What follows belongs to an exercise in optimizing a design on an open flow for small area; a production flow would make more cautious choices.
Only simulation tests tie the RTL to the original design; equivalence was not proved.
The series may have gaps, and a smaller design here may also do less where the tests do not look.
Power and IR drop assume default switching activity.

==> run_1/met3.png <==
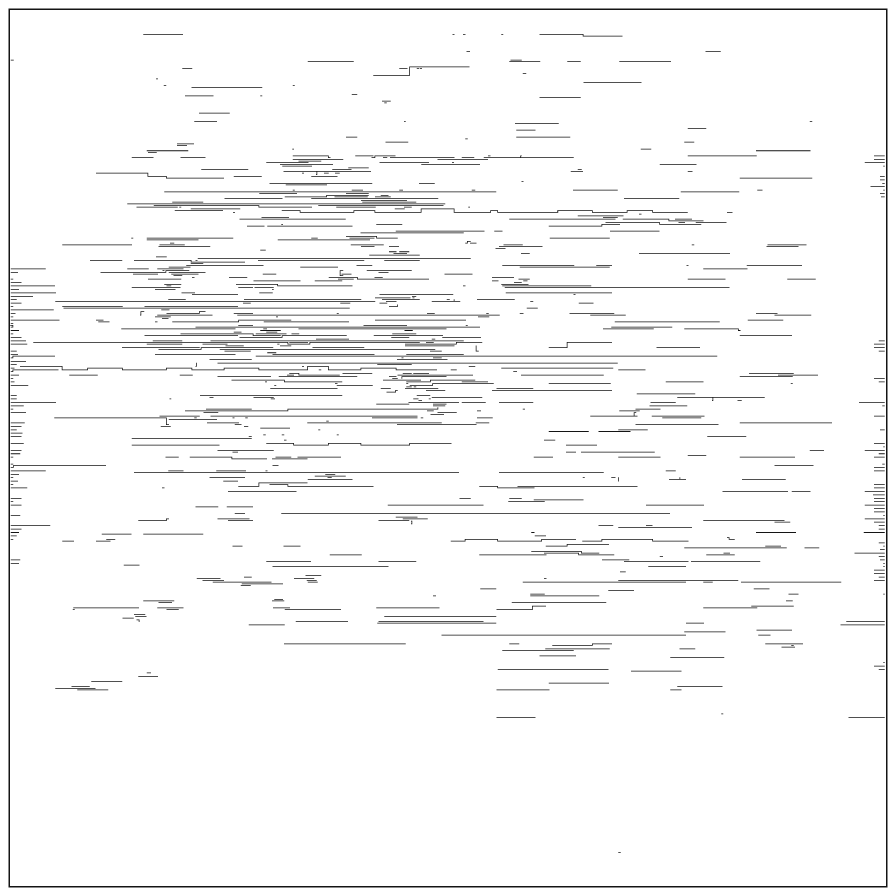
==> run_1/layout.png <==
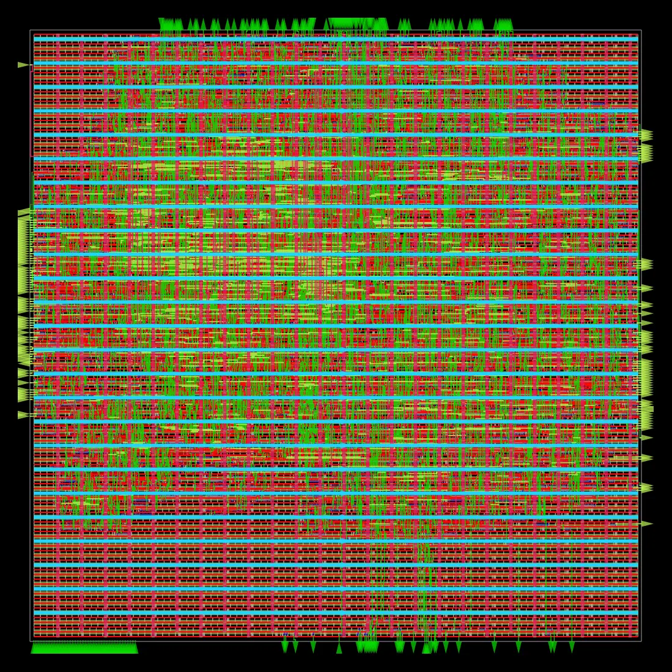
==> run_1/registers.png <==
Bar = 100 um. Other sequential cells in the stronger gray, the rest of the logic in the fainter gray.
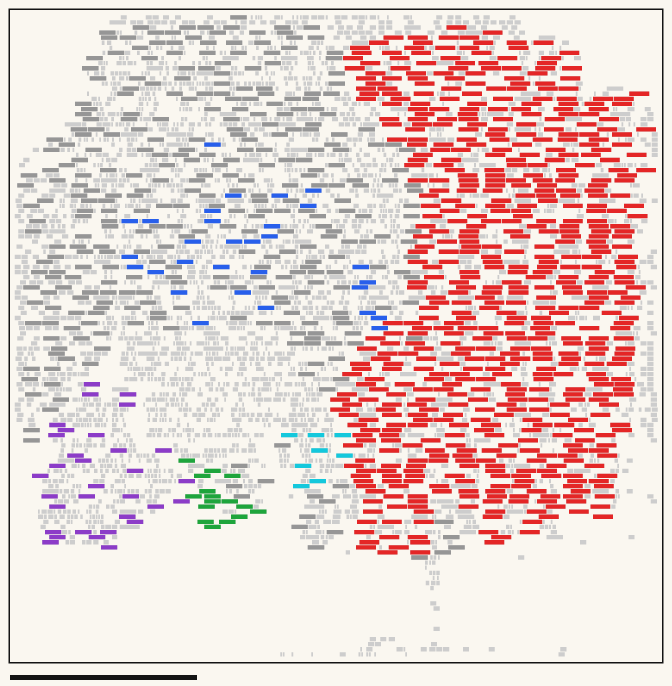
==> design/flow/config.mk <==
export PLATFORM = sky130hd
export DESIGN_NAME = ram_tester
export DESIGN_NICKNAME = ram_tester
export VERILOG_FILES = /design/flow/design.v
export SDC_FILE = /design/flow/constraint.sdc
export NUM_CORES = 4
export LEC_CHECK = 0
export CAP_MARGIN = 20
export CORE_MARGIN = 2
export CORE_UTILIZATION = 40
export SLEW_MARGIN = 20
==> design/flow/constraint.sdc <==
create_clock -name core_clock -period 10.0 [get_ports {clk_i}]
set_input_delay 2.0000 -clock core_clock [delete_from_list [all_inputs] [get_ports {clk_i}]]
set_output_delay 2.0000 -clock core_clock [all_outputs]
set_load 0.01 [all_outputs]
==> design/flow/design.v <==
module ram_tester
#(
     parameter AXI_ID           = 0
)
(
     input          clk_i
    ,input          rst_i
    ,input          cfg_awvalid_i
    ,input  [31:0]  cfg_awaddr_i
    ,input          cfg_wvalid_i
    ,input  [31:0]  cfg_wdata_i
    ,input  [3:0]   cfg_wstrb_i
    ,input          cfg_bready_i
    ,input          cfg_arvalid_i
    ,input  [31:0]  cfg_araddr_i
    ,input          cfg_rready_i
    ,input          outport_awready_i
    ,input          outport_wready_i
    ,input          outport_bvalid_i
    ,input  [1:0]   outport_bresp_i
    ,input  [3:0]   outport_bid_i
    ,input          outport_arready_i
    ,input          outport_rvalid_i
    ,input  [31:0]  outport_rdata_i
    ,input  [1:0]   outport_rresp_i
    ,input  [3:0]   outport_rid_i
    ,input          outport_rlast_i
    ,output         cfg_awready_o
    ,output         cfg_wready_o
    ,output         cfg_bvalid_o
    ,output [1:0]   cfg_bresp_o
    ,output         cfg_arready_o
    ,output         cfg_rvalid_o
    ,output [31:0]  cfg_rdata_o
    ,output [1:0]   cfg_rresp_o
    ,output         outport_awvalid_o
    ,output [31:0]  outport_awaddr_o
    ,output [3:0]   outport_awid_o
    ,output [7:0]   outport_awlen_o
    ,output [1:0]   outport_awburst_o
    ,output         outport_wvalid_o
    ,output [31:0]  outport_wdata_o
    ,output [3:0]   outport_wstrb_o
    ,output         outport_wlast_o
    ,output         outport_bready_o
    ,output         outport_arvalid_o
    ,output [31:0]  outport_araddr_o
    ,output [3:0]   outport_arid_o
    ,output [7:0]   outport_arlen_o
    ,output [1:0]   outport_arburst_o
    ,output         outport_rready_o
);
reg awvalid_q;
reg wvalid_q;
wire wr_cmd_accepted_w  = (cfg_awvalid_i && cfg_awready_o) || awvalid_q;
wire wr_data_accepted_w = (cfg_wvalid_i  && cfg_wready_o)  || wvalid_q;
always @ (posedge clk_i or posedge rst_i)
if (rst_i)
    awvalid_q <= 1'b0;
else if (cfg_awvalid_i && cfg_awready_o && !wr_data_accepted_w)
    awvalid_q <= 1'b1;
else if (wr_data_accepted_w)
    awvalid_q <= 1'b0;
always @ (posedge clk_i or posedge rst_i)
if (rst_i)
    wvalid_q <= 1'b0;
else if (cfg_wvalid_i && cfg_wready_o && !wr_cmd_accepted_w)
    wvalid_q <= 1'b1;
else if (wr_cmd_accepted_w)
    wvalid_q <= 1'b0;
reg [7:0] wr_addr_q;
always @ (posedge clk_i or posedge rst_i)
if (rst_i)
    wr_addr_q <= 8'b0;
else if (cfg_awvalid_i && cfg_awready_o)
    wr_addr_q <= cfg_awaddr_i[7:0];
wire [7:0] wr_addr_w = awvalid_q ? wr_addr_q : cfg_awaddr_i[7:0];
reg [31:0] wr_data_q;
always @ (posedge clk_i or posedge rst_i)
if (rst_i)
    wr_data_q <= 32'b0;
else if (cfg_wvalid_i && cfg_wready_o)
    wr_data_q <= cfg_wdata_i;
wire [31:0] wr_data_w = wvalid_q ? wr_data_q : cfg_wdata_i;
wire read_en_w  = cfg_arvalid_i & cfg_arready_o;
wire write_en_w = wr_cmd_accepted_w && wr_data_accepted_w;
assign cfg_arready_o = ~cfg_rvalid_o;
assign cfg_awready_o = ~cfg_bvalid_o && ~cfg_arvalid_i && ~awvalid_q;
assign cfg_wready_o  = ~cfg_bvalid_o && ~cfg_arvalid_i && ~wvalid_q;
reg ram_test_cfg_wr_q;
always @ (posedge clk_i or posedge rst_i)
if (rst_i)
    ram_test_cfg_wr_q <= 1'b0;
else if (write_en_w && (wr_addr_w[7:0] == 8'h0))
    ram_test_cfg_wr_q <= 1'b1;
else
    ram_test_cfg_wr_q <= 1'b0;
reg [3:0]  ram_test_cfg_burst_len_q;
always @ (posedge clk_i or posedge rst_i)
if (rst_i)
    ram_test_cfg_burst_len_q <= 4'd0;
else if (write_en_w && (wr_addr_w[7:0] == 8'h0))
    ram_test_cfg_burst_len_q <= wr_data_w[31:28];
wire [3:0]  ram_test_cfg_burst_len_out_w = ram_test_cfg_burst_len_q;
reg        ram_test_cfg_read_q;
always @ (posedge clk_i or posedge rst_i)
if (rst_i)
    ram_test_cfg_read_q <= 1'd0;
else if (write_en_w && (wr_addr_w[7:0] == 8'h0))
    ram_test_cfg_read_q <= wr_data_w[8:8];
wire        ram_test_cfg_read_out_w = ram_test_cfg_read_q;
reg        ram_test_cfg_rnd_delay_q;
always @ (posedge clk_i or posedge rst_i)
if (rst_i)
    ram_test_cfg_rnd_delay_q <= 1'd0;
else if (write_en_w && (wr_addr_w[7:0] == 8'h0))
    ram_test_cfg_rnd_delay_q <= wr_data_w[7:7];
wire        ram_test_cfg_rnd_delay_out_w = ram_test_cfg_rnd_delay_q;
reg        ram_test_cfg_user_q;
always @ (posedge clk_i or posedge rst_i)
if (rst_i)
    ram_test_cfg_user_q <= 1'd0;
else if (write_en_w && (wr_addr_w[7:0] == 8'h0))
    ram_test_cfg_user_q <= wr_data_w[3:3];
else
    ram_test_cfg_user_q <= 1'd0;
wire        ram_test_cfg_user_out_w = ram_test_cfg_user_q;
reg        ram_test_cfg_incr_q;
always @ (posedge clk_i or posedge rst_i)
if (rst_i)
    ram_test_cfg_incr_q <= 1'd0;
else if (write_en_w && (wr_addr_w[7:0] == 8'h0))
    ram_test_cfg_incr_q <= wr_data_w[2:2];
else
    ram_test_cfg_incr_q <= 1'd0;
wire        ram_test_cfg_incr_out_w = ram_test_cfg_incr_q;
reg        ram_test_cfg_ones_q;
always @ (posedge clk_i or posedge rst_i)
if (rst_i)
    ram_test_cfg_ones_q <= 1'd0;
else if (write_en_w && (wr_addr_w[7:0] == 8'h0))
    ram_test_cfg_ones_q <= wr_data_w[1:1];
else
    ram_test_cfg_ones_q <= 1'd0;
wire        ram_test_cfg_ones_out_w = ram_test_cfg_ones_q;
reg        ram_test_cfg_zero_q;
always @ (posedge clk_i or posedge rst_i)
if (rst_i)
    ram_test_cfg_zero_q <= 1'd0;
else if (write_en_w && (wr_addr_w[7:0] == 8'h0))
    ram_test_cfg_zero_q <= wr_data_w[0:0];
else
    ram_test_cfg_zero_q <= 1'd0;
wire        ram_test_cfg_zero_out_w = ram_test_cfg_zero_q;
reg ram_test_base_wr_q;
always @ (posedge clk_i or posedge rst_i)
if (rst_i)
    ram_test_base_wr_q <= 1'b0;
else if (write_en_w && (wr_addr_w[7:0] == 8'h4))
    ram_test_base_wr_q <= 1'b1;
else
    ram_test_base_wr_q <= 1'b0;
reg [31:0]  ram_test_base_addr_q;
always @ (posedge clk_i or posedge rst_i)
if (rst_i)
    ram_test_base_addr_q <= 32'd0;
else if (write_en_w && (wr_addr_w[7:0] == 8'h4))
    ram_test_base_addr_q <= wr_data_w[31:0];
wire [31:0]  ram_test_base_addr_out_w = ram_test_base_addr_q;
reg ram_test_end_wr_q;
always @ (posedge clk_i or posedge rst_i)
if (rst_i)
    ram_test_end_wr_q <= 1'b0;
else if (write_en_w && (wr_addr_w[7:0] == 8'h8))
    ram_test_end_wr_q <= 1'b1;
else
    ram_test_end_wr_q <= 1'b0;
reg [31:0]  ram_test_end_addr_q;
always @ (posedge clk_i or posedge rst_i)
if (rst_i)
    ram_test_end_addr_q <= 32'd0;
else if (write_en_w && (wr_addr_w[7:0] == 8'h8))
    ram_test_end_addr_q <= wr_data_w[31:0];
wire [31:0]  ram_test_end_addr_out_w = ram_test_end_addr_q;
reg ram_test_sts_wr_q;
always @ (posedge clk_i or posedge rst_i)
if (rst_i)
    ram_test_sts_wr_q <= 1'b0;
else if (write_en_w && (wr_addr_w[7:0] == 8'hc))
    ram_test_sts_wr_q <= 1'b1;
else
    ram_test_sts_wr_q <= 1'b0;
reg ram_test_current_wr_q;
always @ (posedge clk_i or posedge rst_i)
if (rst_i)
    ram_test_current_wr_q <= 1'b0;
else if (write_en_w && (wr_addr_w[7:0] == 8'h10))
    ram_test_current_wr_q <= 1'b1;
else
    ram_test_current_wr_q <= 1'b0;
reg ram_test_write_wr_q;
always @ (posedge clk_i or posedge rst_i)
if (rst_i)
    ram_test_write_wr_q <= 1'b0;
else if (write_en_w && (wr_addr_w[7:0] == 8'h14))
    ram_test_write_wr_q <= 1'b1;
else
    ram_test_write_wr_q <= 1'b0;
reg [31:0]  ram_test_write_pattern_q;
always @ (posedge clk_i or posedge rst_i)
if (rst_i)
    ram_test_write_pattern_q <= 32'd0;
else if (write_en_w && (wr_addr_w[7:0] == 8'h14))
    ram_test_write_pattern_q <= wr_data_w[31:0];
wire [31:0]  ram_test_write_pattern_out_w = ram_test_write_pattern_q;
reg ram_test_time_wr_q;
always @ (posedge clk_i or posedge rst_i)
if (rst_i)
    ram_test_time_wr_q <= 1'b0;
else if (write_en_w && (wr_addr_w[7:0] == 8'h18))
    ram_test_time_wr_q <= 1'b1;
else
    ram_test_time_wr_q <= 1'b0;
reg ram_test_errors_wr_q;
always @ (posedge clk_i or posedge rst_i)
if (rst_i)
    ram_test_errors_wr_q <= 1'b0;
else if (write_en_w && (wr_addr_w[7:0] == 8'h1c))
    ram_test_errors_wr_q <= 1'b1;
else
    ram_test_errors_wr_q <= 1'b0;
reg ram_test_last_wr_q;
always @ (posedge clk_i or posedge rst_i)
if (rst_i)
    ram_test_last_wr_q <= 1'b0;
else if (write_en_w && (wr_addr_w[7:0] == 8'h20))
    ram_test_last_wr_q <= 1'b1;
else
    ram_test_last_wr_q <= 1'b0;
wire        ram_test_sts_busy_in_w;
wire [31:0]  ram_test_current_addr_in_w;
wire [31:0]  ram_test_time_cycles_in_w;
wire [31:0]  ram_test_errors_count_in_w;
wire [31:0]  ram_test_last_rd_data_in_w;
reg [31:0] data_r;
always @ *
begin
    data_r = 32'b0;
    case (cfg_araddr_i[7:0])
    8'h0:
    begin
        data_r[31:28] = ram_test_cfg_burst_len_q;
        data_r[8:8] = ram_test_cfg_read_q;
        data_r[7:7] = ram_test_cfg_rnd_delay_q;
    end
    8'h4:
    begin
        data_r[31:0] = ram_test_base_addr_q;
    end
    8'h8:
    begin
        data_r[31:0] = ram_test_end_addr_q;
    end
    8'hc:
    begin
        data_r[0:0] = ram_test_sts_busy_in_w;
    end
    8'h10:
    begin
        data_r[31:0] = ram_test_current_addr_in_w;
    end
    8'h14:
    begin
        data_r[31:0] = ram_test_write_pattern_q;
    end
    8'h18:
    begin
        data_r[31:0] = ram_test_time_cycles_in_w;
    end
    8'h1c:
    begin
        data_r[31:0] = ram_test_errors_count_in_w;
    end
    8'h20:
    begin
        data_r[31:0] = ram_test_last_rd_data_in_w;
    end
    default :
        data_r = 32'b0;
    endcase
end
reg rvalid_q;
always @ (posedge clk_i or posedge rst_i)
if (rst_i)
    rvalid_q <= 1'b0;
else if (read_en_w)
    rvalid_q <= 1'b1;
else if (cfg_rready_i)
    rvalid_q <= 1'b0;
assign cfg_rvalid_o = rvalid_q;
reg [31:0] rd_data_q;
always @ (posedge clk_i or posedge rst_i)
if (rst_i)
    rd_data_q <= 32'b0;
else if (!cfg_rvalid_o || cfg_rready_i)
    rd_data_q <= data_r;
assign cfg_rdata_o = rd_data_q;
assign cfg_rresp_o = 2'b0;
reg bvalid_q;
always @ (posedge clk_i or posedge rst_i)
if (rst_i)
    bvalid_q <= 1'b0;
else if (write_en_w)
    bvalid_q <= 1'b1;
else if (cfg_bready_i)
    bvalid_q <= 1'b0;
assign cfg_bvalid_o = bvalid_q;
assign cfg_bresp_o  = 2'b0;
wire [31:0] buffer_base_w     = {ram_test_base_addr_out_w[31:2], 2'b0};
wire [31:0] buffer_end_w      = {ram_test_end_addr_out_w[31:2],  2'b0};
wire [31:0] user_data_w       = ram_test_write_pattern_out_w;
wire        cfg_zero_w        = ram_test_cfg_zero_out_w;
wire        cfg_ones_w        = ram_test_cfg_ones_out_w;
wire        cfg_incr_w        = ram_test_cfg_incr_out_w;
wire        cfg_user_w        = ram_test_cfg_user_out_w;
wire        cfg_dly_w         = ram_test_cfg_rnd_delay_out_w;
wire        cfg_read_w        = ram_test_cfg_read_out_w;
wire        awvalid_w;
wire        arvalid_w;
wire [31:0] axaddr_w;
wire [7:0]  axlen_w;
wire        wvalid_w;
wire [31:0] wdata_w;
wire [3:0]  wstrb_w;
wire        wlast_w;
wire        accept_w;
reg [31:0]  current_addr_q;
reg [31:0]  outstanding_q;
reg         burst_q;
reg [7:0]   burst_cnt_q;
localparam STATE_W          = 3;
localparam STATE_IDLE       = 3'd0;
localparam STATE_ZERO       = 3'd1;
localparam STATE_ONES       = 3'd2;
localparam STATE_INCR       = 3'd3;
localparam STATE_USER       = 3'd4;
localparam STATE_WAIT       = 3'd5;
reg [STATE_W-1:0] state_q;
reg [STATE_W-1:0] next_state_r;
always @ *
begin
    next_state_r = state_q;
    case (state_q)
    STATE_IDLE :
    begin
        if (cfg_zero_w)
            next_state_r  = STATE_ZERO;
        else if (cfg_ones_w)
            next_state_r  = STATE_ONES;
        else if (cfg_incr_w)
            next_state_r  = STATE_INCR;
        else if (cfg_user_w)
            next_state_r  = STATE_USER;
    end
    STATE_ZERO, STATE_ONES, STATE_INCR, STATE_USER:
    begin
        if (current_addr_q == buffer_end_w && !burst_q)
            next_state_r = STATE_WAIT;
    end
    STATE_WAIT:
    begin
        if (outstanding_q == 32'd0)
            next_state_r = STATE_IDLE;
    end
    default :
       ;
    endcase
end
always @ (posedge clk_i or posedge rst_i)
if (rst_i)
    state_q <= STATE_IDLE;
else
    state_q <= next_state_r;
wire [3:0] rand_w;
ram_lfsr
#(
    .BITS(4),
    .N(16),
    .POLYNOMIAL(16'h8810)
)
u_rand
(
    .clk_i(clk_i),
    .rst_i(rst_i),
    .random_o(rand_w)
);
reg [31:0]  outstanding_r;
always @ *
begin
    outstanding_r = outstanding_q;
    if ((arvalid_w || awvalid_w) && accept_w)
        outstanding_r = outstanding_r + 32'd1;
    if (outport_bvalid_i && outport_bready_o)
        outstanding_r = outstanding_r - 32'd1;
    else if (outport_rvalid_i && outport_rlast_i && outport_rready_o)
        outstanding_r = outstanding_r - 32'd1;
end
always @ (posedge clk_i or posedge rst_i)
if (rst_i) 
    outstanding_q <= 32'b0;
else
    outstanding_q <= outstanding_r;
reg [3:0] delay_q;
always @ (posedge clk_i or posedge rst_i)
if (rst_i) 
    delay_q <= 4'b0;
else if ((awvalid_w || arvalid_w || wvalid_w) && accept_w)
    delay_q <= rand_w;
else if (delay_q != 4'b0)
    delay_q <= delay_q - 4'd1;
wire valid_w = (!cfg_dly_w || delay_q == 4'b0) &&
               (current_addr_q != buffer_end_w || burst_q) &&
               (state_q != STATE_IDLE && state_q != STATE_WAIT);
reg [7:0]   burst_length_r;
wire [31:0] remaining_w    = buffer_end_w - current_addr_q - 32'd4;
wire [31:0] remain_words_w = {2'b0, remaining_w[31:2]};
wire [31:0] max_words_w    = {28'b0, ram_test_cfg_burst_len_out_w};
always @ *
begin
    burst_length_r = 8'b0;
    if (remain_words_w > max_words_w)
        burst_length_r = max_words_w[7:0];
    else if (remain_words_w[7:0] == 8'd1 || 
             remain_words_w[7:0] == 8'd3 ||
             remain_words_w[7:0] == 8'd7)
        burst_length_r = remain_words_w[7:0];
end
wire [31:0] length_bytes_w = {22'b0, burst_length_r + 8'd1, 2'b0};
assign axlen_w = burst_length_r;
always @ (posedge clk_i or posedge rst_i)
if (rst_i) 
    burst_q <= 1'b0;
else if (awvalid_w && accept_w && axlen_w != 8'b0)
    burst_q <= 1'b1;
else if (wvalid_w && accept_w && burst_cnt_q == 8'b0)
    burst_q <= 1'b0;
always @ (posedge clk_i or posedge rst_i)
if (rst_i) 
    burst_cnt_q <= 8'b0;
else if (awvalid_w && accept_w)
    burst_cnt_q <= axlen_w - 8'd1;
else if (wvalid_w && accept_w)
    burst_cnt_q <= burst_cnt_q - 8'd1;
always @ (posedge clk_i or posedge rst_i)
if (rst_i) 
    current_addr_q <= 32'b0;
else if ((state_q == STATE_IDLE) && (next_state_r != STATE_IDLE))
    current_addr_q <= buffer_base_w;
else if (state_q != STATE_IDLE && (awvalid_w || arvalid_w) && accept_w)
    current_addr_q <= {current_addr_q[31:2], 2'b0} + length_bytes_w;
assign awvalid_w                  = valid_w & ~burst_q & ~cfg_read_w;
assign arvalid_w                  = valid_w & cfg_read_w;
assign axaddr_w                   = current_addr_q;
assign ram_test_current_addr_in_w = current_addr_q;
reg [31:0] write_data_q;
reg        cfg_inc_q;
always @ (posedge clk_i or posedge rst_i)
if (rst_i) 
    cfg_inc_q <= 1'b0;
else if (state_q == STATE_IDLE && next_state_r == STATE_INCR)
    cfg_inc_q <= 1'b1;
else if (state_q == STATE_IDLE)
    cfg_inc_q <= 1'b0;
always @ (posedge clk_i or posedge rst_i)
if (rst_i) 
    write_data_q <= 32'b0;
else if ((state_q == STATE_IDLE) && (next_state_r != STATE_IDLE))
begin
    if (next_state_r == STATE_ONES)
        write_data_q <= 32'hFFFFFFFF;
    else if (next_state_r == STATE_INCR)
        write_data_q <= 32'h33221100;
    else if (next_state_r == STATE_USER)
        write_data_q <= user_data_w;
    else
        write_data_q <= 32'b0;
end
else if (cfg_inc_q && wvalid_w && accept_w)
    write_data_q <= write_data_q + 32'h44444444;
else if (cfg_inc_q && outport_rvalid_i && outport_rready_o)
    write_data_q <= write_data_q + 32'h44444444;
assign wvalid_w = (burst_q | awvalid_w) & valid_w;
assign wdata_w  = write_data_q;
assign wstrb_w  = 4'hF;
assign wlast_w  = burst_q ? (burst_cnt_q == 8'd0) : (axlen_w == 8'd0);
reg [31:0] error_count_q;
always @ (posedge clk_i or posedge rst_i)
if (rst_i) 
    error_count_q <= 32'b0;
else if ((state_q == STATE_IDLE) && (next_state_r != STATE_IDLE))
    error_count_q <= 32'b0;
else if (outport_rvalid_i && outport_rready_o && outport_rdata_i != write_data_q)
    error_count_q <= error_count_q + 32'd1;
assign ram_test_errors_count_in_w = error_count_q;
reg [31:0] last_data_q;
always @ (posedge clk_i or posedge rst_i)
if (rst_i) 
    last_data_q <= 32'b0;
else if ((state_q == STATE_IDLE) && (next_state_r != STATE_IDLE))
    last_data_q <= 32'b0;
else if (outport_rvalid_i && outport_rready_o)
    last_data_q <= outport_rdata_i;
assign ram_test_last_rd_data_in_w = last_data_q;
reg [31:0] cycles_q;
always @ (posedge clk_i or posedge rst_i)
if (rst_i) 
    cycles_q <= 32'b0;
else if ((state_q == STATE_IDLE) && (next_state_r != STATE_IDLE))
    cycles_q <= 32'b0;
else if (state_q != STATE_IDLE)
    cycles_q <= cycles_q + 32'd1;
assign ram_test_time_cycles_in_w = cycles_q - 32'd2;  
wire        axi_valid_w;
wire        axi_awvalid_w;
wire        axi_arvalid_w;
wire        axi_wvalid_w;
wire        axi_pop_w;
generic_fifo
#(
     .WIDTH(1+1+32+8+1+32+4+1)
    ,.DEPTH(8)
    ,.ADDR_W(3)
)
u_request
(
     .clk_i(clk_i)
    ,.rst_i(rst_i)
    ,.push_i(awvalid_w | arvalid_w | wvalid_w)
    ,.data_in_i({awvalid_w, arvalid_w, axaddr_w, axlen_w, wvalid_w, wdata_w, wstrb_w, wlast_w})
    ,.accept_o(accept_w)
    ,.valid_o(axi_valid_w)
    ,.data_out_o({axi_awvalid_w, axi_arvalid_w, outport_awaddr_o, outport_awlen_o, 
                  axi_wvalid_w, outport_wdata_o, outport_wstrb_o, outport_wlast_o})
    ,.pop_i(axi_pop_w)
);
reg axi_awvalid_q;
reg axi_wvalid_q;
always @ (posedge clk_i or posedge rst_i)
if (rst_i) 
    axi_awvalid_q <= 1'b0;
else if (outport_awvalid_o && outport_awready_i && (outport_wvalid_o && !outport_wready_i))
    axi_awvalid_q <= 1'b1;
else if (axi_pop_w)
    axi_awvalid_q <= 1'b0;
always @ (posedge clk_i or posedge rst_i)
if (rst_i) 
    axi_wvalid_q <= 1'b0;
else if (outport_wvalid_o && outport_wready_i && (outport_awvalid_o && !outport_awready_i))
    axi_wvalid_q <= 1'b1;
else if (axi_pop_w)
    axi_wvalid_q <= 1'b0;
assign outport_awvalid_o = axi_valid_w & axi_awvalid_w & ~axi_awvalid_q;
assign outport_awid_o    = AXI_ID;
assign outport_awburst_o = 2'b01;
assign outport_wvalid_o  = axi_valid_w & axi_wvalid_w  & ~axi_wvalid_q;
assign outport_bready_o  = 1'b1;
assign outport_arvalid_o = axi_valid_w & axi_arvalid_w;
assign outport_arid_o    = AXI_ID;
assign outport_araddr_o  = outport_awaddr_o;
assign outport_arlen_o   = outport_awlen_o;
assign outport_arburst_o = outport_awburst_o;
assign outport_rready_o  = 1'b1;
assign axi_pop_w = (outport_arvalid_o   && outport_arready_i) ||
                   (((outport_awvalid_o && outport_awready_i) || axi_awvalid_q || !axi_awvalid_w) &&
                    ((outport_wvalid_o  && outport_wready_i)  || axi_wvalid_q || !axi_wvalid_w) && !axi_arvalid_w);
assign ram_test_sts_busy_in_w = (state_q != STATE_IDLE);
endmodule
module ram_lfsr
#(
  parameter POLYNOMIAL = 4'h9,
  parameter N          = 4,
  parameter BITS       = 4
)
(
  input  clk_i,
  input  rst_i,
  output [BITS-1:0] random_o
);
reg [N-1:0] data_q;
reg [N-1:0] data_next_r;
reg         feedback_r;
integer i;
always @* 
begin
  data_next_r = data_q;
  for (i=0; i<BITS; i=i+1)
  begin
    feedback_r  = ^( POLYNOMIAL & data_next_r);
    data_next_r = {data_next_r[N-2:0], ~feedback_r};
  end
end
always @ (posedge clk_i or posedge rst_i)
if (rst_i) 
    data_q <= 'b0;
else
    data_q <= data_next_r;
assign random_o = data_q[N-1:N-BITS];
endmodule
module generic_fifo
#(
    parameter WIDTH   = 8,
    parameter DEPTH   = 4,
    parameter ADDR_W  = 2
)
(
     input               clk_i
    ,input               rst_i
    ,input  [WIDTH-1:0]  data_in_i
    ,input               push_i
    ,input               pop_i
    ,output [WIDTH-1:0]  data_out_o
    ,output              accept_o
    ,output              valid_o
);
localparam COUNT_W = ADDR_W + 1;
reg [WIDTH-1:0]   ram_q[DEPTH-1:0];
reg [ADDR_W-1:0]  rd_ptr_q;
reg [ADDR_W-1:0]  wr_ptr_q;
reg [COUNT_W-1:0] count_q;
always @ (posedge clk_i or posedge rst_i)
if (rst_i)
begin
    count_q   <= {(COUNT_W) {1'b0}};
    rd_ptr_q  <= {(ADDR_W) {1'b0}};
    wr_ptr_q  <= {(ADDR_W) {1'b0}};
end
else
begin
    if (push_i & accept_o)
    begin
        ram_q[wr_ptr_q] <= data_in_i;
        wr_ptr_q        <= wr_ptr_q + 1;
    end
    if (pop_i & valid_o)
        rd_ptr_q      <= rd_ptr_q + 1;
    if ((push_i & accept_o) & ~(pop_i & valid_o))
        count_q <= count_q + 1;
    else if (~(push_i & accept_o) & (pop_i & valid_o))
        count_q <= count_q - 1;
end
/*verilator lint_off WIDTH*/
assign valid_o       = (count_q != 0);
assign accept_o      = (count_q != DEPTH);
/*verilator lint_on WIDTH*/
assign data_out_o    = ram_q[rd_ptr_q];
endmodule
==> design/flow/run.sh <==
#!/bin/bash
# synth_recipe.tcl (not shown) runs the flow's synth.tcl, then flattens the netlist and writes it again
# the make line also repeats each setting of config.mk as NAME=value (left out here)
make -C /OpenROAD-flow-scripts/flow DESIGN_CONFIG=/design/flow/config.mk WORK_HOME=/design/flow/orfs CLKGATE_MAP_FILE= SYNTH_SCRIPT=/design/flow/synth_recipe.tcl finish
==> out/qor.csv, run 1 <==
stage;metric;value;unit
floorplanning;rows;126;
global_route;grt_overflow;0;
outcome;outcome;no timing/DRC/antenna violations;
logic_synthesis;ys_async_sr_fraction;41.33;%
final_layout;seqCellArea;28220;um2
setup_path;criticalPathCategory;reg -> reg;
clocking;cts-hold-fix-buffers;0;
final_layout;n_all_inverters;154;
final_layout;fin_util;46.20;%
global_route;antenna_found_initial;4;
final_layout;multi_input_area_share;32.13;%
logic_synthesis;synth_xor_xnor_area_share;3.905;%
power;finalPower;17.74;mW
clocking;cts.sinks;1009;
placed_design;place_congestion;0.9272;
sta;tns;0;ps
floorplanning;die_area;121100;um2
final_layout;top_area_cell_class;registers;
setup_path;start_kind;flip-flop;
hold_path;hold_end;u_rand.data_q[9];
setup_path;crit_start;current_addr_q[2];
placed_design;port_buffers;241;
setup_path;path_depth;28;
sta;clock.fmax;115.1;MHz
placed_design;dp.cells;5643;
placed_design;dp_hpwl;92980;um
clocking;clkTransAtPathRegs;60;ps
logic_synthesis;synthAdderAreaFrac;2.718;%
global_route;grt_pass1_wl;206500;um
logic_synthesis;yosysMostFrequentCell;edfxtp_1;
Notes on met3.png above:
nets with wire on the layer: 464
longest straight run: 183 um
main direction: horizontal
share of all routed wire: 8.1%
wire length on this layer: 11400 um
met3 GRT Util: 4.562%
Vias: 33550

Notes on layout.png above:
num ports: 332
fin cells: 5833

Notes on registers.png above:
| name in the netlist | color | flops |
|---|---|---|
| `u_request.ram_q` | red | 592 |
| `u_rand.data_q` | green | 16 |
| `current_addr_q` | blue | 30 |
| `outstanding_q` | purple | 32 |
| `burst_cnt_q` | cyan | 8 |

-- run 1: state kept, by name (all words and copies together), names as in the netlist, 16 cells and up --
| signal | flops |
|---|---|
| current_addr_q | 30 |
| cycles_q | 32 |
| write_data_q | 32 |
| wr_data_q | 32 |
| ram_test_end_addr_q | 32 |
| last_data_q | 32 |
| rd_data_q | 32 |
| outstanding_q | 32 |
| error_count_q | 32 |
| ram_test_write_pattern_q | 32 |
| u_request.ram_q | 592 |
| ram_test_base_addr_q | 32 |
| u_rand.data_q | 16 |
-- run 1: report_power, final --
| group | internal [mW] | switching [mW] | total (mW) |
|---|---|---|---|
| clock | 2.19 | 1.69 | 3.88 |
| sequential | 5.44 | 1.02 | 6.46 |
| combinational | 3.04 | 4.36 | 7.40 |
-- run 1: per-layer routing --
metal  wire length, um  up-vias  track usage (%)
li1                  -    15200                -
met1             60200    16790            31.51
met2             64400     1353            35.64
met3             11410      202            4.562
met4              4388        0            7.041
met5                 0        -                0
## Run 2: files that changed since run 1, shown whole
==> design/flow/design.v <==
module ram_tester
#(
     parameter AXI_ID           = 0
)
(
     input          clk_i
    ,input          rst_i
    ,input          cfg_awvalid_i
    ,input  [31:0]  cfg_awaddr_i
    ,input          cfg_wvalid_i
    ,input  [31:0]  cfg_wdata_i
    ,input  [3:0]   cfg_wstrb_i
    ,input          cfg_bready_i
    ,input          cfg_arvalid_i
    ,input  [31:0]  cfg_araddr_i
    ,input          cfg_rready_i
    ,input          outport_awready_i
    ,input          outport_wready_i
    ,input          outport_bvalid_i
    ,input  [1:0]   outport_bresp_i
    ,input  [3:0]   outport_bid_i
    ,input          outport_arready_i
    ,input          outport_rvalid_i
    ,input  [31:0]  outport_rdata_i
    ,input  [1:0]   outport_rresp_i
    ,input  [3:0]   outport_rid_i
    ,input          outport_rlast_i
    ,output         cfg_awready_o
    ,output         cfg_wready_o
    ,output         cfg_bvalid_o
    ,output [1:0]   cfg_bresp_o
    ,output         cfg_arready_o
    ,output         cfg_rvalid_o
    ,output [31:0]  cfg_rdata_o
    ,output [1:0]   cfg_rresp_o
    ,output         outport_awvalid_o
    ,output [31:0]  outport_awaddr_o
    ,output [3:0]   outport_awid_o
    ,output [7:0]   outport_awlen_o
    ,output [1:0]   outport_awburst_o
    ,output         outport_wvalid_o
    ,output [31:0]  outport_wdata_o
    ,output [3:0]   outport_wstrb_o
    ,output         outport_wlast_o
    ,output         outport_bready_o
    ,output         outport_arvalid_o
    ,output [31:0]  outport_araddr_o
    ,output [3:0]   outport_arid_o
    ,output [7:0]   outport_arlen_o
    ,output [1:0]   outport_arburst_o
    ,output         outport_rready_o
);
reg awvalid_q;
reg wvalid_q;
wire wr_cmd_accepted_w  = (cfg_awvalid_i && cfg_awready_o) || awvalid_q;
wire wr_data_accepted_w = (cfg_wvalid_i  && cfg_wready_o)  || wvalid_q;
always @ (posedge clk_i or posedge rst_i)
if (rst_i)
    awvalid_q <= 1'b0;
else if (cfg_awvalid_i && cfg_awready_o && !wr_data_accepted_w)
    awvalid_q <= 1'b1;
else if (wr_data_accepted_w)
    awvalid_q <= 1'b0;
always @ (posedge clk_i or posedge rst_i)
if (rst_i)
    wvalid_q <= 1'b0;
else if (cfg_wvalid_i && cfg_wready_o && !wr_cmd_accepted_w)
    wvalid_q <= 1'b1;
else if (wr_cmd_accepted_w)
    wvalid_q <= 1'b0;
wire [3:0] wr_dec_in_w;
assign wr_dec_in_w[0] = (cfg_awaddr_i[7:0] == 8'h0);
assign wr_dec_in_w[1] = (cfg_awaddr_i[7:0] == 8'h4);
assign wr_dec_in_w[2] = (cfg_awaddr_i[7:0] == 8'h8);
assign wr_dec_in_w[3] = (cfg_awaddr_i[7:0] == 8'h14);
reg [3:0] wr_dec_q;
always @ (posedge clk_i)
if (cfg_awvalid_i && cfg_awready_o)
    wr_dec_q <= wr_dec_in_w;
wire [3:0] wr_dec_w = awvalid_q ? wr_dec_q : wr_dec_in_w;
reg [31:0] wr_data_q;
always @ (posedge clk_i)
if (cfg_wvalid_i && cfg_wready_o)
    wr_data_q <= cfg_wdata_i;
wire [31:0] wr_data_w = wvalid_q ? wr_data_q : cfg_wdata_i;
wire read_en_w  = cfg_arvalid_i & cfg_arready_o;
wire write_en_w = wr_cmd_accepted_w && wr_data_accepted_w;
assign cfg_arready_o = ~cfg_rvalid_o;
assign cfg_awready_o = ~cfg_bvalid_o && ~cfg_arvalid_i && ~awvalid_q;
assign cfg_wready_o  = ~cfg_bvalid_o && ~cfg_arvalid_i && ~wvalid_q;
wire wr_cfg_w   = write_en_w & wr_dec_w[0];
wire wr_base_w  = write_en_w & wr_dec_w[1];
wire wr_end_w   = write_en_w & wr_dec_w[2];
wire wr_write_w = write_en_w & wr_dec_w[3];
reg [3:0]  cfg_burst_len_q;
reg        cfg_read_q;
reg        cfg_dly_q;
reg [31:0] base_q;
reg [31:0] end_q;
reg [31:0] user_q;
always @ (posedge clk_i or posedge rst_i)
if (rst_i)
begin
    cfg_burst_len_q <= 4'b0;
    cfg_read_q      <= 1'b0;
    cfg_dly_q       <= 1'b0;
end
else if (wr_cfg_w)
begin
    cfg_burst_len_q <= wr_data_w[31:28];
    cfg_read_q      <= wr_data_w[8:8];
    cfg_dly_q       <= wr_data_w[7:7];
end
always @ (posedge clk_i or posedge rst_i)
if (rst_i)
    base_q <= 32'b0;
else if (wr_base_w)
    base_q <= wr_data_w;
always @ (posedge clk_i or posedge rst_i)
if (rst_i)
    end_q <= 32'b0;
else if (wr_end_w)
    end_q <= wr_data_w;
always @ (posedge clk_i or posedge rst_i)
if (rst_i)
    user_q <= 32'b0;
else if (wr_write_w)
    user_q <= wr_data_w;
localparam STATE_IDLE  = 2'd0;
localparam STATE_START = 2'd1;
localparam STATE_RUN   = 2'd2;
localparam STATE_WAIT  = 2'd3;
reg [1:0]  state_q;
reg [1:0]  next_state_r;
reg [29:0] current_q;       
reg [30:0] outstanding_q;
reg        burst_q;
reg [3:0]  burst_cnt_q;
wire [29:0] rem_w    = end_q[31:2] - current_q;    
wire        at_end_w = (rem_w == 30'd0);
wire strobe_w = wr_cfg_w & (|wr_data_w[3:0]);
always @ *
begin
    next_state_r = state_q;
    case (state_q)
    STATE_START: next_state_r = STATE_RUN;
    STATE_RUN:
        if (at_end_w && !burst_q)
            next_state_r = STATE_WAIT;
    STATE_WAIT:
        if (outstanding_q == 31'd0)
            next_state_r = STATE_IDLE;
    default: ;
    endcase
    if (next_state_r == STATE_IDLE && strobe_w)
        next_state_r = STATE_START;
end
always @ (posedge clk_i or posedge rst_i)
if (rst_i)
    state_q <= STATE_IDLE;
else
    state_q <= next_state_r;
wire start_w = (state_q == STATE_START);
wire run_w   = (state_q == STATE_RUN);
wire busy_w  = state_q[1];
reg [31:0] write_data_q;
reg        cfg_inc_q;
wire pop_w;
wire out_w_w;       
always @ (posedge clk_i or posedge rst_i)
if (rst_i)
    cfg_inc_q <= 1'b0;
else if (next_state_r == STATE_START)
    cfg_inc_q <= ~wr_data_w[0] & ~wr_data_w[1] & wr_data_w[2];
always @ (posedge clk_i)
if (next_state_r == STATE_START)
begin
    if (wr_data_w[0])
        write_data_q <= 32'h00000000;
    else if (wr_data_w[1])
        write_data_q <= 32'hFFFFFFFF;
    else if (wr_data_w[2])
        write_data_q <= 32'h33221100;
    else
        write_data_q <= user_q;
end
else if (cfg_inc_q && ((pop_w && out_w_w) || outport_rvalid_i))
    write_data_q <= write_data_q + 32'h44444444;
reg [15:0] lfsr_q;
reg [15:0] lfsr_next_r;
reg        feedback_r;
integer i;
always @ *
begin
    lfsr_next_r = lfsr_q;
    for (i = 0; i < 4; i = i + 1)
    begin
        feedback_r  = ^(16'h8810 & lfsr_next_r);
        lfsr_next_r = {lfsr_next_r[14:0], ~feedback_r};
    end
end
always @ (posedge clk_i or posedge rst_i)
if (rst_i)
    lfsr_q <= 16'b0;
else
    lfsr_q <= lfsr_next_r;
reg [3:0] delay_q;
wire      push_w;
always @ (posedge clk_i or posedge rst_i)
if (rst_i)
    delay_q <= 4'b0;
else if (push_w)
    delay_q <= lfsr_q[15:12];
else if (delay_q != 4'b0)
    delay_q <= delay_q - 4'd1;
wire valid_w = (!cfg_dly_q || delay_q == 4'b0) &&
               (!at_end_w || burst_q) && run_w;
wire awvalid_w = valid_w & ~burst_q & ~cfg_read_q;
wire arvalid_w = valid_w & cfg_read_q;
wire wvalid_w  = (burst_q | awvalid_w) & valid_w;
reg  [3:0] count_q;
wire       accept_w = ~count_q[3];
assign push_w = (awvalid_w | arvalid_w | wvalid_w) & accept_w;
wire push_addr_w = (awvalid_w | arvalid_w) & accept_w;
wire [4:0] max_words_w = {1'b0, cfg_burst_len_q} + 5'd1;
wire       push_big_w = (|rem_w[29:5]) || (rem_w[4:0] > max_words_w);
reg  [3:0] push_len_r;
always @ *
begin
    if (push_big_w)
        push_len_r = cfg_burst_len_q;
    else if (rem_w[4:0] == 5'd2 || rem_w[4:0] == 5'd4 || rem_w[4:0] == 5'd8)
        push_len_r = rem_w[3:0] - 4'd1;
    else
        push_len_r = 4'd0;
end
always @ (posedge clk_i or posedge rst_i)
if (rst_i)
    burst_q <= 1'b0;
else if (awvalid_w && accept_w && push_len_r != 4'b0)
    burst_q <= 1'b1;
else if (wvalid_w && accept_w && burst_cnt_q == 4'b0)
    burst_q <= 1'b0;
always @ (posedge clk_i or posedge rst_i)
if (rst_i)
    burst_cnt_q <= 4'b0;
else if (awvalid_w && accept_w)
    burst_cnt_q <= push_len_r - 4'd1;
else if (wvalid_w && accept_w)
    burst_cnt_q <= burst_cnt_q - 4'd1;
always @ (posedge clk_i or posedge rst_i)
if (rst_i)
    current_q <= 30'b0;
else if (start_w)
    current_q <= base_q[31:2];
else if (push_addr_w)
    current_q <= current_q + {26'b0, push_len_r} + 30'd1;
reg  [7:0] pend_q;           
reg        out_burst_q;      
reg  [3:0] out_cnt_q;
reg        axi_awvalid_q;
reg        axi_wvalid_q;
wire       q_valid_w = (count_q != 4'd0);
wire       head_ar_w = cfg_read_q;
wire       head_aw_w = ~cfg_read_q & ~out_burst_q;
assign     out_w_w   = ~cfg_read_q;
wire [8:0] out_rem_lo_w = {1'b0, rem_w[7:0]} + {1'b0, pend_q};
wire       out_hi_w     = |rem_w[29:8];
wire       out_big_w    = out_hi_w || (out_rem_lo_w > {4'b0, max_words_w});
reg  [3:0] out_len_r;
always @ *
begin
    if (out_big_w)
        out_len_r = cfg_burst_len_q;
    else if (out_rem_lo_w == 9'd2 || out_rem_lo_w == 9'd4 || out_rem_lo_w == 9'd8)
        out_len_r = out_rem_lo_w[3:0] - 4'd1;
    else
        out_len_r = 4'd0;
end
assign outport_awvalid_o = q_valid_w & head_aw_w & ~axi_awvalid_q;
assign outport_wvalid_o  = q_valid_w & out_w_w   & ~axi_wvalid_q;
assign outport_arvalid_o = q_valid_w & head_ar_w;
assign pop_w = q_valid_w &
               ((outport_arvalid_o && outport_arready_i) ||
                (((outport_awvalid_o && outport_awready_i) || axi_awvalid_q || !head_aw_w) &&
                 ((outport_wvalid_o  && outport_wready_i)  || axi_wvalid_q  || !out_w_w) && !head_ar_w));
wire pop_addr_w = pop_w & (head_ar_w | head_aw_w);
always @ (posedge clk_i or posedge rst_i)
if (rst_i)
    count_q <= 4'b0;
else if (push_w & ~pop_w)
    count_q <= count_q + 4'd1;
else if (~push_w & pop_w)
    count_q <= count_q - 4'd1;
always @ (posedge clk_i or posedge rst_i)
if (rst_i)
    pend_q <= 8'b0;
else if (push_addr_w | pop_addr_w)
    pend_q <= pend_q + (push_addr_w ? {4'b0, push_len_r} + 8'd1 : 8'd0)
                     - (pop_addr_w  ? {4'b0, out_len_r}  + 8'd1 : 8'd0);
always @ (posedge clk_i or posedge rst_i)
if (rst_i)
    out_burst_q <= 1'b0;
else if (pop_w && head_aw_w && out_len_r != 4'b0)
    out_burst_q <= 1'b1;
else if (pop_w && out_burst_q && out_cnt_q == 4'b0)
    out_burst_q <= 1'b0;
always @ (posedge clk_i)
if (pop_w && head_aw_w)
    out_cnt_q <= out_len_r - 4'd1;
else if (pop_w)
    out_cnt_q <= out_cnt_q - 4'd1;
always @ (posedge clk_i or posedge rst_i)
if (rst_i)
    axi_awvalid_q <= 1'b0;
else if (outport_awvalid_o && outport_awready_i && (outport_wvalid_o && !outport_wready_i))
    axi_awvalid_q <= 1'b1;
else if (pop_w)
    axi_awvalid_q <= 1'b0;
always @ (posedge clk_i or posedge rst_i)
if (rst_i)
    axi_wvalid_q <= 1'b0;
else if (outport_wvalid_o && outport_wready_i && (outport_awvalid_o && !outport_awready_i))
    axi_wvalid_q <= 1'b1;
else if (pop_w)
    axi_wvalid_q <= 1'b0;
wire [29:0] out_addr_w = current_q - {22'b0, pend_q};
assign outport_awaddr_o  = {out_addr_w, 2'b00};
assign outport_awid_o    = AXI_ID;
assign outport_awlen_o   = {4'b0, out_len_r};
assign outport_awburst_o = 2'b01;
assign outport_wdata_o   = write_data_q;
assign outport_wstrb_o   = 4'hF;
assign outport_wlast_o   = out_burst_q ? (out_cnt_q == 4'd0) : (out_len_r == 4'd0);
assign outport_bready_o  = 1'b1;
assign outport_araddr_o  = {out_addr_w, 2'b00};
assign outport_arid_o    = AXI_ID;
assign outport_arlen_o   = {4'b0, out_len_r};
assign outport_arburst_o = 2'b01;
assign outport_rready_o  = 1'b1;
always @ (posedge clk_i or posedge rst_i)
if (rst_i)
    outstanding_q <= 31'b0;
else if (push_addr_w && !(outport_bvalid_i || (outport_rvalid_i && outport_rlast_i)))
    outstanding_q <= outstanding_q + 31'd1;
else if (!push_addr_w && (outport_bvalid_i || (outport_rvalid_i && outport_rlast_i)))
    outstanding_q <= outstanding_q - 31'd1;
reg [31:0] errors_q;
reg [31:0] last_q;
reg [31:0] time_q;      
always @ (posedge clk_i or posedge rst_i)
if (rst_i)
    errors_q <= 32'b0;
else if (start_w)
    errors_q <= 32'b0;
else if (outport_rvalid_i && outport_rdata_i != write_data_q)
    errors_q <= errors_q + 32'd1;
always @ (posedge clk_i or posedge rst_i)
if (rst_i)
    last_q <= 32'b0;
else if (start_w)
    last_q <= 32'b0;
else if (outport_rvalid_i)
    last_q <= outport_rdata_i;
always @ (posedge clk_i or posedge rst_i)
if (rst_i)
    time_q <= 32'hFFFFFFFE;
else if (start_w)
    time_q <= 32'hFFFFFFFE;
else if (busy_w)
    time_q <= time_q + 32'd1;
reg [31:0] data_r;
always @ *
begin
    data_r = 32'b0;
    case (cfg_araddr_i[7:0])
    8'h0:
    begin
        data_r[31:28] = cfg_burst_len_q;
        data_r[8:8]      = cfg_read_q;
        data_r[7:7] = cfg_dly_q;
    end
    8'h4:    data_r = base_q;
    8'h8:     data_r = end_q;
    8'hc:     data_r[0] = busy_w;
    8'h10: data_r = {current_q, 2'b00};
    8'h14:   data_r = user_q;
    8'h18:    data_r = time_q;
    8'h1c:  data_r = errors_q;
    8'h20:    data_r = last_q;
    default:           data_r = 32'b0;
    endcase
end
reg rvalid_q;
always @ (posedge clk_i or posedge rst_i)
if (rst_i)
    rvalid_q <= 1'b0;
else if (read_en_w)
    rvalid_q <= 1'b1;
else if (cfg_rready_i)
    rvalid_q <= 1'b0;
assign cfg_rvalid_o = rvalid_q;
reg [31:0] rd_data_q;
always @ (posedge clk_i)
if (!rvalid_q)
    rd_data_q <= data_r;
assign cfg_rdata_o = rd_data_q;
assign cfg_rresp_o = 2'b0;
reg bvalid_q;
always @ (posedge clk_i or posedge rst_i)
if (rst_i)
    bvalid_q <= 1'b0;
else if (write_en_w)
    bvalid_q <= 1'b1;
else if (cfg_bready_i)
    bvalid_q <= 1'b0;
assign cfg_bvalid_o = bvalid_q;
assign cfg_bresp_o  = 2'b0;
endmodule
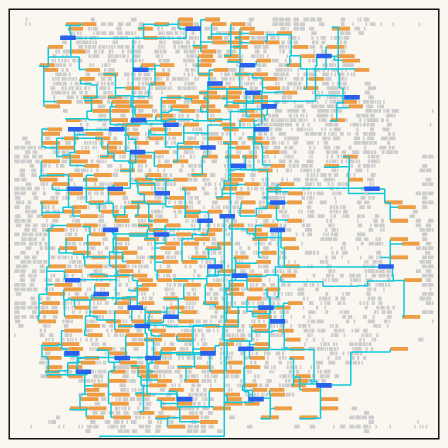
(run_2/clock_map.png)
[cells driving clock nets] blue | count: 46
[flip-flops] orange | count: 410
[clock wires] cyan | length: 5840 um
routed clock nets: 47

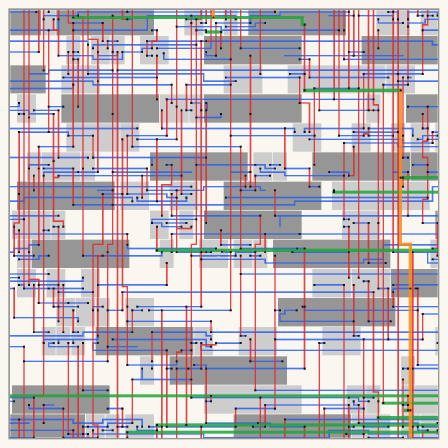
(run_2/zoom.png)
Region (44, 44) to (84, 84) um. Cells in gray, sequential cells in the stronger gray; small squares are vias.
| layer | color |
|---|---|
| met4 | orange |
| met3 | green |
| met2 | red |
| met1 | blue |
cells with their middle in the window: 87
most frequent: nand2_1 (16), dfrtp_1 (15), o21ai_0 (11)
netlist names of flops here include: `user_q` (8), `last_q` (5), `wr_data_q` (4)
sequential cells in the window: 19

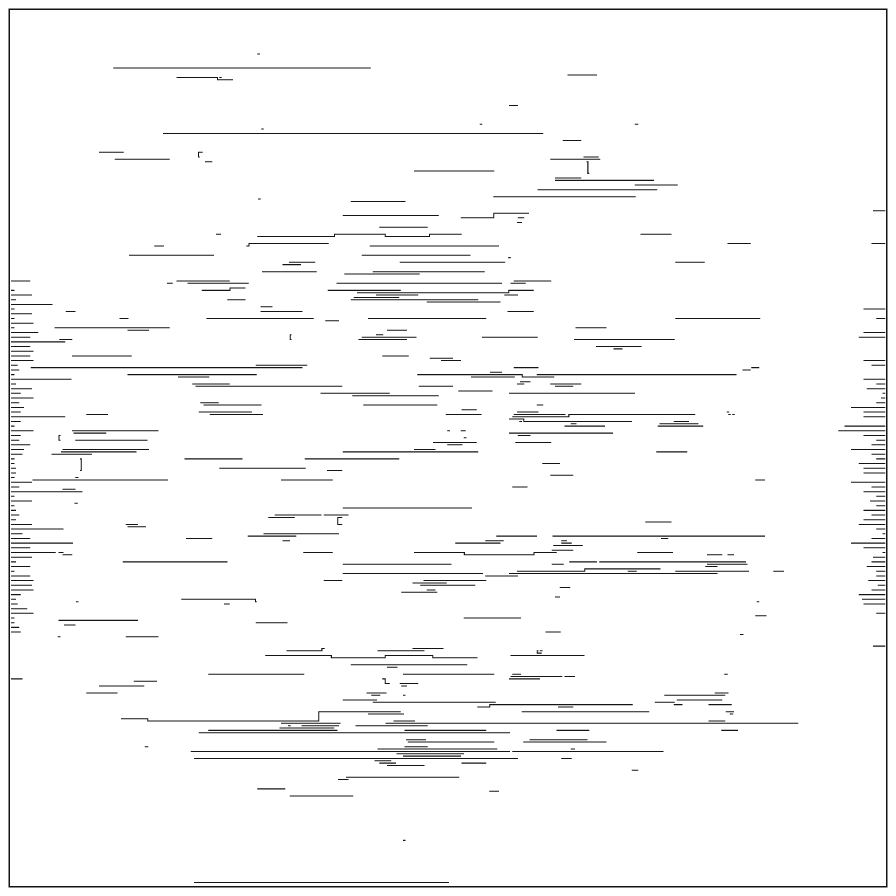
(run_2/met3.png)
longest straight run: 120 um
wire length on this layer: 5330 um
share of all routed wire: 6.6%
main direction: horizontal
nets with wire on the layer: 329
Vias: 21170
met3 GRT Util: 3.164%
wirelength, routed: 80820 um

==> out/qor.csv, run 2 <==
stage;metric;value;unit;change
power;internal_power;5.885;mW;was 10.68 mW
setup_path;start_kind;flip-flop;;unchanged
logic_synthesis;yosysMostFrequentCell;dfrtp_1;;was edfxtp_1
final_layout;fin_util;47.69;%;was 46.20%
placed_design;dp.cells;3629;;was 5643
final_layout;finalNonFillerCells;3715;;was 5833
placed_design;port_buffers;233;;was 241
outcome;outcome;no timing/DRC/antenna violations;;unchanged
sta;clock.fmax;118.4;MHz;was 115.1 MHz
power;power_leader;combinational logic;;unchanged
power;p_switching;4.553;mW;was 7.060 mW
sta;tns;0;ps;unchanged
clocking;cts-hold-fix-buffers;0;;unchanged
power;finalPower;10.44;mW;was 17.74 mW
placed_design;dp_hpwl;60330;um;was 92980 um
power;clk-power;1.80;mW;was 3.88 mW
routing;wl_met2;36390;um;was 64400 um
clocking;cts.sinks;410;;was 1009
hold_path;hold_end;lfsr_q[10];;was u_rand.data_q[9]
logic_synthesis;synth_xor_xnor_area_share;7.012;%;was 3.905%
power;pg_comb;5.63;mW;was 7.40 mW
routing;met1_length;37590;um;was 60200 um
power;power_frac_clock;17.2;%;was 21.9%
logic_synthesis;synthAdderAreaFrac;6.609;%;was 2.718%
clocking;clkTransAtPathRegs;60;ps;about the same
power;seqPwrFrac;28.8;%;was 36.4%
==> run 2: cell types whose count changed in the layout (fill, tap and decap cells not counted), moves of 87 or more <==
cell | previous run | this run
dfrtp_1 | 415 | 274
a21oi_1 | 253 | 166
nand2_1 | 363 | 264
nor2_1 | 374 | 250
edfxtp_1 | 592 | 104
mux2_2 | 178 | 15
==> run 2: how the worst max path moves through the flow <==
stage               slack [ps]           from           endpoint  depth (start not counted)
global placement          1840   current_q[0]  outstanding_q[29]                         29
finish                    1560   current_q[1]    outport_wlast_o                         20
global route               940  current_q[20]  outstanding_q[29]                         29
detailed placement        1810   current_q[0]  outstanding_q[29]                         29
floorplan                 2780   current_q[0]  outstanding_q[29]                         30
CTS                       1530   current_q[1]    outport_wlast_o                         20
==> run 2: area by class of cell <==
class	count	share of cell area, %
Clock inverter	21	0.8275
Inverter	116	1.490
Timing Repair Buffer	258	8.572
Multi-Input combinational cell	2008	44.23
Clock buffer	65	4.630
Tap cell	837	3.552
Sequential cell	410	36.70
==> run 2: per-layer routing <==
metal,global-route usage [%],up-vias
met4,5.613,0
li1,-,9928
met1,36.38,10450
met3,3.164,80
met2,38.59,715
met5,0,-
==> run 2 -> run 3 <==
--- a/design/flow/design.v
+++ b/design/flow/design.v
@@ -136,8 +136,23 @@
 reg [30:0] outstanding_q;
 reg        burst_q;
 reg [3:0]  burst_cnt_q;
-wire [29:0] rem_w    = end_q[31:2] - current_q;    
-wire        at_end_w = (rem_w == 30'd0);
+wire [5:0]  lo_diff_w = {1'b0, end_q[6:2]} - {1'b0, current_q[4:0]};
+wire [4:0]  rem_lo_w  = lo_diff_w[4:0];
+wire        borrow_w  = lo_diff_w[5];
+wire [24:0] e_hi_w = end_q[31:7];
+wire [24:0] c_hi_w = current_q[29:5];
+wire [25:0] d_w    = {1'b0, e_hi_w ^ c_hi_w};
+wire        hi_eq_w = ~|d_w;
+reg         hi_eq1_r;
+integer     j;
+always @ *
+begin
+    hi_eq1_r = d_w[0];
+    for (j = 0; j < 25; j = j + 1)
+        hi_eq1_r = hi_eq1_r & ~(d_w[j+1] & ~d_w[j]) & ~(d_w[j] & (c_hi_w[j] ^ d_w[j+1]));
+end
+wire        rem_lt32_w = borrow_w ? hi_eq1_r : hi_eq_w;
+wire        at_end_w   = rem_lt32_w && (rem_lo_w == 5'd0);
 wire strobe_w = wr_cfg_w & (|wr_data_w[3:0]);
 always @ *
 begin
@@ -223,14 +238,14 @@
 assign push_w = (awvalid_w | arvalid_w | wvalid_w) & accept_w;
 wire push_addr_w = (awvalid_w | arvalid_w) & accept_w;
 wire [4:0] max_words_w = {1'b0, cfg_burst_len_q} + 5'd1;
-wire       push_big_w = (|rem_w[29:5]) || (rem_w[4:0] > max_words_w);
+wire       push_big_w = ~rem_lt32_w || (rem_lo_w > max_words_w);
 reg  [3:0] push_len_r;
 always @ *
 begin
     if (push_big_w)
         push_len_r = cfg_burst_len_q;
-    else if (rem_w[4:0] == 5'd2 || rem_w[4:0] == 5'd4 || rem_w[4:0] == 5'd8)
-        push_len_r = rem_w[3:0] - 4'd1;
+    else if (rem_lo_w == 5'd2 || rem_lo_w == 5'd4 || rem_lo_w == 5'd8)
+        push_len_r = rem_lo_w[3:0] - 4'd1;
     else
         push_len_r = 4'd0;
 end
@@ -248,13 +263,27 @@
     burst_cnt_q <= push_len_r - 4'd1;
 else if (wvalid_w && accept_w)
     burst_cnt_q <= burst_cnt_q - 4'd1;
+wire [4:0]  cur_lo_w = {1'b0, current_q[3:0]} + {1'b0, push_len_r} + 5'd1;
+reg  [25:0] cur_hi_r;
+reg         cur_a_r;
+integer     q;
+always @ *
+begin
+    cur_a_r = 1'b1;
+    for (q = 0; q < 26; q = q + 1)
+    begin
+        cur_hi_r[q] = current_q[q+4] ^ (cur_lo_w[4] & cur_a_r);
+        cur_a_r     = cur_a_r & current_q[q+4];
+    end
+end
+wire [29:0] cur_next_w = {cur_hi_r, cur_lo_w[3:0]};
 always @ (posedge clk_i or posedge rst_i)
 if (rst_i)
     current_q <= 30'b0;
 else if (start_w)
     current_q <= base_q[31:2];
 else if (push_addr_w)
-    current_q <= current_q + {26'b0, push_len_r} + 30'd1;
+    current_q <= cur_next_w;
 reg  [7:0] pend_q;           
 reg        out_burst_q;      
 reg  [3:0] out_cnt_q;
@@ -264,8 +293,8 @@
 wire       head_ar_w = cfg_read_q;
 wire       head_aw_w = ~cfg_read_q & ~out_burst_q;
 assign     out_w_w   = ~cfg_read_q;
-wire [8:0] out_rem_lo_w = {1'b0, rem_w[7:0]} + {1'b0, pend_q};
-wire       out_hi_w     = |rem_w[29:8];
+wire [8:0] out_rem_lo_w = {4'b0, rem_lo_w} + {1'b0, pend_q};
+wire       out_hi_w     = ~rem_lt32_w;
 wire       out_big_w    = out_hi_w || (out_rem_lo_w > {4'b0, max_words_w});
 reg  [3:0] out_len_r;
 always @ *
@@ -324,7 +353,20 @@
     axi_wvalid_q <= 1'b1;
 else if (pop_w)
     axi_wvalid_q <= 1'b0;
-wire [29:0] out_addr_w = current_q - {22'b0, pend_q};
+wire [8:0]  out_lo_w   = {1'b0, current_q[7:0]} - {1'b0, pend_q};
+reg  [21:0] out_hi_r;
+reg         out_z_r;
+integer     n;
+always @ *
+begin
+    out_z_r = 1'b1;
+    for (n = 0; n < 22; n = n + 1)
+    begin
+        out_hi_r[n] = current_q[n+8] ^ (out_lo_w[8] & out_z_r);
+        out_z_r     = out_z_r & ~current_q[n+8];
+    end
+end
+wire [29:0] out_addr_w = {out_hi_r, out_lo_w[7:0]};
 assign outport_awaddr_o  = {out_addr_w, 2'b00};
 assign outport_awid_o    = AXI_ID;
 assign outport_awlen_o   = {4'b0, out_len_r};
@@ -338,37 +380,71 @@
 assign outport_arlen_o   = {4'b0, out_len_r};
 assign outport_arburst_o = 2'b01;
 assign outport_rready_o  = 1'b1;
+wire resp_w  = outport_bvalid_i || (outport_rvalid_i && outport_rlast_i);
+wire out_up_w = push_addr_w & ~resp_w;
+wire out_dn_w = ~push_addr_w & resp_w;
+reg [30:0] outstanding_r;
+reg        all1_r;
+reg        all0_r;
+integer    m;
+always @ *
+begin
+    all1_r = 1'b1;
+    all0_r = 1'b1;
+    for (m = 0; m < 31; m = m + 1)
+    begin
+        outstanding_r[m] = outstanding_q[m] ^ ((out_up_w & all1_r) | (out_dn_w & all0_r));
+        all1_r = all1_r &  outstanding_q[m];
+        all0_r = all0_r & ~outstanding_q[m];
+    end
+end
 always @ (posedge clk_i or posedge rst_i)
 if (rst_i)
     outstanding_q <= 31'b0;
-else if (push_addr_w && !(outport_bvalid_i || (outport_rvalid_i && outport_rlast_i)))
-    outstanding_q <= outstanding_q + 31'd1;
-else if (!push_addr_w && (outport_bvalid_i || (outport_rvalid_i && outport_rlast_i)))
-    outstanding_q <= outstanding_q - 31'd1;
-reg [31:0] errors_q;
-reg [31:0] last_q;
-reg [31:0] time_q;      
-always @ (posedge clk_i or posedge rst_i)
-if (rst_i)
-    errors_q <= 32'b0;
-else if (start_w)
-    errors_q <= 32'b0;
-else if (outport_rvalid_i && outport_rdata_i != write_data_q)
-    errors_q <= errors_q + 32'd1;
+else
+    outstanding_q <= outstanding_r;
+function [31:0] inc32;
+    input [31:0] a;
+    input        cin;
+    integer      k;
+    reg          c;
+    begin
+        c = cin;
+        for (k = 0; k < 32; k = k + 1)
+        begin
+            inc32[k] = a[k] ^ c;
+            c        = a[k] & c;
+        end
+    end
+endfunction
+reg        init_q;
 always @ (posedge clk_i or posedge rst_i)
 if (rst_i)
-    last_q <= 32'b0;
-else if (start_w)
-    last_q <= 32'b0;
-else if (outport_rvalid_i)
+    init_q <= 1'b0;
+else
+    init_q <= ~start_w;
+reg [31:0] errors_q;
+reg [31:0] time_q;      
+reg [31:0] last_q;
+reg        last_vld_q;
+wire [31:0] errors_w = init_q ? errors_q : 32'h00000000;
+wire [31:0] time_w   = init_q ? time_q   : 32'hFFFFFFFE;
+always @ (posedge clk_i)
+begin
+    errors_q <= inc32(errors_w, outport_rvalid_i && outport_rdata_i != write_data_q);
+    time_q   <= inc32(time_w, busy_w);
+end
+always @ (posedge clk_i)
+if (outport_rvalid_i)
     last_q <= outport_rdata_i;
 always @ (posedge clk_i or posedge rst_i)
 if (rst_i)
-    time_q <= 32'hFFFFFFFE;
+    last_vld_q <= 1'b0;
 else if (start_w)
-    time_q <= 32'hFFFFFFFE;
-else if (busy_w)
-    time_q <= time_q + 32'd1;
+    last_vld_q <= 1'b0;
+else if (outport_rvalid_i)
+    last_vld_q <= 1'b1;
+wire [31:0] last_w = last_vld_q ? last_q : 32'h00000000;
 reg [31:0] data_r;
 always @ *
 begin
@@ -385,9 +461,9 @@
     8'hc:     data_r[0] = busy_w;
     8'h10: data_r = {current_q, 2'b00};
     8'h14:   data_r = user_q;
-    8'h18:    data_r = time_q;
-    8'h1c:  data_r = errors_q;
-    8'h20:    data_r = last_q;
+    8'h18:    data_r = time_w;
+    8'h1c:  data_r = errors_w;
+    8'h20:    data_r = last_w;
     default:           data_r = 32'b0;
     endcase
 end
==> design/flow/flow/run.sh (new file) <==
#!/bin/bash
# The standard layout (standard.sh: the standard flow's synthesis and ORFS flow), with two
# changes to how the layout is made:
#  - port buffers are sky130_fd_sc_hd__buf_1 (every port still gets one);
#  - CTS builds the tree from clkbuf_8 (clusters of at most 14 sinks within
#    50 um) and inserts no dummy loads.
# ORFS writes each step's full log under orfs/logs/; the make output goes to
# standard.log in this folder.
set -euo pipefail
export BUFFER_PORTS_ARGS="-buffer_cell sky130_fd_sc_hd__buf_1"
export CTS_ARGS="-sink_clustering_enable -repair_clock_nets -dont_use_dummy_load -buf_list sky130_fd_sc_hd__clkbuf_8 -sink_clustering_size 14 -sink_clustering_max_diameter 50"
bash standard.sh > standard.log 2>&1
==> design/flow/standard.sh (new file) <==
#!/bin/bash
# synth_recipe.tcl (not shown) runs the flow's synth.tcl, then flattens the netlist and writes it again
# the make line also repeats each setting of config.mk as NAME=value (left out here)
make -C /OpenROAD-flow-scripts/flow DESIGN_CONFIG=/design/flow/config.mk WORK_HOME=/design/flow/orfs CLKGATE_MAP_FILE= SYNTH_SCRIPT=/design/flow/synth_recipe.tcl "${@:-finish}"
--- a/design/flow/config.mk
+++ b/design/flow/config.mk
@@ -7,5 +7,5 @@
 export LEC_CHECK = 0
 export CAP_MARGIN = 20
 export CORE_MARGIN = 2
-export CORE_UTILIZATION = 40
+export CORE_UTILIZATION = 50
 export SLEW_MARGIN = 20
removed: design/flow/run.sh
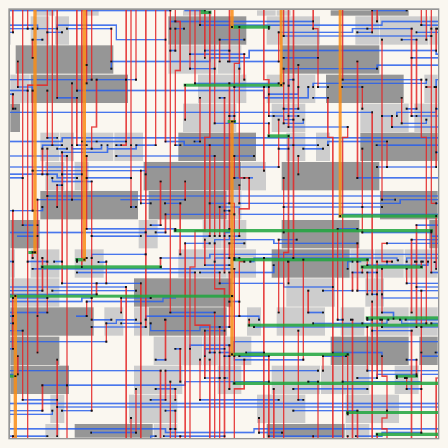
(run_3/zoom.png)
Region (34, 34) to (74, 74) um. Cells in gray, sequential cells in the stronger gray; small squares are vias.

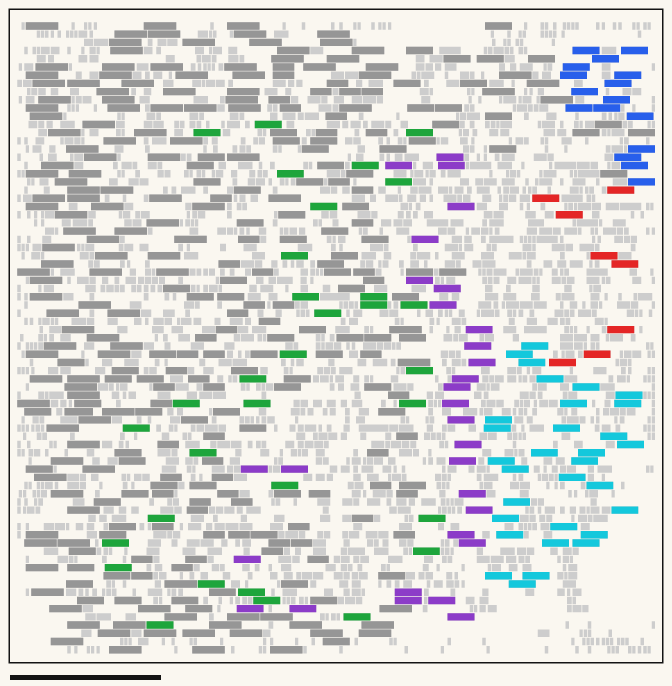
(run_3/registers.png)
Bar = 50 um. Other sequential cells in the stronger gray, the rest of the logic in the fainter gray.
| name in the netlist | color | flops |
|---|---|---|
| `pend_q` | red | 8 |
| `current_q` | purple | 30 |
| `outstanding_q` | cyan | 31 |
| `base_q` | green | 32 |
| `lfsr_q` | blue | 16 |
register area: 10670 um2
Seq area share: 44.18%
P_seq: 2.70 mW

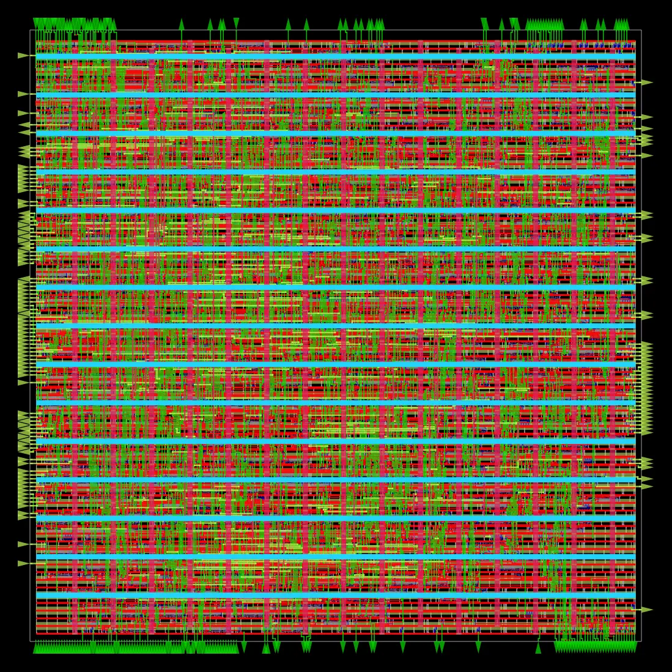
(run_3/layout.png)
Die H: 216.1 um
wirelength, routed: 66970 um

==> out/qor.csv, run 3 <==
stage;metric;value;unit;change
global_route;antenna_found_initial;0;;unchanged
logic_synthesis;ys_async_sr_fraction;51.46;%;was 74.63%
routing;vias;17380;;was 21170
final_layout;top_area_cell_class;multi-input gates;;unchanged
placed_design;port_buffers;233;;unchanged
power;seqPwrFrac;38.0;%;was 28.8%
logic_synthesis;yosysMostFrequentCell;nand2_1;;was dfrtp_1
final_layout;fin_util;54.51;%;was 47.69%
final_layout;buffers_excl_clock;252;;was 258
logic_synthesis;synth_xor_xnor_area_share;7.433;%;was 7.012%
power;pg_comb;3.42;mW;was 5.63 mW
floorplanning;die_area;46690;um2;was 64780 um2
placed_design;dp.cells;2912;;was 3629
final_layout;multi_input_area_share;44.47;%;was 44.23%
clocking;cts-hold-fix-buffers;0;;unchanged
placed_design;place_congestion;0.9065;;was 0.8968
routing;met3_wirelength;4580;um;was 5325 um
power;finalPower;7.124;mW;was 10.44 mW
power;p_switching;3.155;mW;was 4.553 mW
clocking;cts.sinks;412;;was 410
floorplanning;taps;592;;was 837
sta;tns;0;ps;unchanged
final_layout;finalNonFillerCells;2960;;was 3715
power;clk-power;0.998;mW;was 1.80 mW
logic_synthesis;synthAdderAreaFrac;7.955;%;was 6.609%
global_route;grt_pass1_wl;101300;um;was 123000 um
power;power_frac_clock;14.0;%;was 17.2%
global_route;use_met1;40.70;%;was 36.38%
setup_path;criticalPathCategory;in -> reg;;was reg -> out
setup_path;start_kind;input pin;;was flip-flop
floorplanning;rows;77;;was 91
outcome;outcome;no timing/DRC/antenna violations;;unchanged
routing;met1_length;29660;um;was 37590 um
final_layout;comb.multi_input.count;1575;;was 2008
floorplanning;ioPinCount;332;;unchanged
power;power_leader;combinational logic;;unchanged
clocking;clkTransAtPathRegs;80;ps;was 60 ps
global_route;grtUsageMet2;44.78;%;was 38.59%
final_layout;clock_cell_area_share;2.678;%;was 5.457%
power;internal_power;3.969;mW;was 5.885 mW
routing;wl_met2;30510;um;was 36390 um
sta;clock.fmax;117.3;MHz;was 118.4 MHz
final_layout;clkbuf_count;47;;was 65
global_route;grt_overflow;0;;unchanged
placed_design;dp_hpwl;49970;um;was 60330 um
[run 3: changes by cell type in the layout (fill, tap and decap cells not counted), sizes merged, moves of 37 or more]
cell           delta
a21oi            -75
inv              -38
dfrtp            -63
nor2            -155
xor2             -37
clkdlybuf4s50   -232
nand2            -47
buf             +225
dfxtp            +64
[run 3: worst max-delay path, delay by kind of cell]
| family | cells | cell delay, ps |
|---|---|---|
| xor+xnor | 2 | 480 |
| simple gates | 2 | 340 |
| compound gates | 1 | 250 |
| fa+ha+maj | 31 | 5910 |
| buf+inv | 1 | 100 |
[run 3: worst paths after layout]
check                                    start  slack [ps]  cells past startpoint      endpoint
max                        outport_rdata_i[28]        1470                     37  errors_q[31]
max reg2reg                    write_data_q[9]        2350                     36  errors_q[31]
min                                  lfsr_q[0]         350                      0     lfsr_q[4]
max in group asynchronous                rst_i        6620                      5    count_q[2]
min in group asynchronous                rst_i        1460                      2     end_q[17]
min reg2reg                          lfsr_q[0]         350                      0     lfsr_q[4]
==> run 3 -> run 4 <==
==> design/flow/flow/run.sh (replaced) <==
#!/bin/bash
# The standard layout (standard.sh: the standard flow's synthesis and ORFS flow), with
# these changes to how the layout is made:
#  - synthesis is synth_recipe.tcl with ABC's script swapped for
#    flow/abc.script (flow/synth.tcl);
#  - port buffers are sky130_fd_sc_hd__buf_1 (every port still gets one);
#  - CTS builds the tree from clkbuf_8 (clusters of at most 16 sinks within
#    60 um) and inserts no dummy loads;
#  - after global routing, repair_timing -recover_power 100 downsizes gates
#    off the critical paths (ORFS's RECOVER_POWER).
# ORFS writes each step's full log under orfs/logs/; the make output goes to
# standard.log in this folder.
set -euo pipefail
export FLOW_WORK="$PWD"
export FLOW_ABC_SCRIPT="$PWD/flow/abc.script"
export BUFFER_PORTS_ARGS="-buffer_cell sky130_fd_sc_hd__buf_1"
export RECOVER_POWER=100
export CTS_ARGS="-sink_clustering_enable -repair_clock_nets -dont_use_dummy_load -buf_list sky130_fd_sc_hd__clkbuf_8 -sink_clustering_size 16 -sink_clustering_max_diameter 60"
sed "s#SYNTH_SCRIPT=[^ ]*synth_recipe\.tcl#SYNTH_SCRIPT=$PWD/flow/synth.tcl#" standard.sh > standard_abc.sh
grep -q "SYNTH_SCRIPT=$PWD/flow/synth.tcl" standard_abc.sh
bash standard_abc.sh > standard.log 2>&1
grep -q "flow: ABC script" orfs/logs/*/ram_tester/base/1_2_yosys.log
==> design/flow/flow/abc.script (new file) <==
&get -n
&st
&dch
&nf
&st
&syn2
&dch
&nf
&st
&dch
&nf
&put
buffer -c
topo
stime -c
upsize -c
dnsize -c
==> design/flow/flow/synth.tcl (new file) <==
# synth_recipe.tcl unchanged, except that ABC maps the logic with
# flow/abc.script (registers are mapped by dfflibmap before ABC runs, so
# they are the standard synthesis's).
trace add variable ::abc_args write flow_abc_script
proc flow_abc_script {args} {
  trace remove variable ::abc_args write flow_abc_script
  set i [lsearch -exact $::abc_args -script]
  lset ::abc_args [expr {$i + 1}] $::env(FLOW_ABC_SCRIPT)
  puts "flow: ABC script $::env(FLOW_ABC_SCRIPT)"
}
source $::env(FLOW_WORK)/synth_recipe.tcl
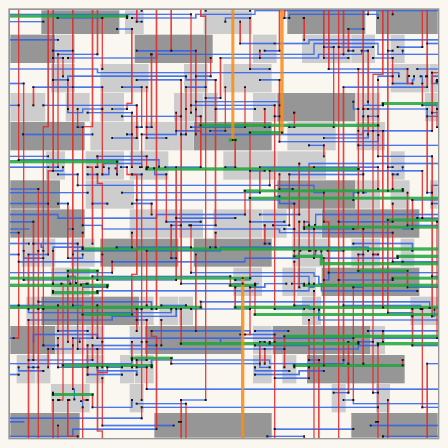
(run_4/zoom.png)
Region (33, 33) to (73, 73) um. Cells in gray, sequential cells in the stronger gray; small squares are vias.

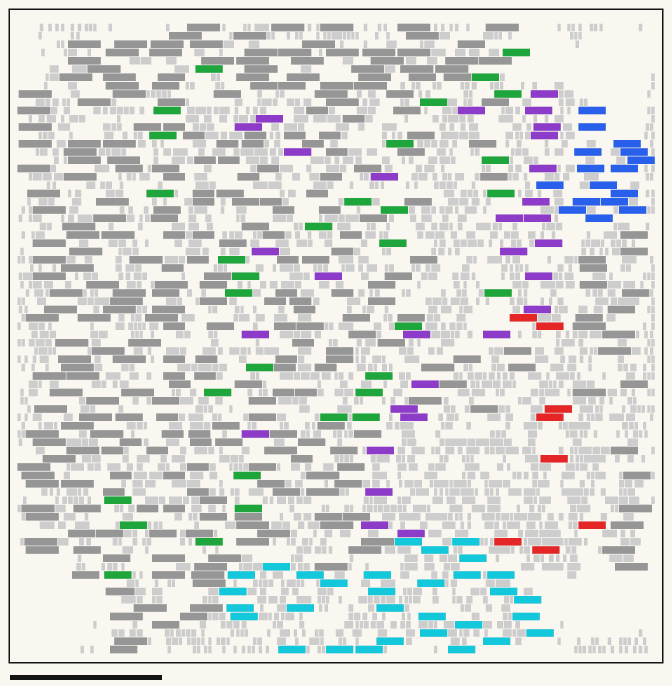
(run_4/registers.png)
Bar = 50 um. Other sequential cells in the stronger gray, the rest of the logic in the fainter gray.
| name in the netlist | color | flops |
|---|---|---|
| `outstanding_q` | cyan | 31 |
| `pend_q` | red | 8 |
| `base_q` | green | 32 |
| `lfsr_q` | blue | 16 |
| `current_q` | purple | 30 |
not colored: 295
P_seq: 3.01 mW
Core Util, Final: 54.33%
Seq area share: 45.40%

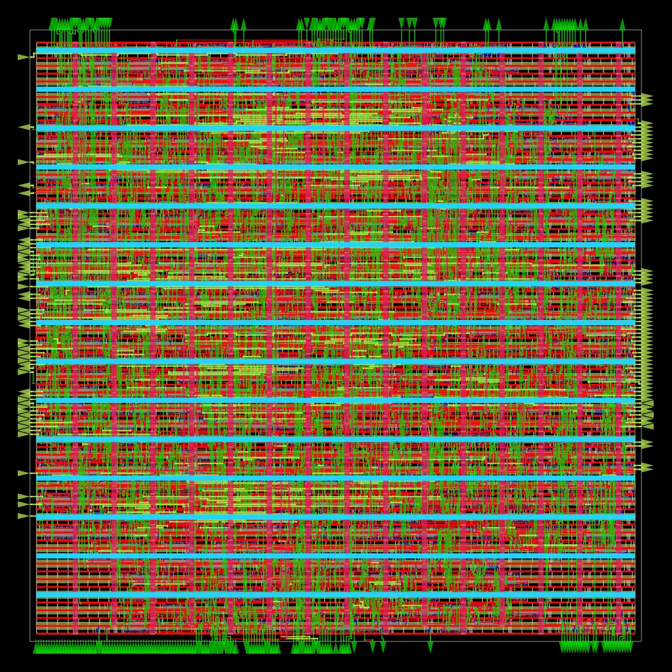
(run_4/layout.png)
Rows: 76
total die area: 45730 um2

==> out/qor.csv, run 4 <==
stage;metric;value;unit;change
global_route;grt_overflow;0;;unchanged
outcome;outcome;finished with violations;;was no timing/DRC/antenna violations
power;power_frac_clock;11.5;%;was 14.0%
final_layout;seqCellArea;10670;um2;unchanged
power;p_switching;3.686;mW;was 3.155 mW
outcome;check.faults;max-capacitance violations, max-slew violations;;
setup_path;reg2reg_slack;1640;ps;was 2350 ps
sta;clock.fmax;113.3;MHz;was 117.3 MHz
global_route;grtUsageMet2;42.75;%;was 44.78%
sta;timing.final.max_slew_violations;709;;was 0
placed_design;port_buffers;233;;unchanged
setup_path;ff2ff_path_depth;32;;was 36
setup_path;cp_num_buf_inv;1;;unchanged
setup_path;criticalPathCategory;in -> reg;;unchanged
setup_path;cp_top_family;adder cells;;unchanged
logic_synthesis;yosysMostFrequentCell;dfrtp_1;;was nand2_1
global_route;use_met3;5.551;%;was 4.126%
power;pwr-share-comb;51.0;%;was 48.0%
routing;vias;17020;;was 17380
run;maxCapViolCount;14;;was 0
placed_design;dp.cells;2865;;was 2912
clocking;clkTransAtPathRegs;110;ps;was 80 ps
setup_path;rr_startpoint;init_q;;was write_data_q[9]
floorplanning;die_y;213.8;um;was 216.1 um
floorplanning;ioPinCount;332;;unchanged
hold_path;hold_depth;0;;unchanged
setup_path;endpoint;errors_q[31];;unchanged
logic_synthesis;ys_async_sr_fraction;51.46;%;unchanged
clocking;cts.sinks;412;;unchanged
routing;drt_wl_total;64910;um;was 66970 um
global_route;antenna_found_initial;1;;was 0
global_route;use_met1;42.48;%;was 40.70%
clocking;cts-hold-fix-buffers;0;;unchanged
global_route;busiest_layer;met2;;unchanged
placed_design;place_congestion;0.9061;;was 0.9065
logic_synthesis;synthAdderAreaFrac;8.126;%;was 7.955%
placed_design;dp_hpwl;47700;um;was 49970 um
power;clk-power;0.918;mW;was 0.998 mW
setup_path;crit_start;outport_rdata_i[4];;was outport_rdata_i[28]
global_route;grt_pass1_wl;97800;um;was 101300 um
setup_path;timing.rr.end;time_q[31];;was errors_q[31]
[run 4: changes by cell type in the layout (fill, tap and decap cells not counted), sizes merged, moves of 11 or more]
cell | before | now
a21oi | 92 | 190
a22oi | 70 | 56
buf | 251 | 240
inv | 81 | 108
nand2 | 220 | 98
nand3 | 60 | 72
nor2 | 100 | 207
o21ai | 193 | 65
o22ai | 5 | 20
o32ai | 0 | 15
or3 | 24 | 6
xnor2 | 128 | 84
[run 4: how the worst min path moves through the flow]
stage,startpoint,to,slack (ps)
2_1_floorplan,lfsr_q[6],lfsr_q[10],330
3_3_place_gp,lfsr_q[6],lfsr_q[10],340
3_5_place_dp,lfsr_q[0],lfsr_q[4],340
4_1_cts,lfsr_q[5],lfsr_q[9],370
5_1_grt,lfsr_q[5],lfsr_q[9],370
6_report,lfsr_q[5],lfsr_q[9],360
[run 4: per-layer routing]
layer	share of wire, %	up-vias
li1	-	7927
met1	45	8279
met2	44	723
met3	8.6	89
met4	2.4	0
met5	0	-
[run 4: cell type report]
type,count,share of cell area (%)
repair buffers,256,4.215
multi-input cells,1502,43.20
diodes,1,0.01065
clock buffers,39,2.283
well taps,585,3.114
inverters,111,1.778
flip-flops and latches,412,45.40
==> run 4 -> run 5 <==
--- a/design/flow/flow/run.sh
+++ b/design/flow/flow/run.sh
@@ -5,16 +5,13 @@
 #    flow/abc.script (flow/synth.tcl);
 #  - port buffers are sky130_fd_sc_hd__buf_1 (every port still gets one);
 #  - CTS builds the tree from clkbuf_8 (clusters of at most 16 sinks within
-#    60 um) and inserts no dummy loads;
-#  - after global routing, repair_timing -recover_power 100 downsizes gates
-#    off the critical paths (ORFS's RECOVER_POWER).
+#    60 um) and inserts no dummy loads.
 # ORFS writes each step's full log under orfs/logs/; the make output goes to
 # standard.log in this folder.
 set -euo pipefail
 export FLOW_WORK="$PWD"
 export FLOW_ABC_SCRIPT="$PWD/flow/abc.script"
 export BUFFER_PORTS_ARGS="-buffer_cell sky130_fd_sc_hd__buf_1"
-export RECOVER_POWER=100
 export CTS_ARGS="-sink_clustering_enable -repair_clock_nets -dont_use_dummy_load -buf_list sky130_fd_sc_hd__clkbuf_8 -sink_clustering_size 16 -sink_clustering_max_diameter 60"
 sed "s#SYNTH_SCRIPT=[^ ]*synth_recipe\.tcl#SYNTH_SCRIPT=$PWD/flow/synth.tcl#" standard.sh > standard_abc.sh
 grep -q "SYNTH_SCRIPT=$PWD/flow/synth.tcl" standard_abc.sh
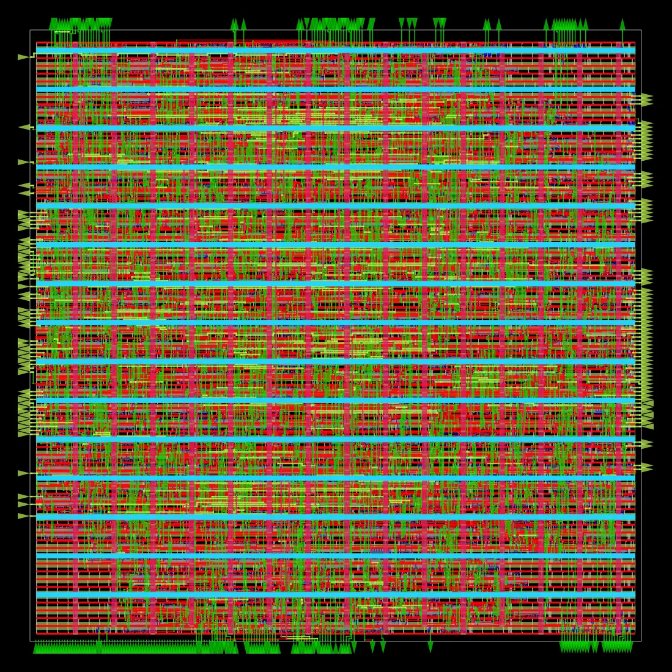
(run_5/layout.png)
Die H: 213.8 um
die span in x: 213.8 um

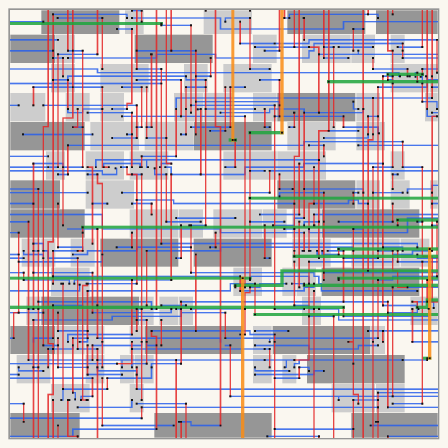
(run_5/zoom.png)
Region (33, 33) to (73, 73) um. Cells in gray, sequential cells in the stronger gray; small squares are vias.
| layer | color |
|---|---|
| met1 | blue |
| met2 | red |
| met4 | orange |
| met3 | green |
cells with their middle in the window: 93
sequential cells in the window: 22
most frequent: ha_1 (12), nor2_1 (11), dfxtp_1 (11)
netlist names of flops here include: `time_q` (6), `errors_q` (5), `base_q` (3)

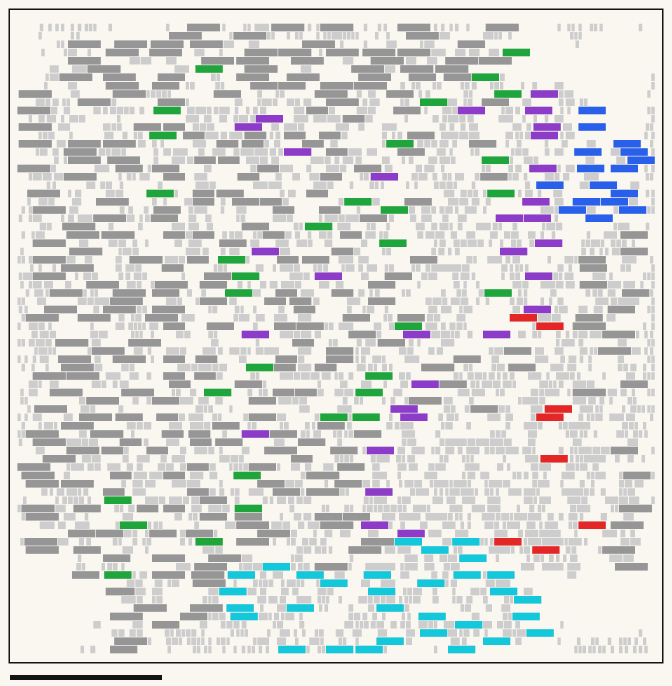
(run_5/registers.png)
Bar = 50 um. Other sequential cells in the stronger gray, the rest of the logic in the fainter gray.
| name in the netlist | color | flops |
|---|---|---|
| `current_q` | purple | 30 |
| `lfsr_q` | blue | 16 |
| `base_q` | green | 32 |
| `outstanding_q` | cyan | 31 |
| `pend_q` | red | 8 |
P_seq: 3.00 mW
Seq area share: 45.15%
Core Util, Final: 54.63%

==> out/qor.csv, run 5 <==
stage;metric;value;unit;change
hold_path;hp-start;lfsr_q[6];;was lfsr_q[5]
routing;met1_length;30000;um;was 29410 um
setup_path;rr_startpoint;write_data_q[4];;was init_q
setup_path;endpoint;errors_q[31];;unchanged
setup_path;ff2ff_path_depth;38;;was 32
placed_design;dp_hpwl;47700;um;unchanged
setup_path;path_depth;39;;unchanged
logic_synthesis;ys_async_sr_fraction;51.46;%;unchanged
hold_path;hold_depth;0;;unchanged
hold_path;hold_end;lfsr_q[10];;was lfsr_q[9]
routing;vias;16970;;was 17020
setup_path;cp_top_family;adder cells;;unchanged
floorplanning;ioPinCount;332;;unchanged
setup_path;start_kind;input pin;;unchanged
setup_path;reg2reg_slack;2090;ps;was 1640 ps
routing;wl_met2;28290;um;was 28360 um
floorplanning;die_area;45730;um2;unchanged
sta;clock.fmax;113.6;MHz;was 113.3 MHz
global_route;antenna_found_initial;1;;unchanged
power;finalPower;8.029;mW;was 8.009 mW
clocking;clkTransAtPathRegs;110;ps;about the same
routing;met3_wirelength;5015;um;was 5571 um
sta;tns;0;ps;unchanged
floorplanning;rows;76;;unchanged
placed_design;port_buffers;233;;unchanged
run;maxCapViolCount;0;;was 14
global_route;grt_overflow;0;;unchanged
placed_design;place_congestion;0.9061;;unchanged
setup_path;criticalPathCategory;in -> reg;;unchanged
logic_synthesis;yosysMostFrequentCell;dfrtp_1;;unchanged
outcome;outcome;no timing/DRC/antenna violations;;was finished with violations
routing;top_layer;met4;;unchanged
final_layout;finalNonFillerCells;2906;;unchanged
placed_design;dp.cells;2865;;unchanged
routing;drt_wl_total;64890;um;was 64910 um
setup_path;crit_start;outport_rdata_i[4];;unchanged
global_route;grt_pass1_wl;97800;um;unchanged
clocking;cts.sinks;412;;unchanged
clocking;cts-hold-fix-buffers;0;;unchanged
-- run 5: cell counts after synthesis --
No cell type changed its count.
-- run 5: power breakdown --
group / switching (mW) / internal, mW
combinational: 2.46 / 1.65
clock: 0.565 / 0.349
sequential: 0.677 / 2.33
total: 3.70 / 4.33
-- run 5: routing by layer --
metal  up-vias  global-route usage [%]
met5         -                       0
met4         0                   8.333
met3        89                   5.551
met2       652                   42.75
met1      8296                   42.48
li1       7933                       -
-- run 5: area by class of cell --
cell class | count | area (um2) | share of cell area, %
sequential | 412 | 10670 | 45.15
multi-input combinational | 1502 | 10200 | 43.15
timing repair buffer | 256 | 1072 | 4.536
tap | 585 | 732.0 | 3.097
clock buffer | 39 | 536.8 | 2.271
inverter | 111 | 424.2 | 1.794
antenna | 1 | 2.502 | 0.01059
-- run 5: cell families (layout without fill, tap and decap cells) --
group,count (synthesis),count (layout),share of synthesized area (%)
AOI/OAI and AO/OA,479,479,14.14
buffers and inverters,279,406,5.990
muxes,61,61,2.853
adders and majority gates,137,137,8.126
other,2,35,0.03411
DFF,412,412,48.46
xor gates and xnor gates,141,141,5.643
and+or+nand+nor,650,650,14.75
==> run 5 -> run 6 <==
--- a/design/flow/flow/run.sh
+++ b/design/flow/flow/run.sh
@@ -5,13 +5,16 @@
 #    flow/abc.script (flow/synth.tcl);
 #  - port buffers are sky130_fd_sc_hd__buf_1 (every port still gets one);
 #  - CTS builds the tree from clkbuf_8 (clusters of at most 16 sinks within
-#    60 um) and inserts no dummy loads.
+#    60 um) and inserts no dummy loads;
+#  - floorplan keeps synthesis's single tie-hi/tie-lo cell for the constant
+#    outputs instead of one per load (SKIP_REPAIR_TIE_FANOUT).
 # ORFS writes each step's full log under orfs/logs/; the make output goes to
 # standard.log in this folder.
 set -euo pipefail
 export FLOW_WORK="$PWD"
 export FLOW_ABC_SCRIPT="$PWD/flow/abc.script"
 export BUFFER_PORTS_ARGS="-buffer_cell sky130_fd_sc_hd__buf_1"
+export SKIP_REPAIR_TIE_FANOUT=1
 export CTS_ARGS="-sink_clustering_enable -repair_clock_nets -dont_use_dummy_load -buf_list sky130_fd_sc_hd__clkbuf_8 -sink_clustering_size 16 -sink_clustering_max_diameter 60"
 sed "s#SYNTH_SCRIPT=[^ ]*synth_recipe\.tcl#SYNTH_SCRIPT=$PWD/flow/synth.tcl#" standard.sh > standard_abc.sh
 grep -q "SYNTH_SCRIPT=$PWD/flow/synth.tcl" standard_abc.sh
--- a/design/flow/config.mk
+++ b/design/flow/config.mk
@@ -7,5 +7,5 @@
 export LEC_CHECK = 0
 export CAP_MARGIN = 20
 export CORE_MARGIN = 2
-export CORE_UTILIZATION = 50
+export CORE_UTILIZATION = 70
 export SLEW_MARGIN = 20
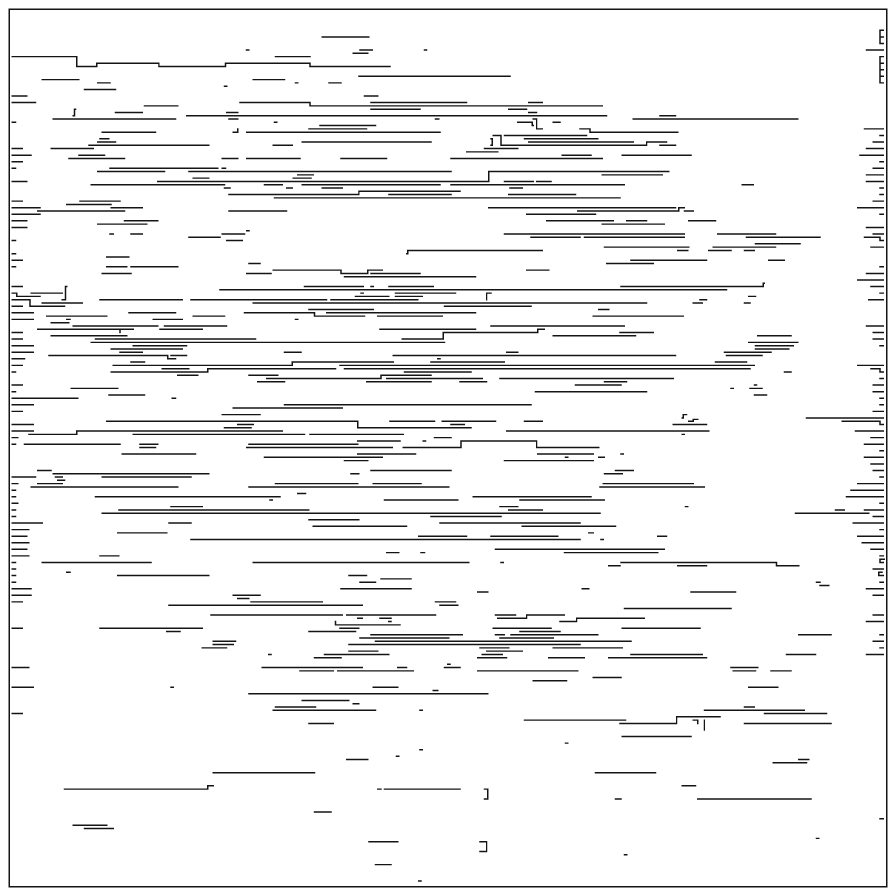
(run_6/met3.png)
main direction: horizontal
nets with wire on the layer: 404
Vias: 17490
wirelength, routed: 61270 um
met3 GRT Util: 7.317%

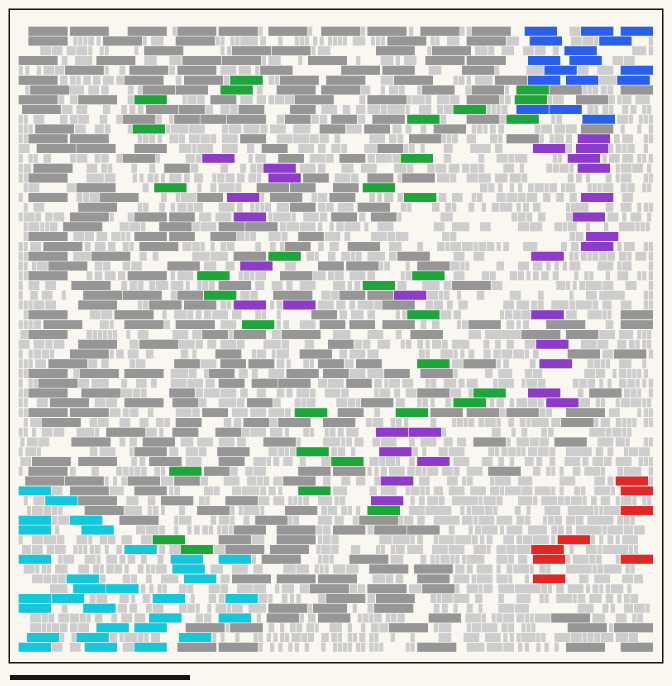
(run_6/registers.png)
Bar = 50 um. Other sequential cells in the stronger gray, the rest of the logic in the fainter gray.
Core Util, Final: 75.41%
Seq area share: 46.02%

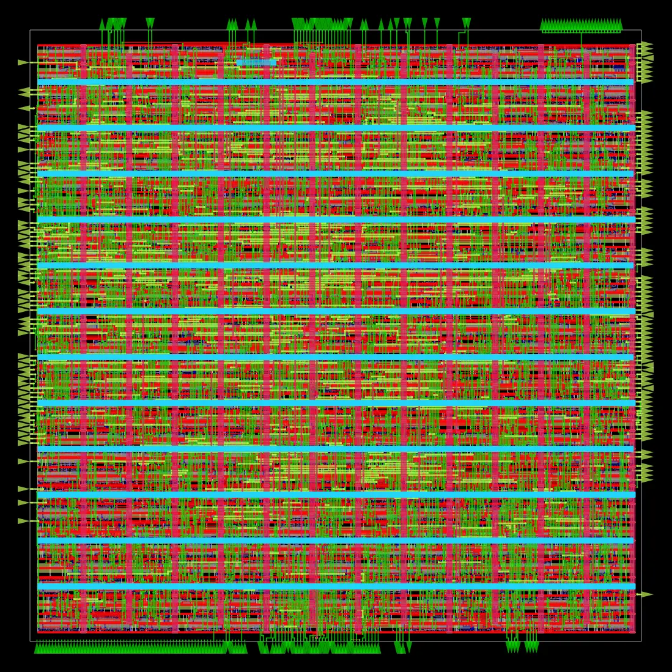
(run_6/layout.png)
final instance area: 23190 um2
die span in x: 181.4 um
Die H: 181.4 um

==> out/qor.csv, run 6 <==
stage;metric;value;unit;change
routing;drcViolationCount;0;;unchanged
floorplanning;taps;396;;was 585
sta;timing.final.max_slew_violations;0;;unchanged
placed_design;place_congestion;0.9650;;was 0.9061
final_layout;comb.multi_input.count;1470;;was 1502
floorplanning;rows;64;;was 76
setup_path;start_kind;input pin;;unchanged
final_layout;multi_input_area_share;43.51;%;was 43.15%
setup_path;reg2reg_slack;1870;ps;was 2090 ps
final_layout;layout.nonclk_buf_share;4.424;%;was 4.536%
final_layout;buffers_excl_clock;253;;was 256
final_layout;design.seq.count;412;;unchanged
power;pwr-share-comb;51.7;%;was 51.2%
global_route;grt_pass1_wl;94490;um;was 97800 um
setup_path;endpoint;errors_q[31];;unchanged
global_route;antenna_found_initial;1;;unchanged
power;seqPwrFrac;37.6;%;was 37.4%
hold_path;hold_depth;0;;unchanged
final_layout;n_all_inverters;111;;unchanged
routing;routedWlPerCell;22.89;um;was 22.33 um
placed_design;port_buffers;233;;unchanged
clocking;cts-hold-fix-buffers;0;;unchanged
final_layout;seqCellArea;10670;um2;unchanged
power;swShare;46.04;%;was 46.11%
final_layout;clock_cell_area_share;2.077;%;was 2.271%
sta;clock.fmax;110.7;MHz;was 113.6 MHz
setup_path;ff2ff_path_depth;38;;unchanged
outcome;outcome;no timing/DRC/antenna violations;;unchanged
power;internal_power;4.296;mW;was 4.327 mW
floorplanning;die_area;32890;um2;was 45730 um2
placed_design;dp_hpwl;44630;um;was 47700 um
power;p_switching;3.666;mW;was 3.702 mW
setup_path;crit_start;outport_rdata_i[4];;unchanged
final_layout;diodes;0;;was 1
run;maxCapViolCount;0;;unchanged
power;power_frac_clock;10.7;%;was 11.4%
clocking;cts.sinks;412;;unchanged
final_layout;multi_input_area;10090;um2;was 10200 um2
logic_synthesis;ys_async_sr_fraction;51.46;%;unchanged
setup_path;criticalPathCategory;in -> reg;;unchanged
final_layout;finalNonFillerCells;2677;;was 2906
global_route;grt_overflow;0;;unchanged
hold_path;hp-start;lfsr_q[5];;was lfsr_q[6]
clocking;clkTransAtPathRegs;100;ps;was 110 ps
logic_synthesis;ys.flop_type;dfrtp_1;;unchanged
power;finalPower;7.963;mW;was 8.029 mW
logic_synthesis;yosysMostFrequentCell;dfrtp_1;;unchanged
==> run 6: cell counts after synthesis <==
No cell type changed its count.
==> run 6: critical path: cells and delay by family <==
family | cells | cell delay, ps
xor gates and xnor gates | 2 | 410
adders and majority gates | 31 | 5790
buffers and inverters | 1 | 90
and+or+nand+nor | 5 | 1190
==> run 6: power groups by stage <==
stage               Combinational [mW]  Clock (mW)  Sequential (mW)
floorplan                         3.29           0             2.73
global placement                  3.87           0             2.96
detailed placement                4.07           0             2.99
CTS                               4.10       0.857             2.96
global route                      4.60       0.910             3.05
finish                            4.12       0.849             3.00
==> run 6: cell families (layout without fill, tap and decap cells) <==
group	after synthesis	count (layout)	synth area share [%]
multiplexers	61	61	2.853
AND/OR/NAND/NOR	650	650	14.75
flip-flops	412	412	48.46
adder cells (fa/ha/maj)	137	137	8.126
XOR/XNOR	141	141	5.643
buffers and inverters	279	399	5.990
other	2	2	0.03411
AO/OA/AOI/OAI	479	479	14.14
==> run 6: routing by layer <==
layer | up-vias | GRT usage [%] | share of wire, %
met1 | 8526 | 53.78 | 41
met4 | 2 | 11.09 | 2.9
met5 | - | 0 | 0.016
met2 | 955 | 57.99 | 45
met3 | 119 | 7.317 | 10
li1 | 7883 | - | -
==> run 6 -> run 7 <==
--- a/design/flow/design.v
+++ b/design/flow/design.v
@@ -133,7 +133,7 @@
 reg [1:0]  state_q;
 reg [1:0]  next_state_r;
 reg [29:0] current_q;       
-reg [30:0] outstanding_q;
+reg [29:0] outstanding_q;      
 reg        burst_q;
 reg [3:0]  burst_cnt_q;
 wire [5:0]  lo_diff_w = {1'b0, end_q[6:2]} - {1'b0, current_q[4:0]};
@@ -163,7 +163,7 @@
         if (at_end_w && !burst_q)
             next_state_r = STATE_WAIT;
     STATE_WAIT:
-        if (outstanding_q == 31'd0)
+        if (outstanding_q == 30'd0)
             next_state_r = STATE_IDLE;
     default: ;
     endcase
@@ -383,7 +383,7 @@
 wire resp_w  = outport_bvalid_i || (outport_rvalid_i && outport_rlast_i);
 wire out_up_w = push_addr_w & ~resp_w;
 wire out_dn_w = ~push_addr_w & resp_w;
-reg [30:0] outstanding_r;
+reg [29:0] outstanding_r;
 reg        all1_r;
 reg        all0_r;
 integer    m;
@@ -391,7 +391,7 @@
 begin
     all1_r = 1'b1;
     all0_r = 1'b1;
-    for (m = 0; m < 31; m = m + 1)
+    for (m = 0; m < 30; m = m + 1)
     begin
         outstanding_r[m] = outstanding_q[m] ^ ((out_up_w & all1_r) | (out_dn_w & all0_r));
         all1_r = all1_r &  outstanding_q[m];
@@ -400,7 +400,7 @@
 end
 always @ (posedge clk_i or posedge rst_i)
 if (rst_i)
-    outstanding_q <= 31'b0;
+    outstanding_q <= 30'b0;
 else
     outstanding_q <= outstanding_r;
 function [31:0] inc32;
@@ -423,15 +423,15 @@
     init_q <= 1'b0;
 else
     init_q <= ~start_w;
-reg [31:0] errors_q;
+reg [29:0] errors_q;    
 reg [31:0] time_q;      
 reg [31:0] last_q;
 reg        last_vld_q;
-wire [31:0] errors_w = init_q ? errors_q : 32'h00000000;
+wire [29:0] errors_w = init_q ? errors_q : 30'h00000000;
 wire [31:0] time_w   = init_q ? time_q   : 32'hFFFFFFFE;
 always @ (posedge clk_i)
 begin
-    errors_q <= inc32(errors_w, outport_rvalid_i && outport_rdata_i != write_data_q);
+    errors_q <= inc32({2'b00, errors_w}, outport_rvalid_i && outport_rdata_i != write_data_q);
     time_q   <= inc32(time_w, busy_w);
 end
 always @ (posedge clk_i)
@@ -462,7 +462,7 @@
     8'h10: data_r = {current_q, 2'b00};
     8'h14:   data_r = user_q;
     8'h18:    data_r = time_w;
-    8'h1c:  data_r = errors_w;
+    8'h1c:  data_r = {2'b00, errors_w};
     8'h20:    data_r = last_w;
     default:           data_r = 32'b0;
     endcase
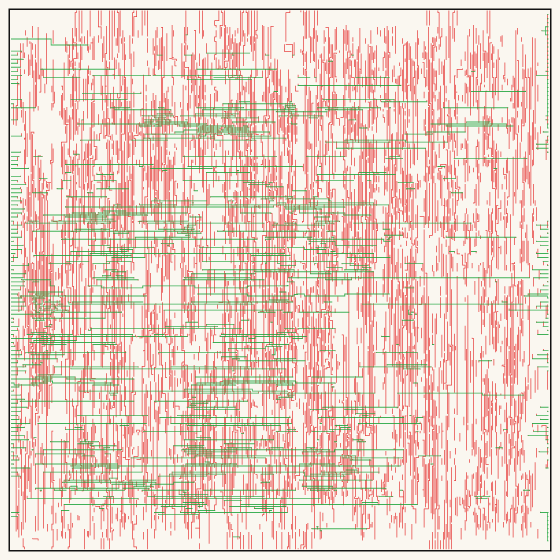
(run_7/metal_stack.png)
Two of the layers only.
| layer | color | wire length |
|---|---|---|
| met3 | green | 7080 um |
| met2 | red | 26.8 mm |

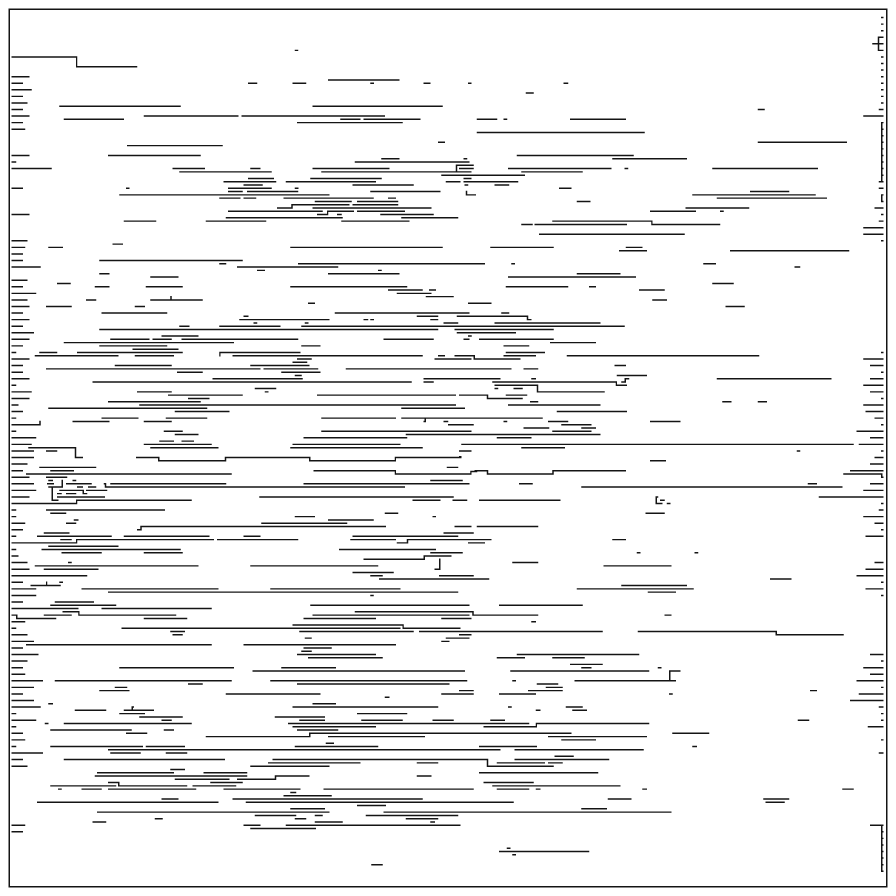
(run_7/met3.png)
wire length on this layer: 7080 um
main direction: horizontal
nets with wire on the layer: 458
longest straight run: 81.0 um
share of all routed wire: 12%

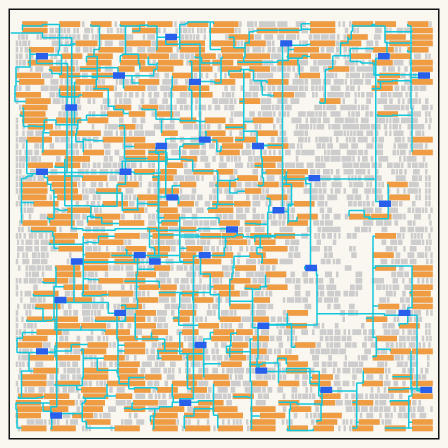
(run_7/clock_map.png)
[flip-flops] orange | count: 409
[cells driving clock nets] blue | count: 34
[clock wires] cyan | length: 4550 um
flops lie: spread over the die

==> out/qor.csv, run 7 <==
stage;metric;value;unit;change
outcome;outcome;no timing/DRC/antenna violations;;unchanged
routing;top_layer;met4;;was met5
power;finalPower;8.049;mW;was 7.963 mW
routing;met1_length;24480;um;was 25390 um
global_route;grt_pass1_wl;93750;um;was 94490 um
logic_synthesis;synth_compound_area_share;13.93;%;was 14.14%
setup_path;reg2reg_slack;2390;ps;was 1870 ps
placed_design;place_congestion;0.9716;;was 0.9650
logic_synthesis;ys_async_sr_fraction;51.59;%;was 51.46%
global_route;antenna_found_initial;2;;was 1
clocking;cts-hold-fix-buffers;0;;unchanged
floorplanning;ioPinCount;332;;unchanged
routing;wl_met2;26850;um;was 27840 um
logic_synthesis;synthAdderAreaFrac;8.006;%;was 8.126%
power;power_leader;combinational logic;;unchanged
power;pg_comb;4.10;mW;was 4.12 mW
sta;clock.fmax;117.4;MHz;was 110.7 MHz
logic_synthesis;muxShareOfSynthArea;2.924;%;was 2.853%
logic_synthesis;ys.flop_type;dfrtp_1;;unchanged
routing;drt_wl_total;60540;um;was 61270 um
final_layout;finalNonFillerCells;2664;;was 2677
power;swShare;46.24;%;was 46.04%
setup_path;ff2ff_path_depth;29;;was 38
routing;routedWlPerCell;22.73;um;was 22.89 um
global_route;grt_overflow;0;;unchanged
clocking;cts.sinks;409;;was 412
floorplanning;die_area;32920;um2;was 32890 um2
run;maxCapViolCount;0;;unchanged
hold_path;hold_end;lfsr_q[11];;was lfsr_q[9]
clocking;clkTransAtPathRegs;100;ps;about the same
hold_path;hold_depth;0;;unchanged
setup_path;criticalPathCategory;in -> reg;;unchanged
logic_synthesis;synth_top_family_by_area;simple AND/OR/NAND/NOR gates;;unchanged
power;powerSeq;3.12;mW;was 3.00 mW
power;p_switching;3.722;mW;was 3.666 mW
power;pwr-share-comb;50.9;%;was 51.7%
==> run 7: cell types whose count changed after synthesis, sizes merged, moves of 9 or more <==
cell / previous run / this run
o21ai: 65 / 44
xor2: 57 / 42
buf: 79 / 93
and3: 10 / 19
nand2: 98 / 77
clkbuf: 89 / 73
o22ai: 20 / 29
nor2: 207 / 232
==> run 7: stage by stage <==
| step | util (%) | hold WS [ps] |
|---|---|---|
| after global routing | 75.11 | 358.5 |
| after floorplan | - | 331.2 |
| after CTS | 75.10 | 357.4 |
| after global placement | 73.58 | 331.4 |
| after detailed placement | 73.58 | 335.5 |
| final | 75.11 | 356.4 |
==> run 7: worst max-delay path, delay by kind of cell <==
family | cells | cell delay [ps]
buf+inv | 2 | 170
fa+ha+maj | 29 | 5350
simple gates | 1 | 180
xor+xnor | 1 | 120
compound gates | 3 | 1140
==> run 7: final cells by class <==
class / instances / area, um2 / share of cell area, %
multi-input combinational: 1465 / 10160 / 43.88
tap: 396 / 495.5 / 2.140
timing repair buffer: 250 / 1003 / 4.334
clock buffer: 34 / 467.9 / 2.021
sequential: 409 / 10610 / 45.81
inverter: 110 / 420.4 / 1.816
==> run 7 -> run 8 <==
==> design/flow/flow/abc.script (replaced) <==
&get -n
&st
&dch
&nf -R 1000
&st
&syn2
&dch
&nf -R 1000
&st
&dch
&nf -R 1000
&st
&dch
&nf -R 1000
&put
buffer -c
topo
stime -c
upsize -c
dnsize -c
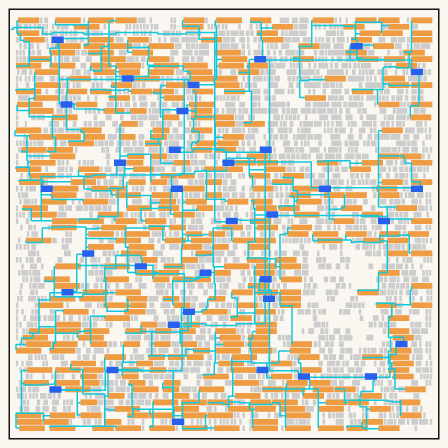
(run_8/clock_map.png)
[cells driving clock nets] blue | count: 34
[flip-flops] orange | count: 409
[clock wires] cyan | length: 4500 um
flops lie: spread over the die
routed clock nets: 35

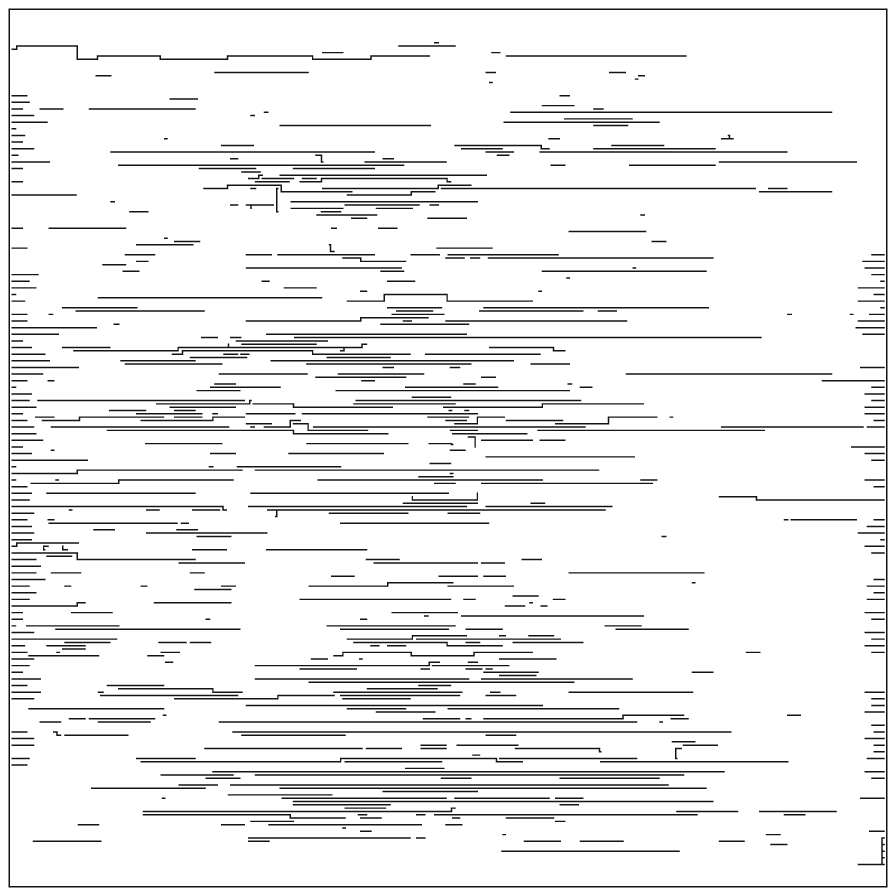
(run_8/met3.png)
nets with wire on the layer: 391
longest straight run: 105 um
met3 GRT Util: 9.340%
Vias: 17160
wirelength, routed: 59430 um

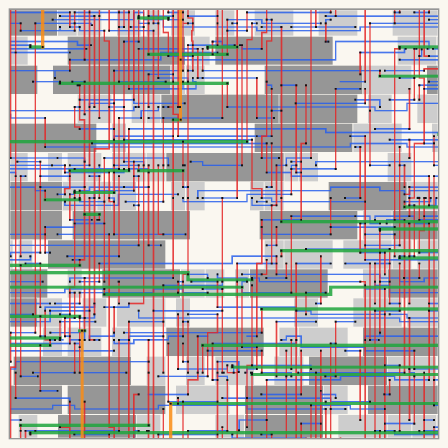
(run_8/zoom.png)
Region (25, 25) to (65, 65) um. Cells in gray, sequential cells in the stronger gray; small squares are vias.
| layer | color |
|---|---|
| met4 | orange |
| met2 | red |
| met3 | green |
| met1 | blue |
netlist names of flops here include: `errors_q` (8), `user_q` (5), `write_data_q` (5)
sequential cells in the window: 26
most frequent: a21oi_1 (14), nor2_1 (13), dfxtp_1 (12)
cells with their middle in the window: 99

==> out/qor.csv, run 8 <==
stage;metric;value;unit;change
floorplanning;rows;64;;unchanged
placed_design;port_buffers;233;;unchanged
final_layout;design.seq.count;409;;unchanged
floorplanning;die_w;179.8;um;was 181.4 um
logic_synthesis;synthAdderAreaFrac;8.158;%;was 8.006%
placed_design;dp_hpwl;44330;um;was 44540 um
sta;clock.fmax;113.0;MHz;was 117.4 MHz
power;finalPower;7.405;mW;was 8.049 mW
final_layout;seqCellArea;10610;um2;unchanged
logic_synthesis;yosysMostFrequentCell;nor2_1;;unchanged
power;p_switching;3.364;mW;was 3.722 mW
final_layout;clock_cell_area_share;2.054;%;was 2.021%
sta;timing.final.max_slew_violations;0;;unchanged
placed_design;dp.cells;2607;;was 2630
power;internal_power;4.041;mW;was 4.327 mW
logic_synthesis;synth_compound_area_share;14.49;%;was 13.93%
final_layout;diodes;0;;unchanged
power;seqPwrFrac;39.3;%;was 38.8%
floorplanning;ioPinCount;332;;unchanged
logic_synthesis;ys_async_sr_fraction;51.59;%;unchanged
final_layout;finalNonFillerCells;2641;;was 2664
global_route;grt_pass1_wl;92160;um;was 93750 um
final_layout;n_all_inverters;106;;was 110
floorplanning;die_y;179.8;um;was 181.4 um
clocking;clkTransAtPathRegs;100;ps;about the same
logic_synthesis;ys.flop_type;dfrtp_1;;unchanged
setup_path;cp_top_family;adder cells;;unchanged
run;maxCapViolCount;0;;unchanged
floorplanning;taps;396;;unchanged
global_route;grt_overflow;0;;unchanged
final_layout;final_area;22780;um2;was 23150 um2
clocking;cts.sinks;409;;unchanged
logic_synthesis;synth_top_family_by_area;compound AO/OA/AOI/OAI gates;;was simple AND/OR/NAND/NOR gates
clocking;cts-hold-fix-buffers;0;;unchanged
power;swShare;45.43;%;was 46.24%
power;power_frac_clock;11.2;%;was 10.3%
final_layout;seq_share;46.56;%;was 45.81%
routing;routedWlPerCell;22.50;um;was 22.73 um
routing;drcViolationCount;0;;unchanged
logic_synthesis;yosys.area_share.simple;14.43;%;was 15.51%
setup_path;cp_num_buf_inv;1;;was 2
outcome;outcome;no timing/DRC/antenna violations;;unchanged
run 8: cell types whose count changed in the layout (fill, tap and decap cells not counted), sizes merged, moves of 5 or more:
| cell | change |
|---|---|
| a21o | +7 |
| a21oi | +18 |
| and4 | -6 |
| mux2i | -5 |
| nand2b | -8 |
| nand3b | -6 |
| nand4 | -9 |
| nor2b | +6 |
| o21ai | +15 |
| o22ai | -5 |
| or2 | -5 |
| xnor2 | -9 |
| xor2 | +5 |
run 8: path summary, 6_finish.rpt:
path,start,to,cells past startpoint
max in group asynchronous,rst_i,burst_q,3
min,lfsr_q[5],lfsr_q[9],0
min reg2reg,lfsr_q[5],lfsr_q[9],0
max reg2reg,current_q[1],pend_q[7],31
min in group asynchronous,rst_i,current_q[19],2
max,outport_rdata_i[10],errors_q[29],38
run 8: per-layer routing:
metal | track usage, % | wire length [um]
met1 | 52.84 | 24290
met2 | 54.84 | 26160
met3 | 9.340 | 7510
met4 | 9.528 | 1448
met5 | 0 | 18
run 8: power groups by stage:
stage	clock network, mW	registers [mW]	logic [mW]
after floorplan	0	2.58	2.99
after global placement	0	2.87	3.45
after detailed placement	0	2.90	3.62
after CTS	0.837	2.87	3.65
after global routing	0.897	2.96	4.11
final	0.829	2.91	3.67
==> run 8 -> run 9 <==
--- a/design/flow/design.v
+++ b/design/flow/design.v
@@ -445,28 +445,6 @@
 else if (outport_rvalid_i)
     last_vld_q <= 1'b1;
 wire [31:0] last_w = last_vld_q ? last_q : 32'h00000000;
-reg [31:0] data_r;
-always @ *
-begin
-    data_r = 32'b0;
-    case (cfg_araddr_i[7:0])
-    8'h0:
-    begin
-        data_r[31:28] = cfg_burst_len_q;
-        data_r[8:8]      = cfg_read_q;
-        data_r[7:7] = cfg_dly_q;
-    end
-    8'h4:    data_r = base_q;
-    8'h8:     data_r = end_q;
-    8'hc:     data_r[0] = busy_w;
-    8'h10: data_r = {current_q, 2'b00};
-    8'h14:   data_r = user_q;
-    8'h18:    data_r = time_w;
-    8'h1c:  data_r = {2'b00, errors_w};
-    8'h20:    data_r = last_w;
-    default:           data_r = 32'b0;
-    endcase
-end
 reg rvalid_q;
 always @ (posedge clk_i or posedge rst_i)
 if (rst_i)
@@ -477,9 +455,29 @@
     rvalid_q <= 1'b0;
 assign cfg_rvalid_o = rvalid_q;
 reg [31:0] rd_data_q;
+wire       rd_ld_w = ~rvalid_q;
+wire [7:0] ra_w    = cfg_araddr_i[7:0];
+wire       s_cfg_w  = rd_ld_w & (ra_w == 8'h0);
+wire       s_base_w = rd_ld_w & (ra_w == 8'h4);
+wire       s_end_w  = rd_ld_w & (ra_w == 8'h8);
+wire       s_sts_w  = rd_ld_w & (ra_w == 8'hc);
+wire       s_cur_w  = rd_ld_w & (ra_w == 8'h10);
+wire       s_user_w = rd_ld_w & (ra_w == 8'h14);
+wire       s_time_w = rd_ld_w & (ra_w == 8'h18);
+wire       s_err_w  = rd_ld_w & (ra_w == 8'h1c);
+wire       s_last_w = rd_ld_w & (ra_w == 8'h20);
+wire [31:0] cfg_rd_w = {cfg_burst_len_q, 19'b0, cfg_read_q, cfg_dly_q, 7'b0};
 always @ (posedge clk_i)
-if (!rvalid_q)
-    rd_data_q <= data_r;
+    rd_data_q <= ({32{s_cfg_w}}  & cfg_rd_w)
+               | ({32{s_base_w}} & base_q)
+               | ({32{s_end_w}}  & end_q)
+               | ({32{s_sts_w}}  & {31'b0, busy_w})
+               | ({32{s_cur_w}}  & {current_q, 2'b00})
+               | ({32{s_user_w}} & user_q)
+               | ({32{s_time_w}} & time_w)
+               | ({32{s_err_w}}  & {2'b00, errors_w})
+               | ({32{s_last_w}} & last_w)
+               | ({32{rvalid_q}} & rd_data_q);
 assign cfg_rdata_o = rd_data_q;
 assign cfg_rresp_o = 2'b0;
 reg bvalid_q;
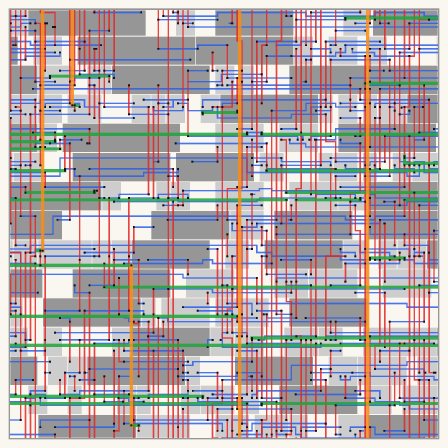
(run_9/zoom.png)
Region (25, 25) to (65, 65) um. Cells in gray, sequential cells in the stronger gray; small squares are vias.

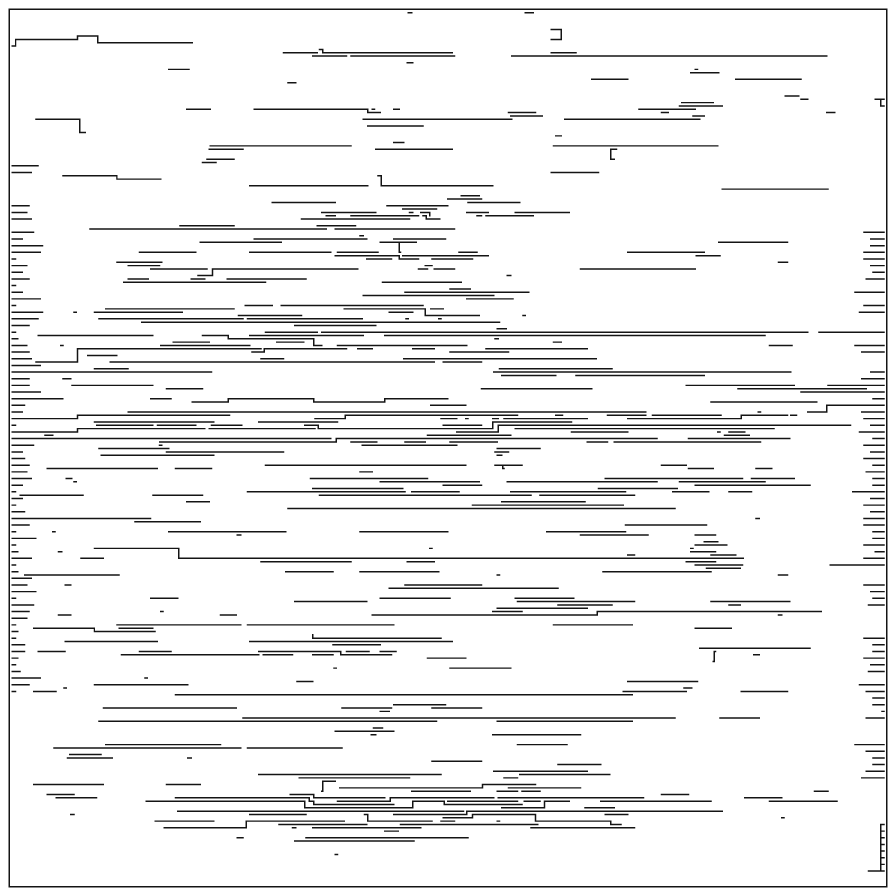
(run_9/met3.png)
nets with wire on the layer: 375
wire length on this layer: 6980 um
main direction: horizontal
longest straight run: 115 um

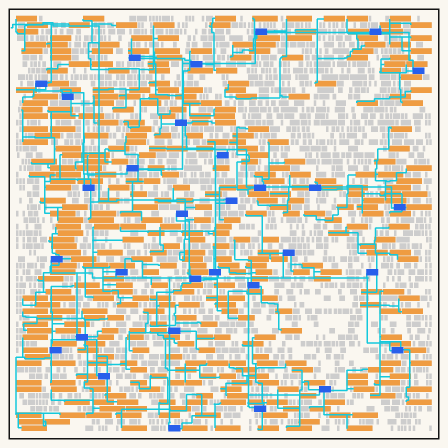
(run_9/clock_map.png)
[cells driving clock nets] blue | count: 31
[clock wires] cyan | length: 4400 um
[flip-flops] orange | count: 409
flops lie: spread over the die
routed clock nets: 32
clk_skew: 39.79 ps
Clk Latency, worst-skew pair: 650 ps
clock network power share: 11.4%

==> out/qor.csv, run 9 <==
stage;metric;value;unit;change
power;internal_power;3.861;mW;was 4.041 mW
run;maxCapViolCount;0;;unchanged
final_layout;n_all_inverters;105;;was 106
outcome;outcome;no timing/DRC/antenna violations;;unchanged
setup_path;start_kind;flip-flop;;was input pin
power;finalPower;6.996;mW;was 7.405 mW
setup_path;cp_top_family;compound AO/OA/AOI/OAI gates;;was adder cells
final_layout;seqCellArea;10290;um2;was 10610 um2
clocking;cts-hold-fix-buffers;0;;unchanged
final_layout;seq_share;45.46;%;was 46.56%
power;seqPwrFrac;39.9;%;was 39.3%
global_route;antenna_found_initial;2;;was 1
final_layout;multi_input_area_share;44.07;%;was 43.00%
final_layout;clkbuf_count;31;;was 34
power;p_switching;3.135;mW;was 3.364 mW
floorplanning;taps;396;;unchanged
logic_synthesis;yosys.area_share.simple;14.77;%;was 14.43%
final_layout;finalNonFillerCells;2661;;was 2641
clocking;clkTransAtPathRegs;100;ps;about the same
setup_path;criticalPathCategory;reg -> out;;was in -> reg
floorplanning;die_area;32070;um2;was 32320 um2
placed_design;dp_hpwl;43840;um;was 44330 um
logic_synthesis;yosysMostFrequentCell;nor2_1;;unchanged
routing;met1_length;25130;um;was 24290 um
final_layout;buffers_excl_clock;255;;was 251
routing;wl_met2;26050;um;was 26160 um
routing;top_layer;met5;;unchanged
floorplanning;die_y;179.1;um;was 179.8 um
final_layout;multi_input_area;9971;um2;was 9796 um2
setup_path;cp_num_buf_inv;4;;was 1
global_route;grt_pass1_wl;90380;um;was 92160 um
routing;met3_wirelength;6978;um;was 7510 um
logic_synthesis;synth_xor_xnor_area_share;6.164;%;was 5.265%
floorplanning;ioPinCount;332;;unchanged
placed_design;dp.cells;2629;;was 2607
floorplanning;die_w;179.1;um;was 179.8 um
sta;clock.fmax;116.6;MHz;was 113.0 MHz
placed_design;port_buffers;233;;unchanged
final_layout;clock_cell_area_share;1.886;%;was 2.054%
logic_synthesis;ys_async_sr_fraction;51.59;%;unchanged
==> run 9: worst reg2reg max path, delay by kind of cell, from the launching register on <==
kind,cells,cell delay (ps)
buf+inv,2,300
fa+ha+maj,6,2240
compound gates,14,2970
flops,1,500
xor+xnor,3,1070
simple gates,6,770
==> run 9: per-layer routing <==
metal / track usage (%) / vias to the layer above
met5: 0 / -
met2: 55.46 / 910
met3: 9.245 / 103
met1: 54.63 / 8269
li1: - / 7795
met4: 10.50 / 2
==> run 9: path summary, 6_finish.rpt <==
path	start	end	slack (ps)	cells past startpoint
setup / recovery	current_q[1]	outport_wlast_o	1420	23
hold / removal	lfsr_q[5]	lfsr_q[9]	360	0
setup reg to reg	current_q[1]	pend_q[7]	2060	31
hold reg to reg	lfsr_q[5]	lfsr_q[9]	360	0
max in group asynchronous	rst_i	outstanding_q[6]	7220	3
min in group asynchronous	rst_i	awvalid_q	1410	2
==> run 9: power by group through the flow <==
stage                     Sequential (mW)  Combinational [mW]  Clock [mW]
final                                2.79                3.41       0.797
after global routing                 2.84                3.87       0.846
after CTS                            2.76                3.40       0.797
after detailed placement             2.79                3.38           0
after global placement               2.77                3.23           0
after floorplan                      2.58                2.72           0

==> notes/layouts.md <==
Pictures saved along the way, in no particular order.

Clock distribution.
panel A
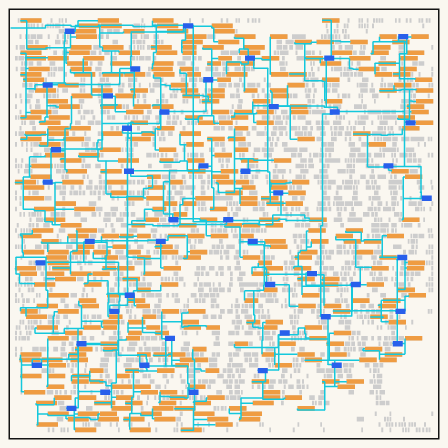
panel B
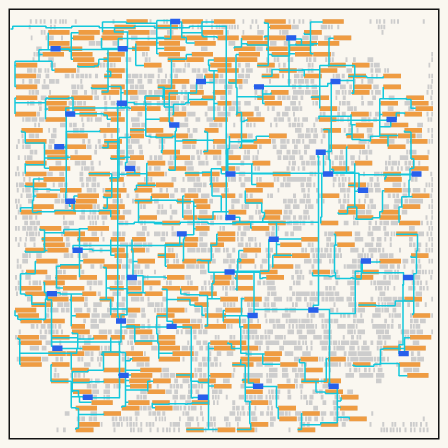
panel C
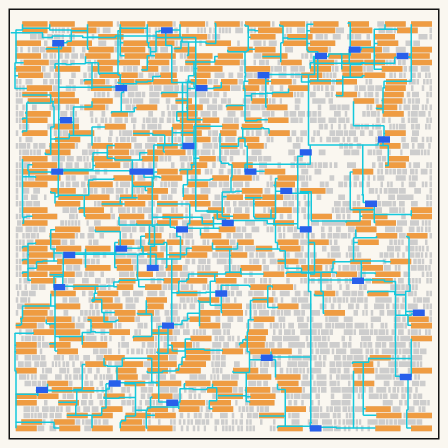
Panel B is run 5.
Panel C is run 6.
Panel A is run 3.

Key to panel A:
[flip-flops] orange | count: 412
[clock wires] cyan | length: 5460 um
[cells driving clock nets] blue | count: 47
flops lie: spread over the die

## port drivers added, routing unchanged
No port has a modelled driver above. Below, the same layouts with a new extraction and two added sets of constraints. Step 1 sets driving cells, clkbuf_16 on the clock port and buf_2 on the other inputs (assumed; they add their load-dependent delay and slew). Step 2, shift: input delay + t, output delay - t, t = (earliest + latest rising clock arrival at the registers) / 2. This alone moves slack from input paths to output paths. a / b / c = ideal ports / drivers / drivers and shift; a / b = the first two.
| run | t, ns | setup slack, ns | worst hold slack (ns) | worst setup path at the end | worst slew at a driven data input, ns |
|---|---|---|---|---|---|
| run 1 | 0.758 | 1.308 / 1.308 / 1.308 | 0.350 / 0.350 / 0.350 | register to register | 0.07 |
| run 2 | 0.647 | 1.556 / 1.499 / 1.633 | 0.352 / 0.352 / 0.352 | register to register | 0.07 |
| run 3 | 0.683 | 1.472 / 1.507 / 0.823 | 0.353 / 0.353 / 0.353 | input to register | 0.04 |
| run 4 | 0.653 | 1.176 / 1.204 / 0.551 | 0.363 / 0.363 / 0.363 | input to register | 0.08 |
| run 5 | 0.647 | 1.195 / 1.225 / 0.578 | 0.365 / 0.365 / 0.365 | input to register | 0.08 |
| run 6 | 0.596 | 0.965 / 0.993 / 0.398 | 0.358 / 0.358 / 0.358 | input to register | 0.06 |
| run 7 | 0.593 | 1.481 / 1.508 / 0.915 | 0.356 / 0.356 / 0.356 | input to register | 0.06 |
| run 8 | 0.597 | 1.150 / 1.180 / 0.584 | 0.361 / 0.361 / 0.361 | input to register | 0.06 |
| run 9 | 0.677 | 1.425 / 1.375 / 1.089 | 0.360 / 0.360 / 0.360 | input to register | 0.08 |
The setup slack of run 3, which loses most, moves by +0.035 ns with the drivers and by -0.649 ns with both steps.
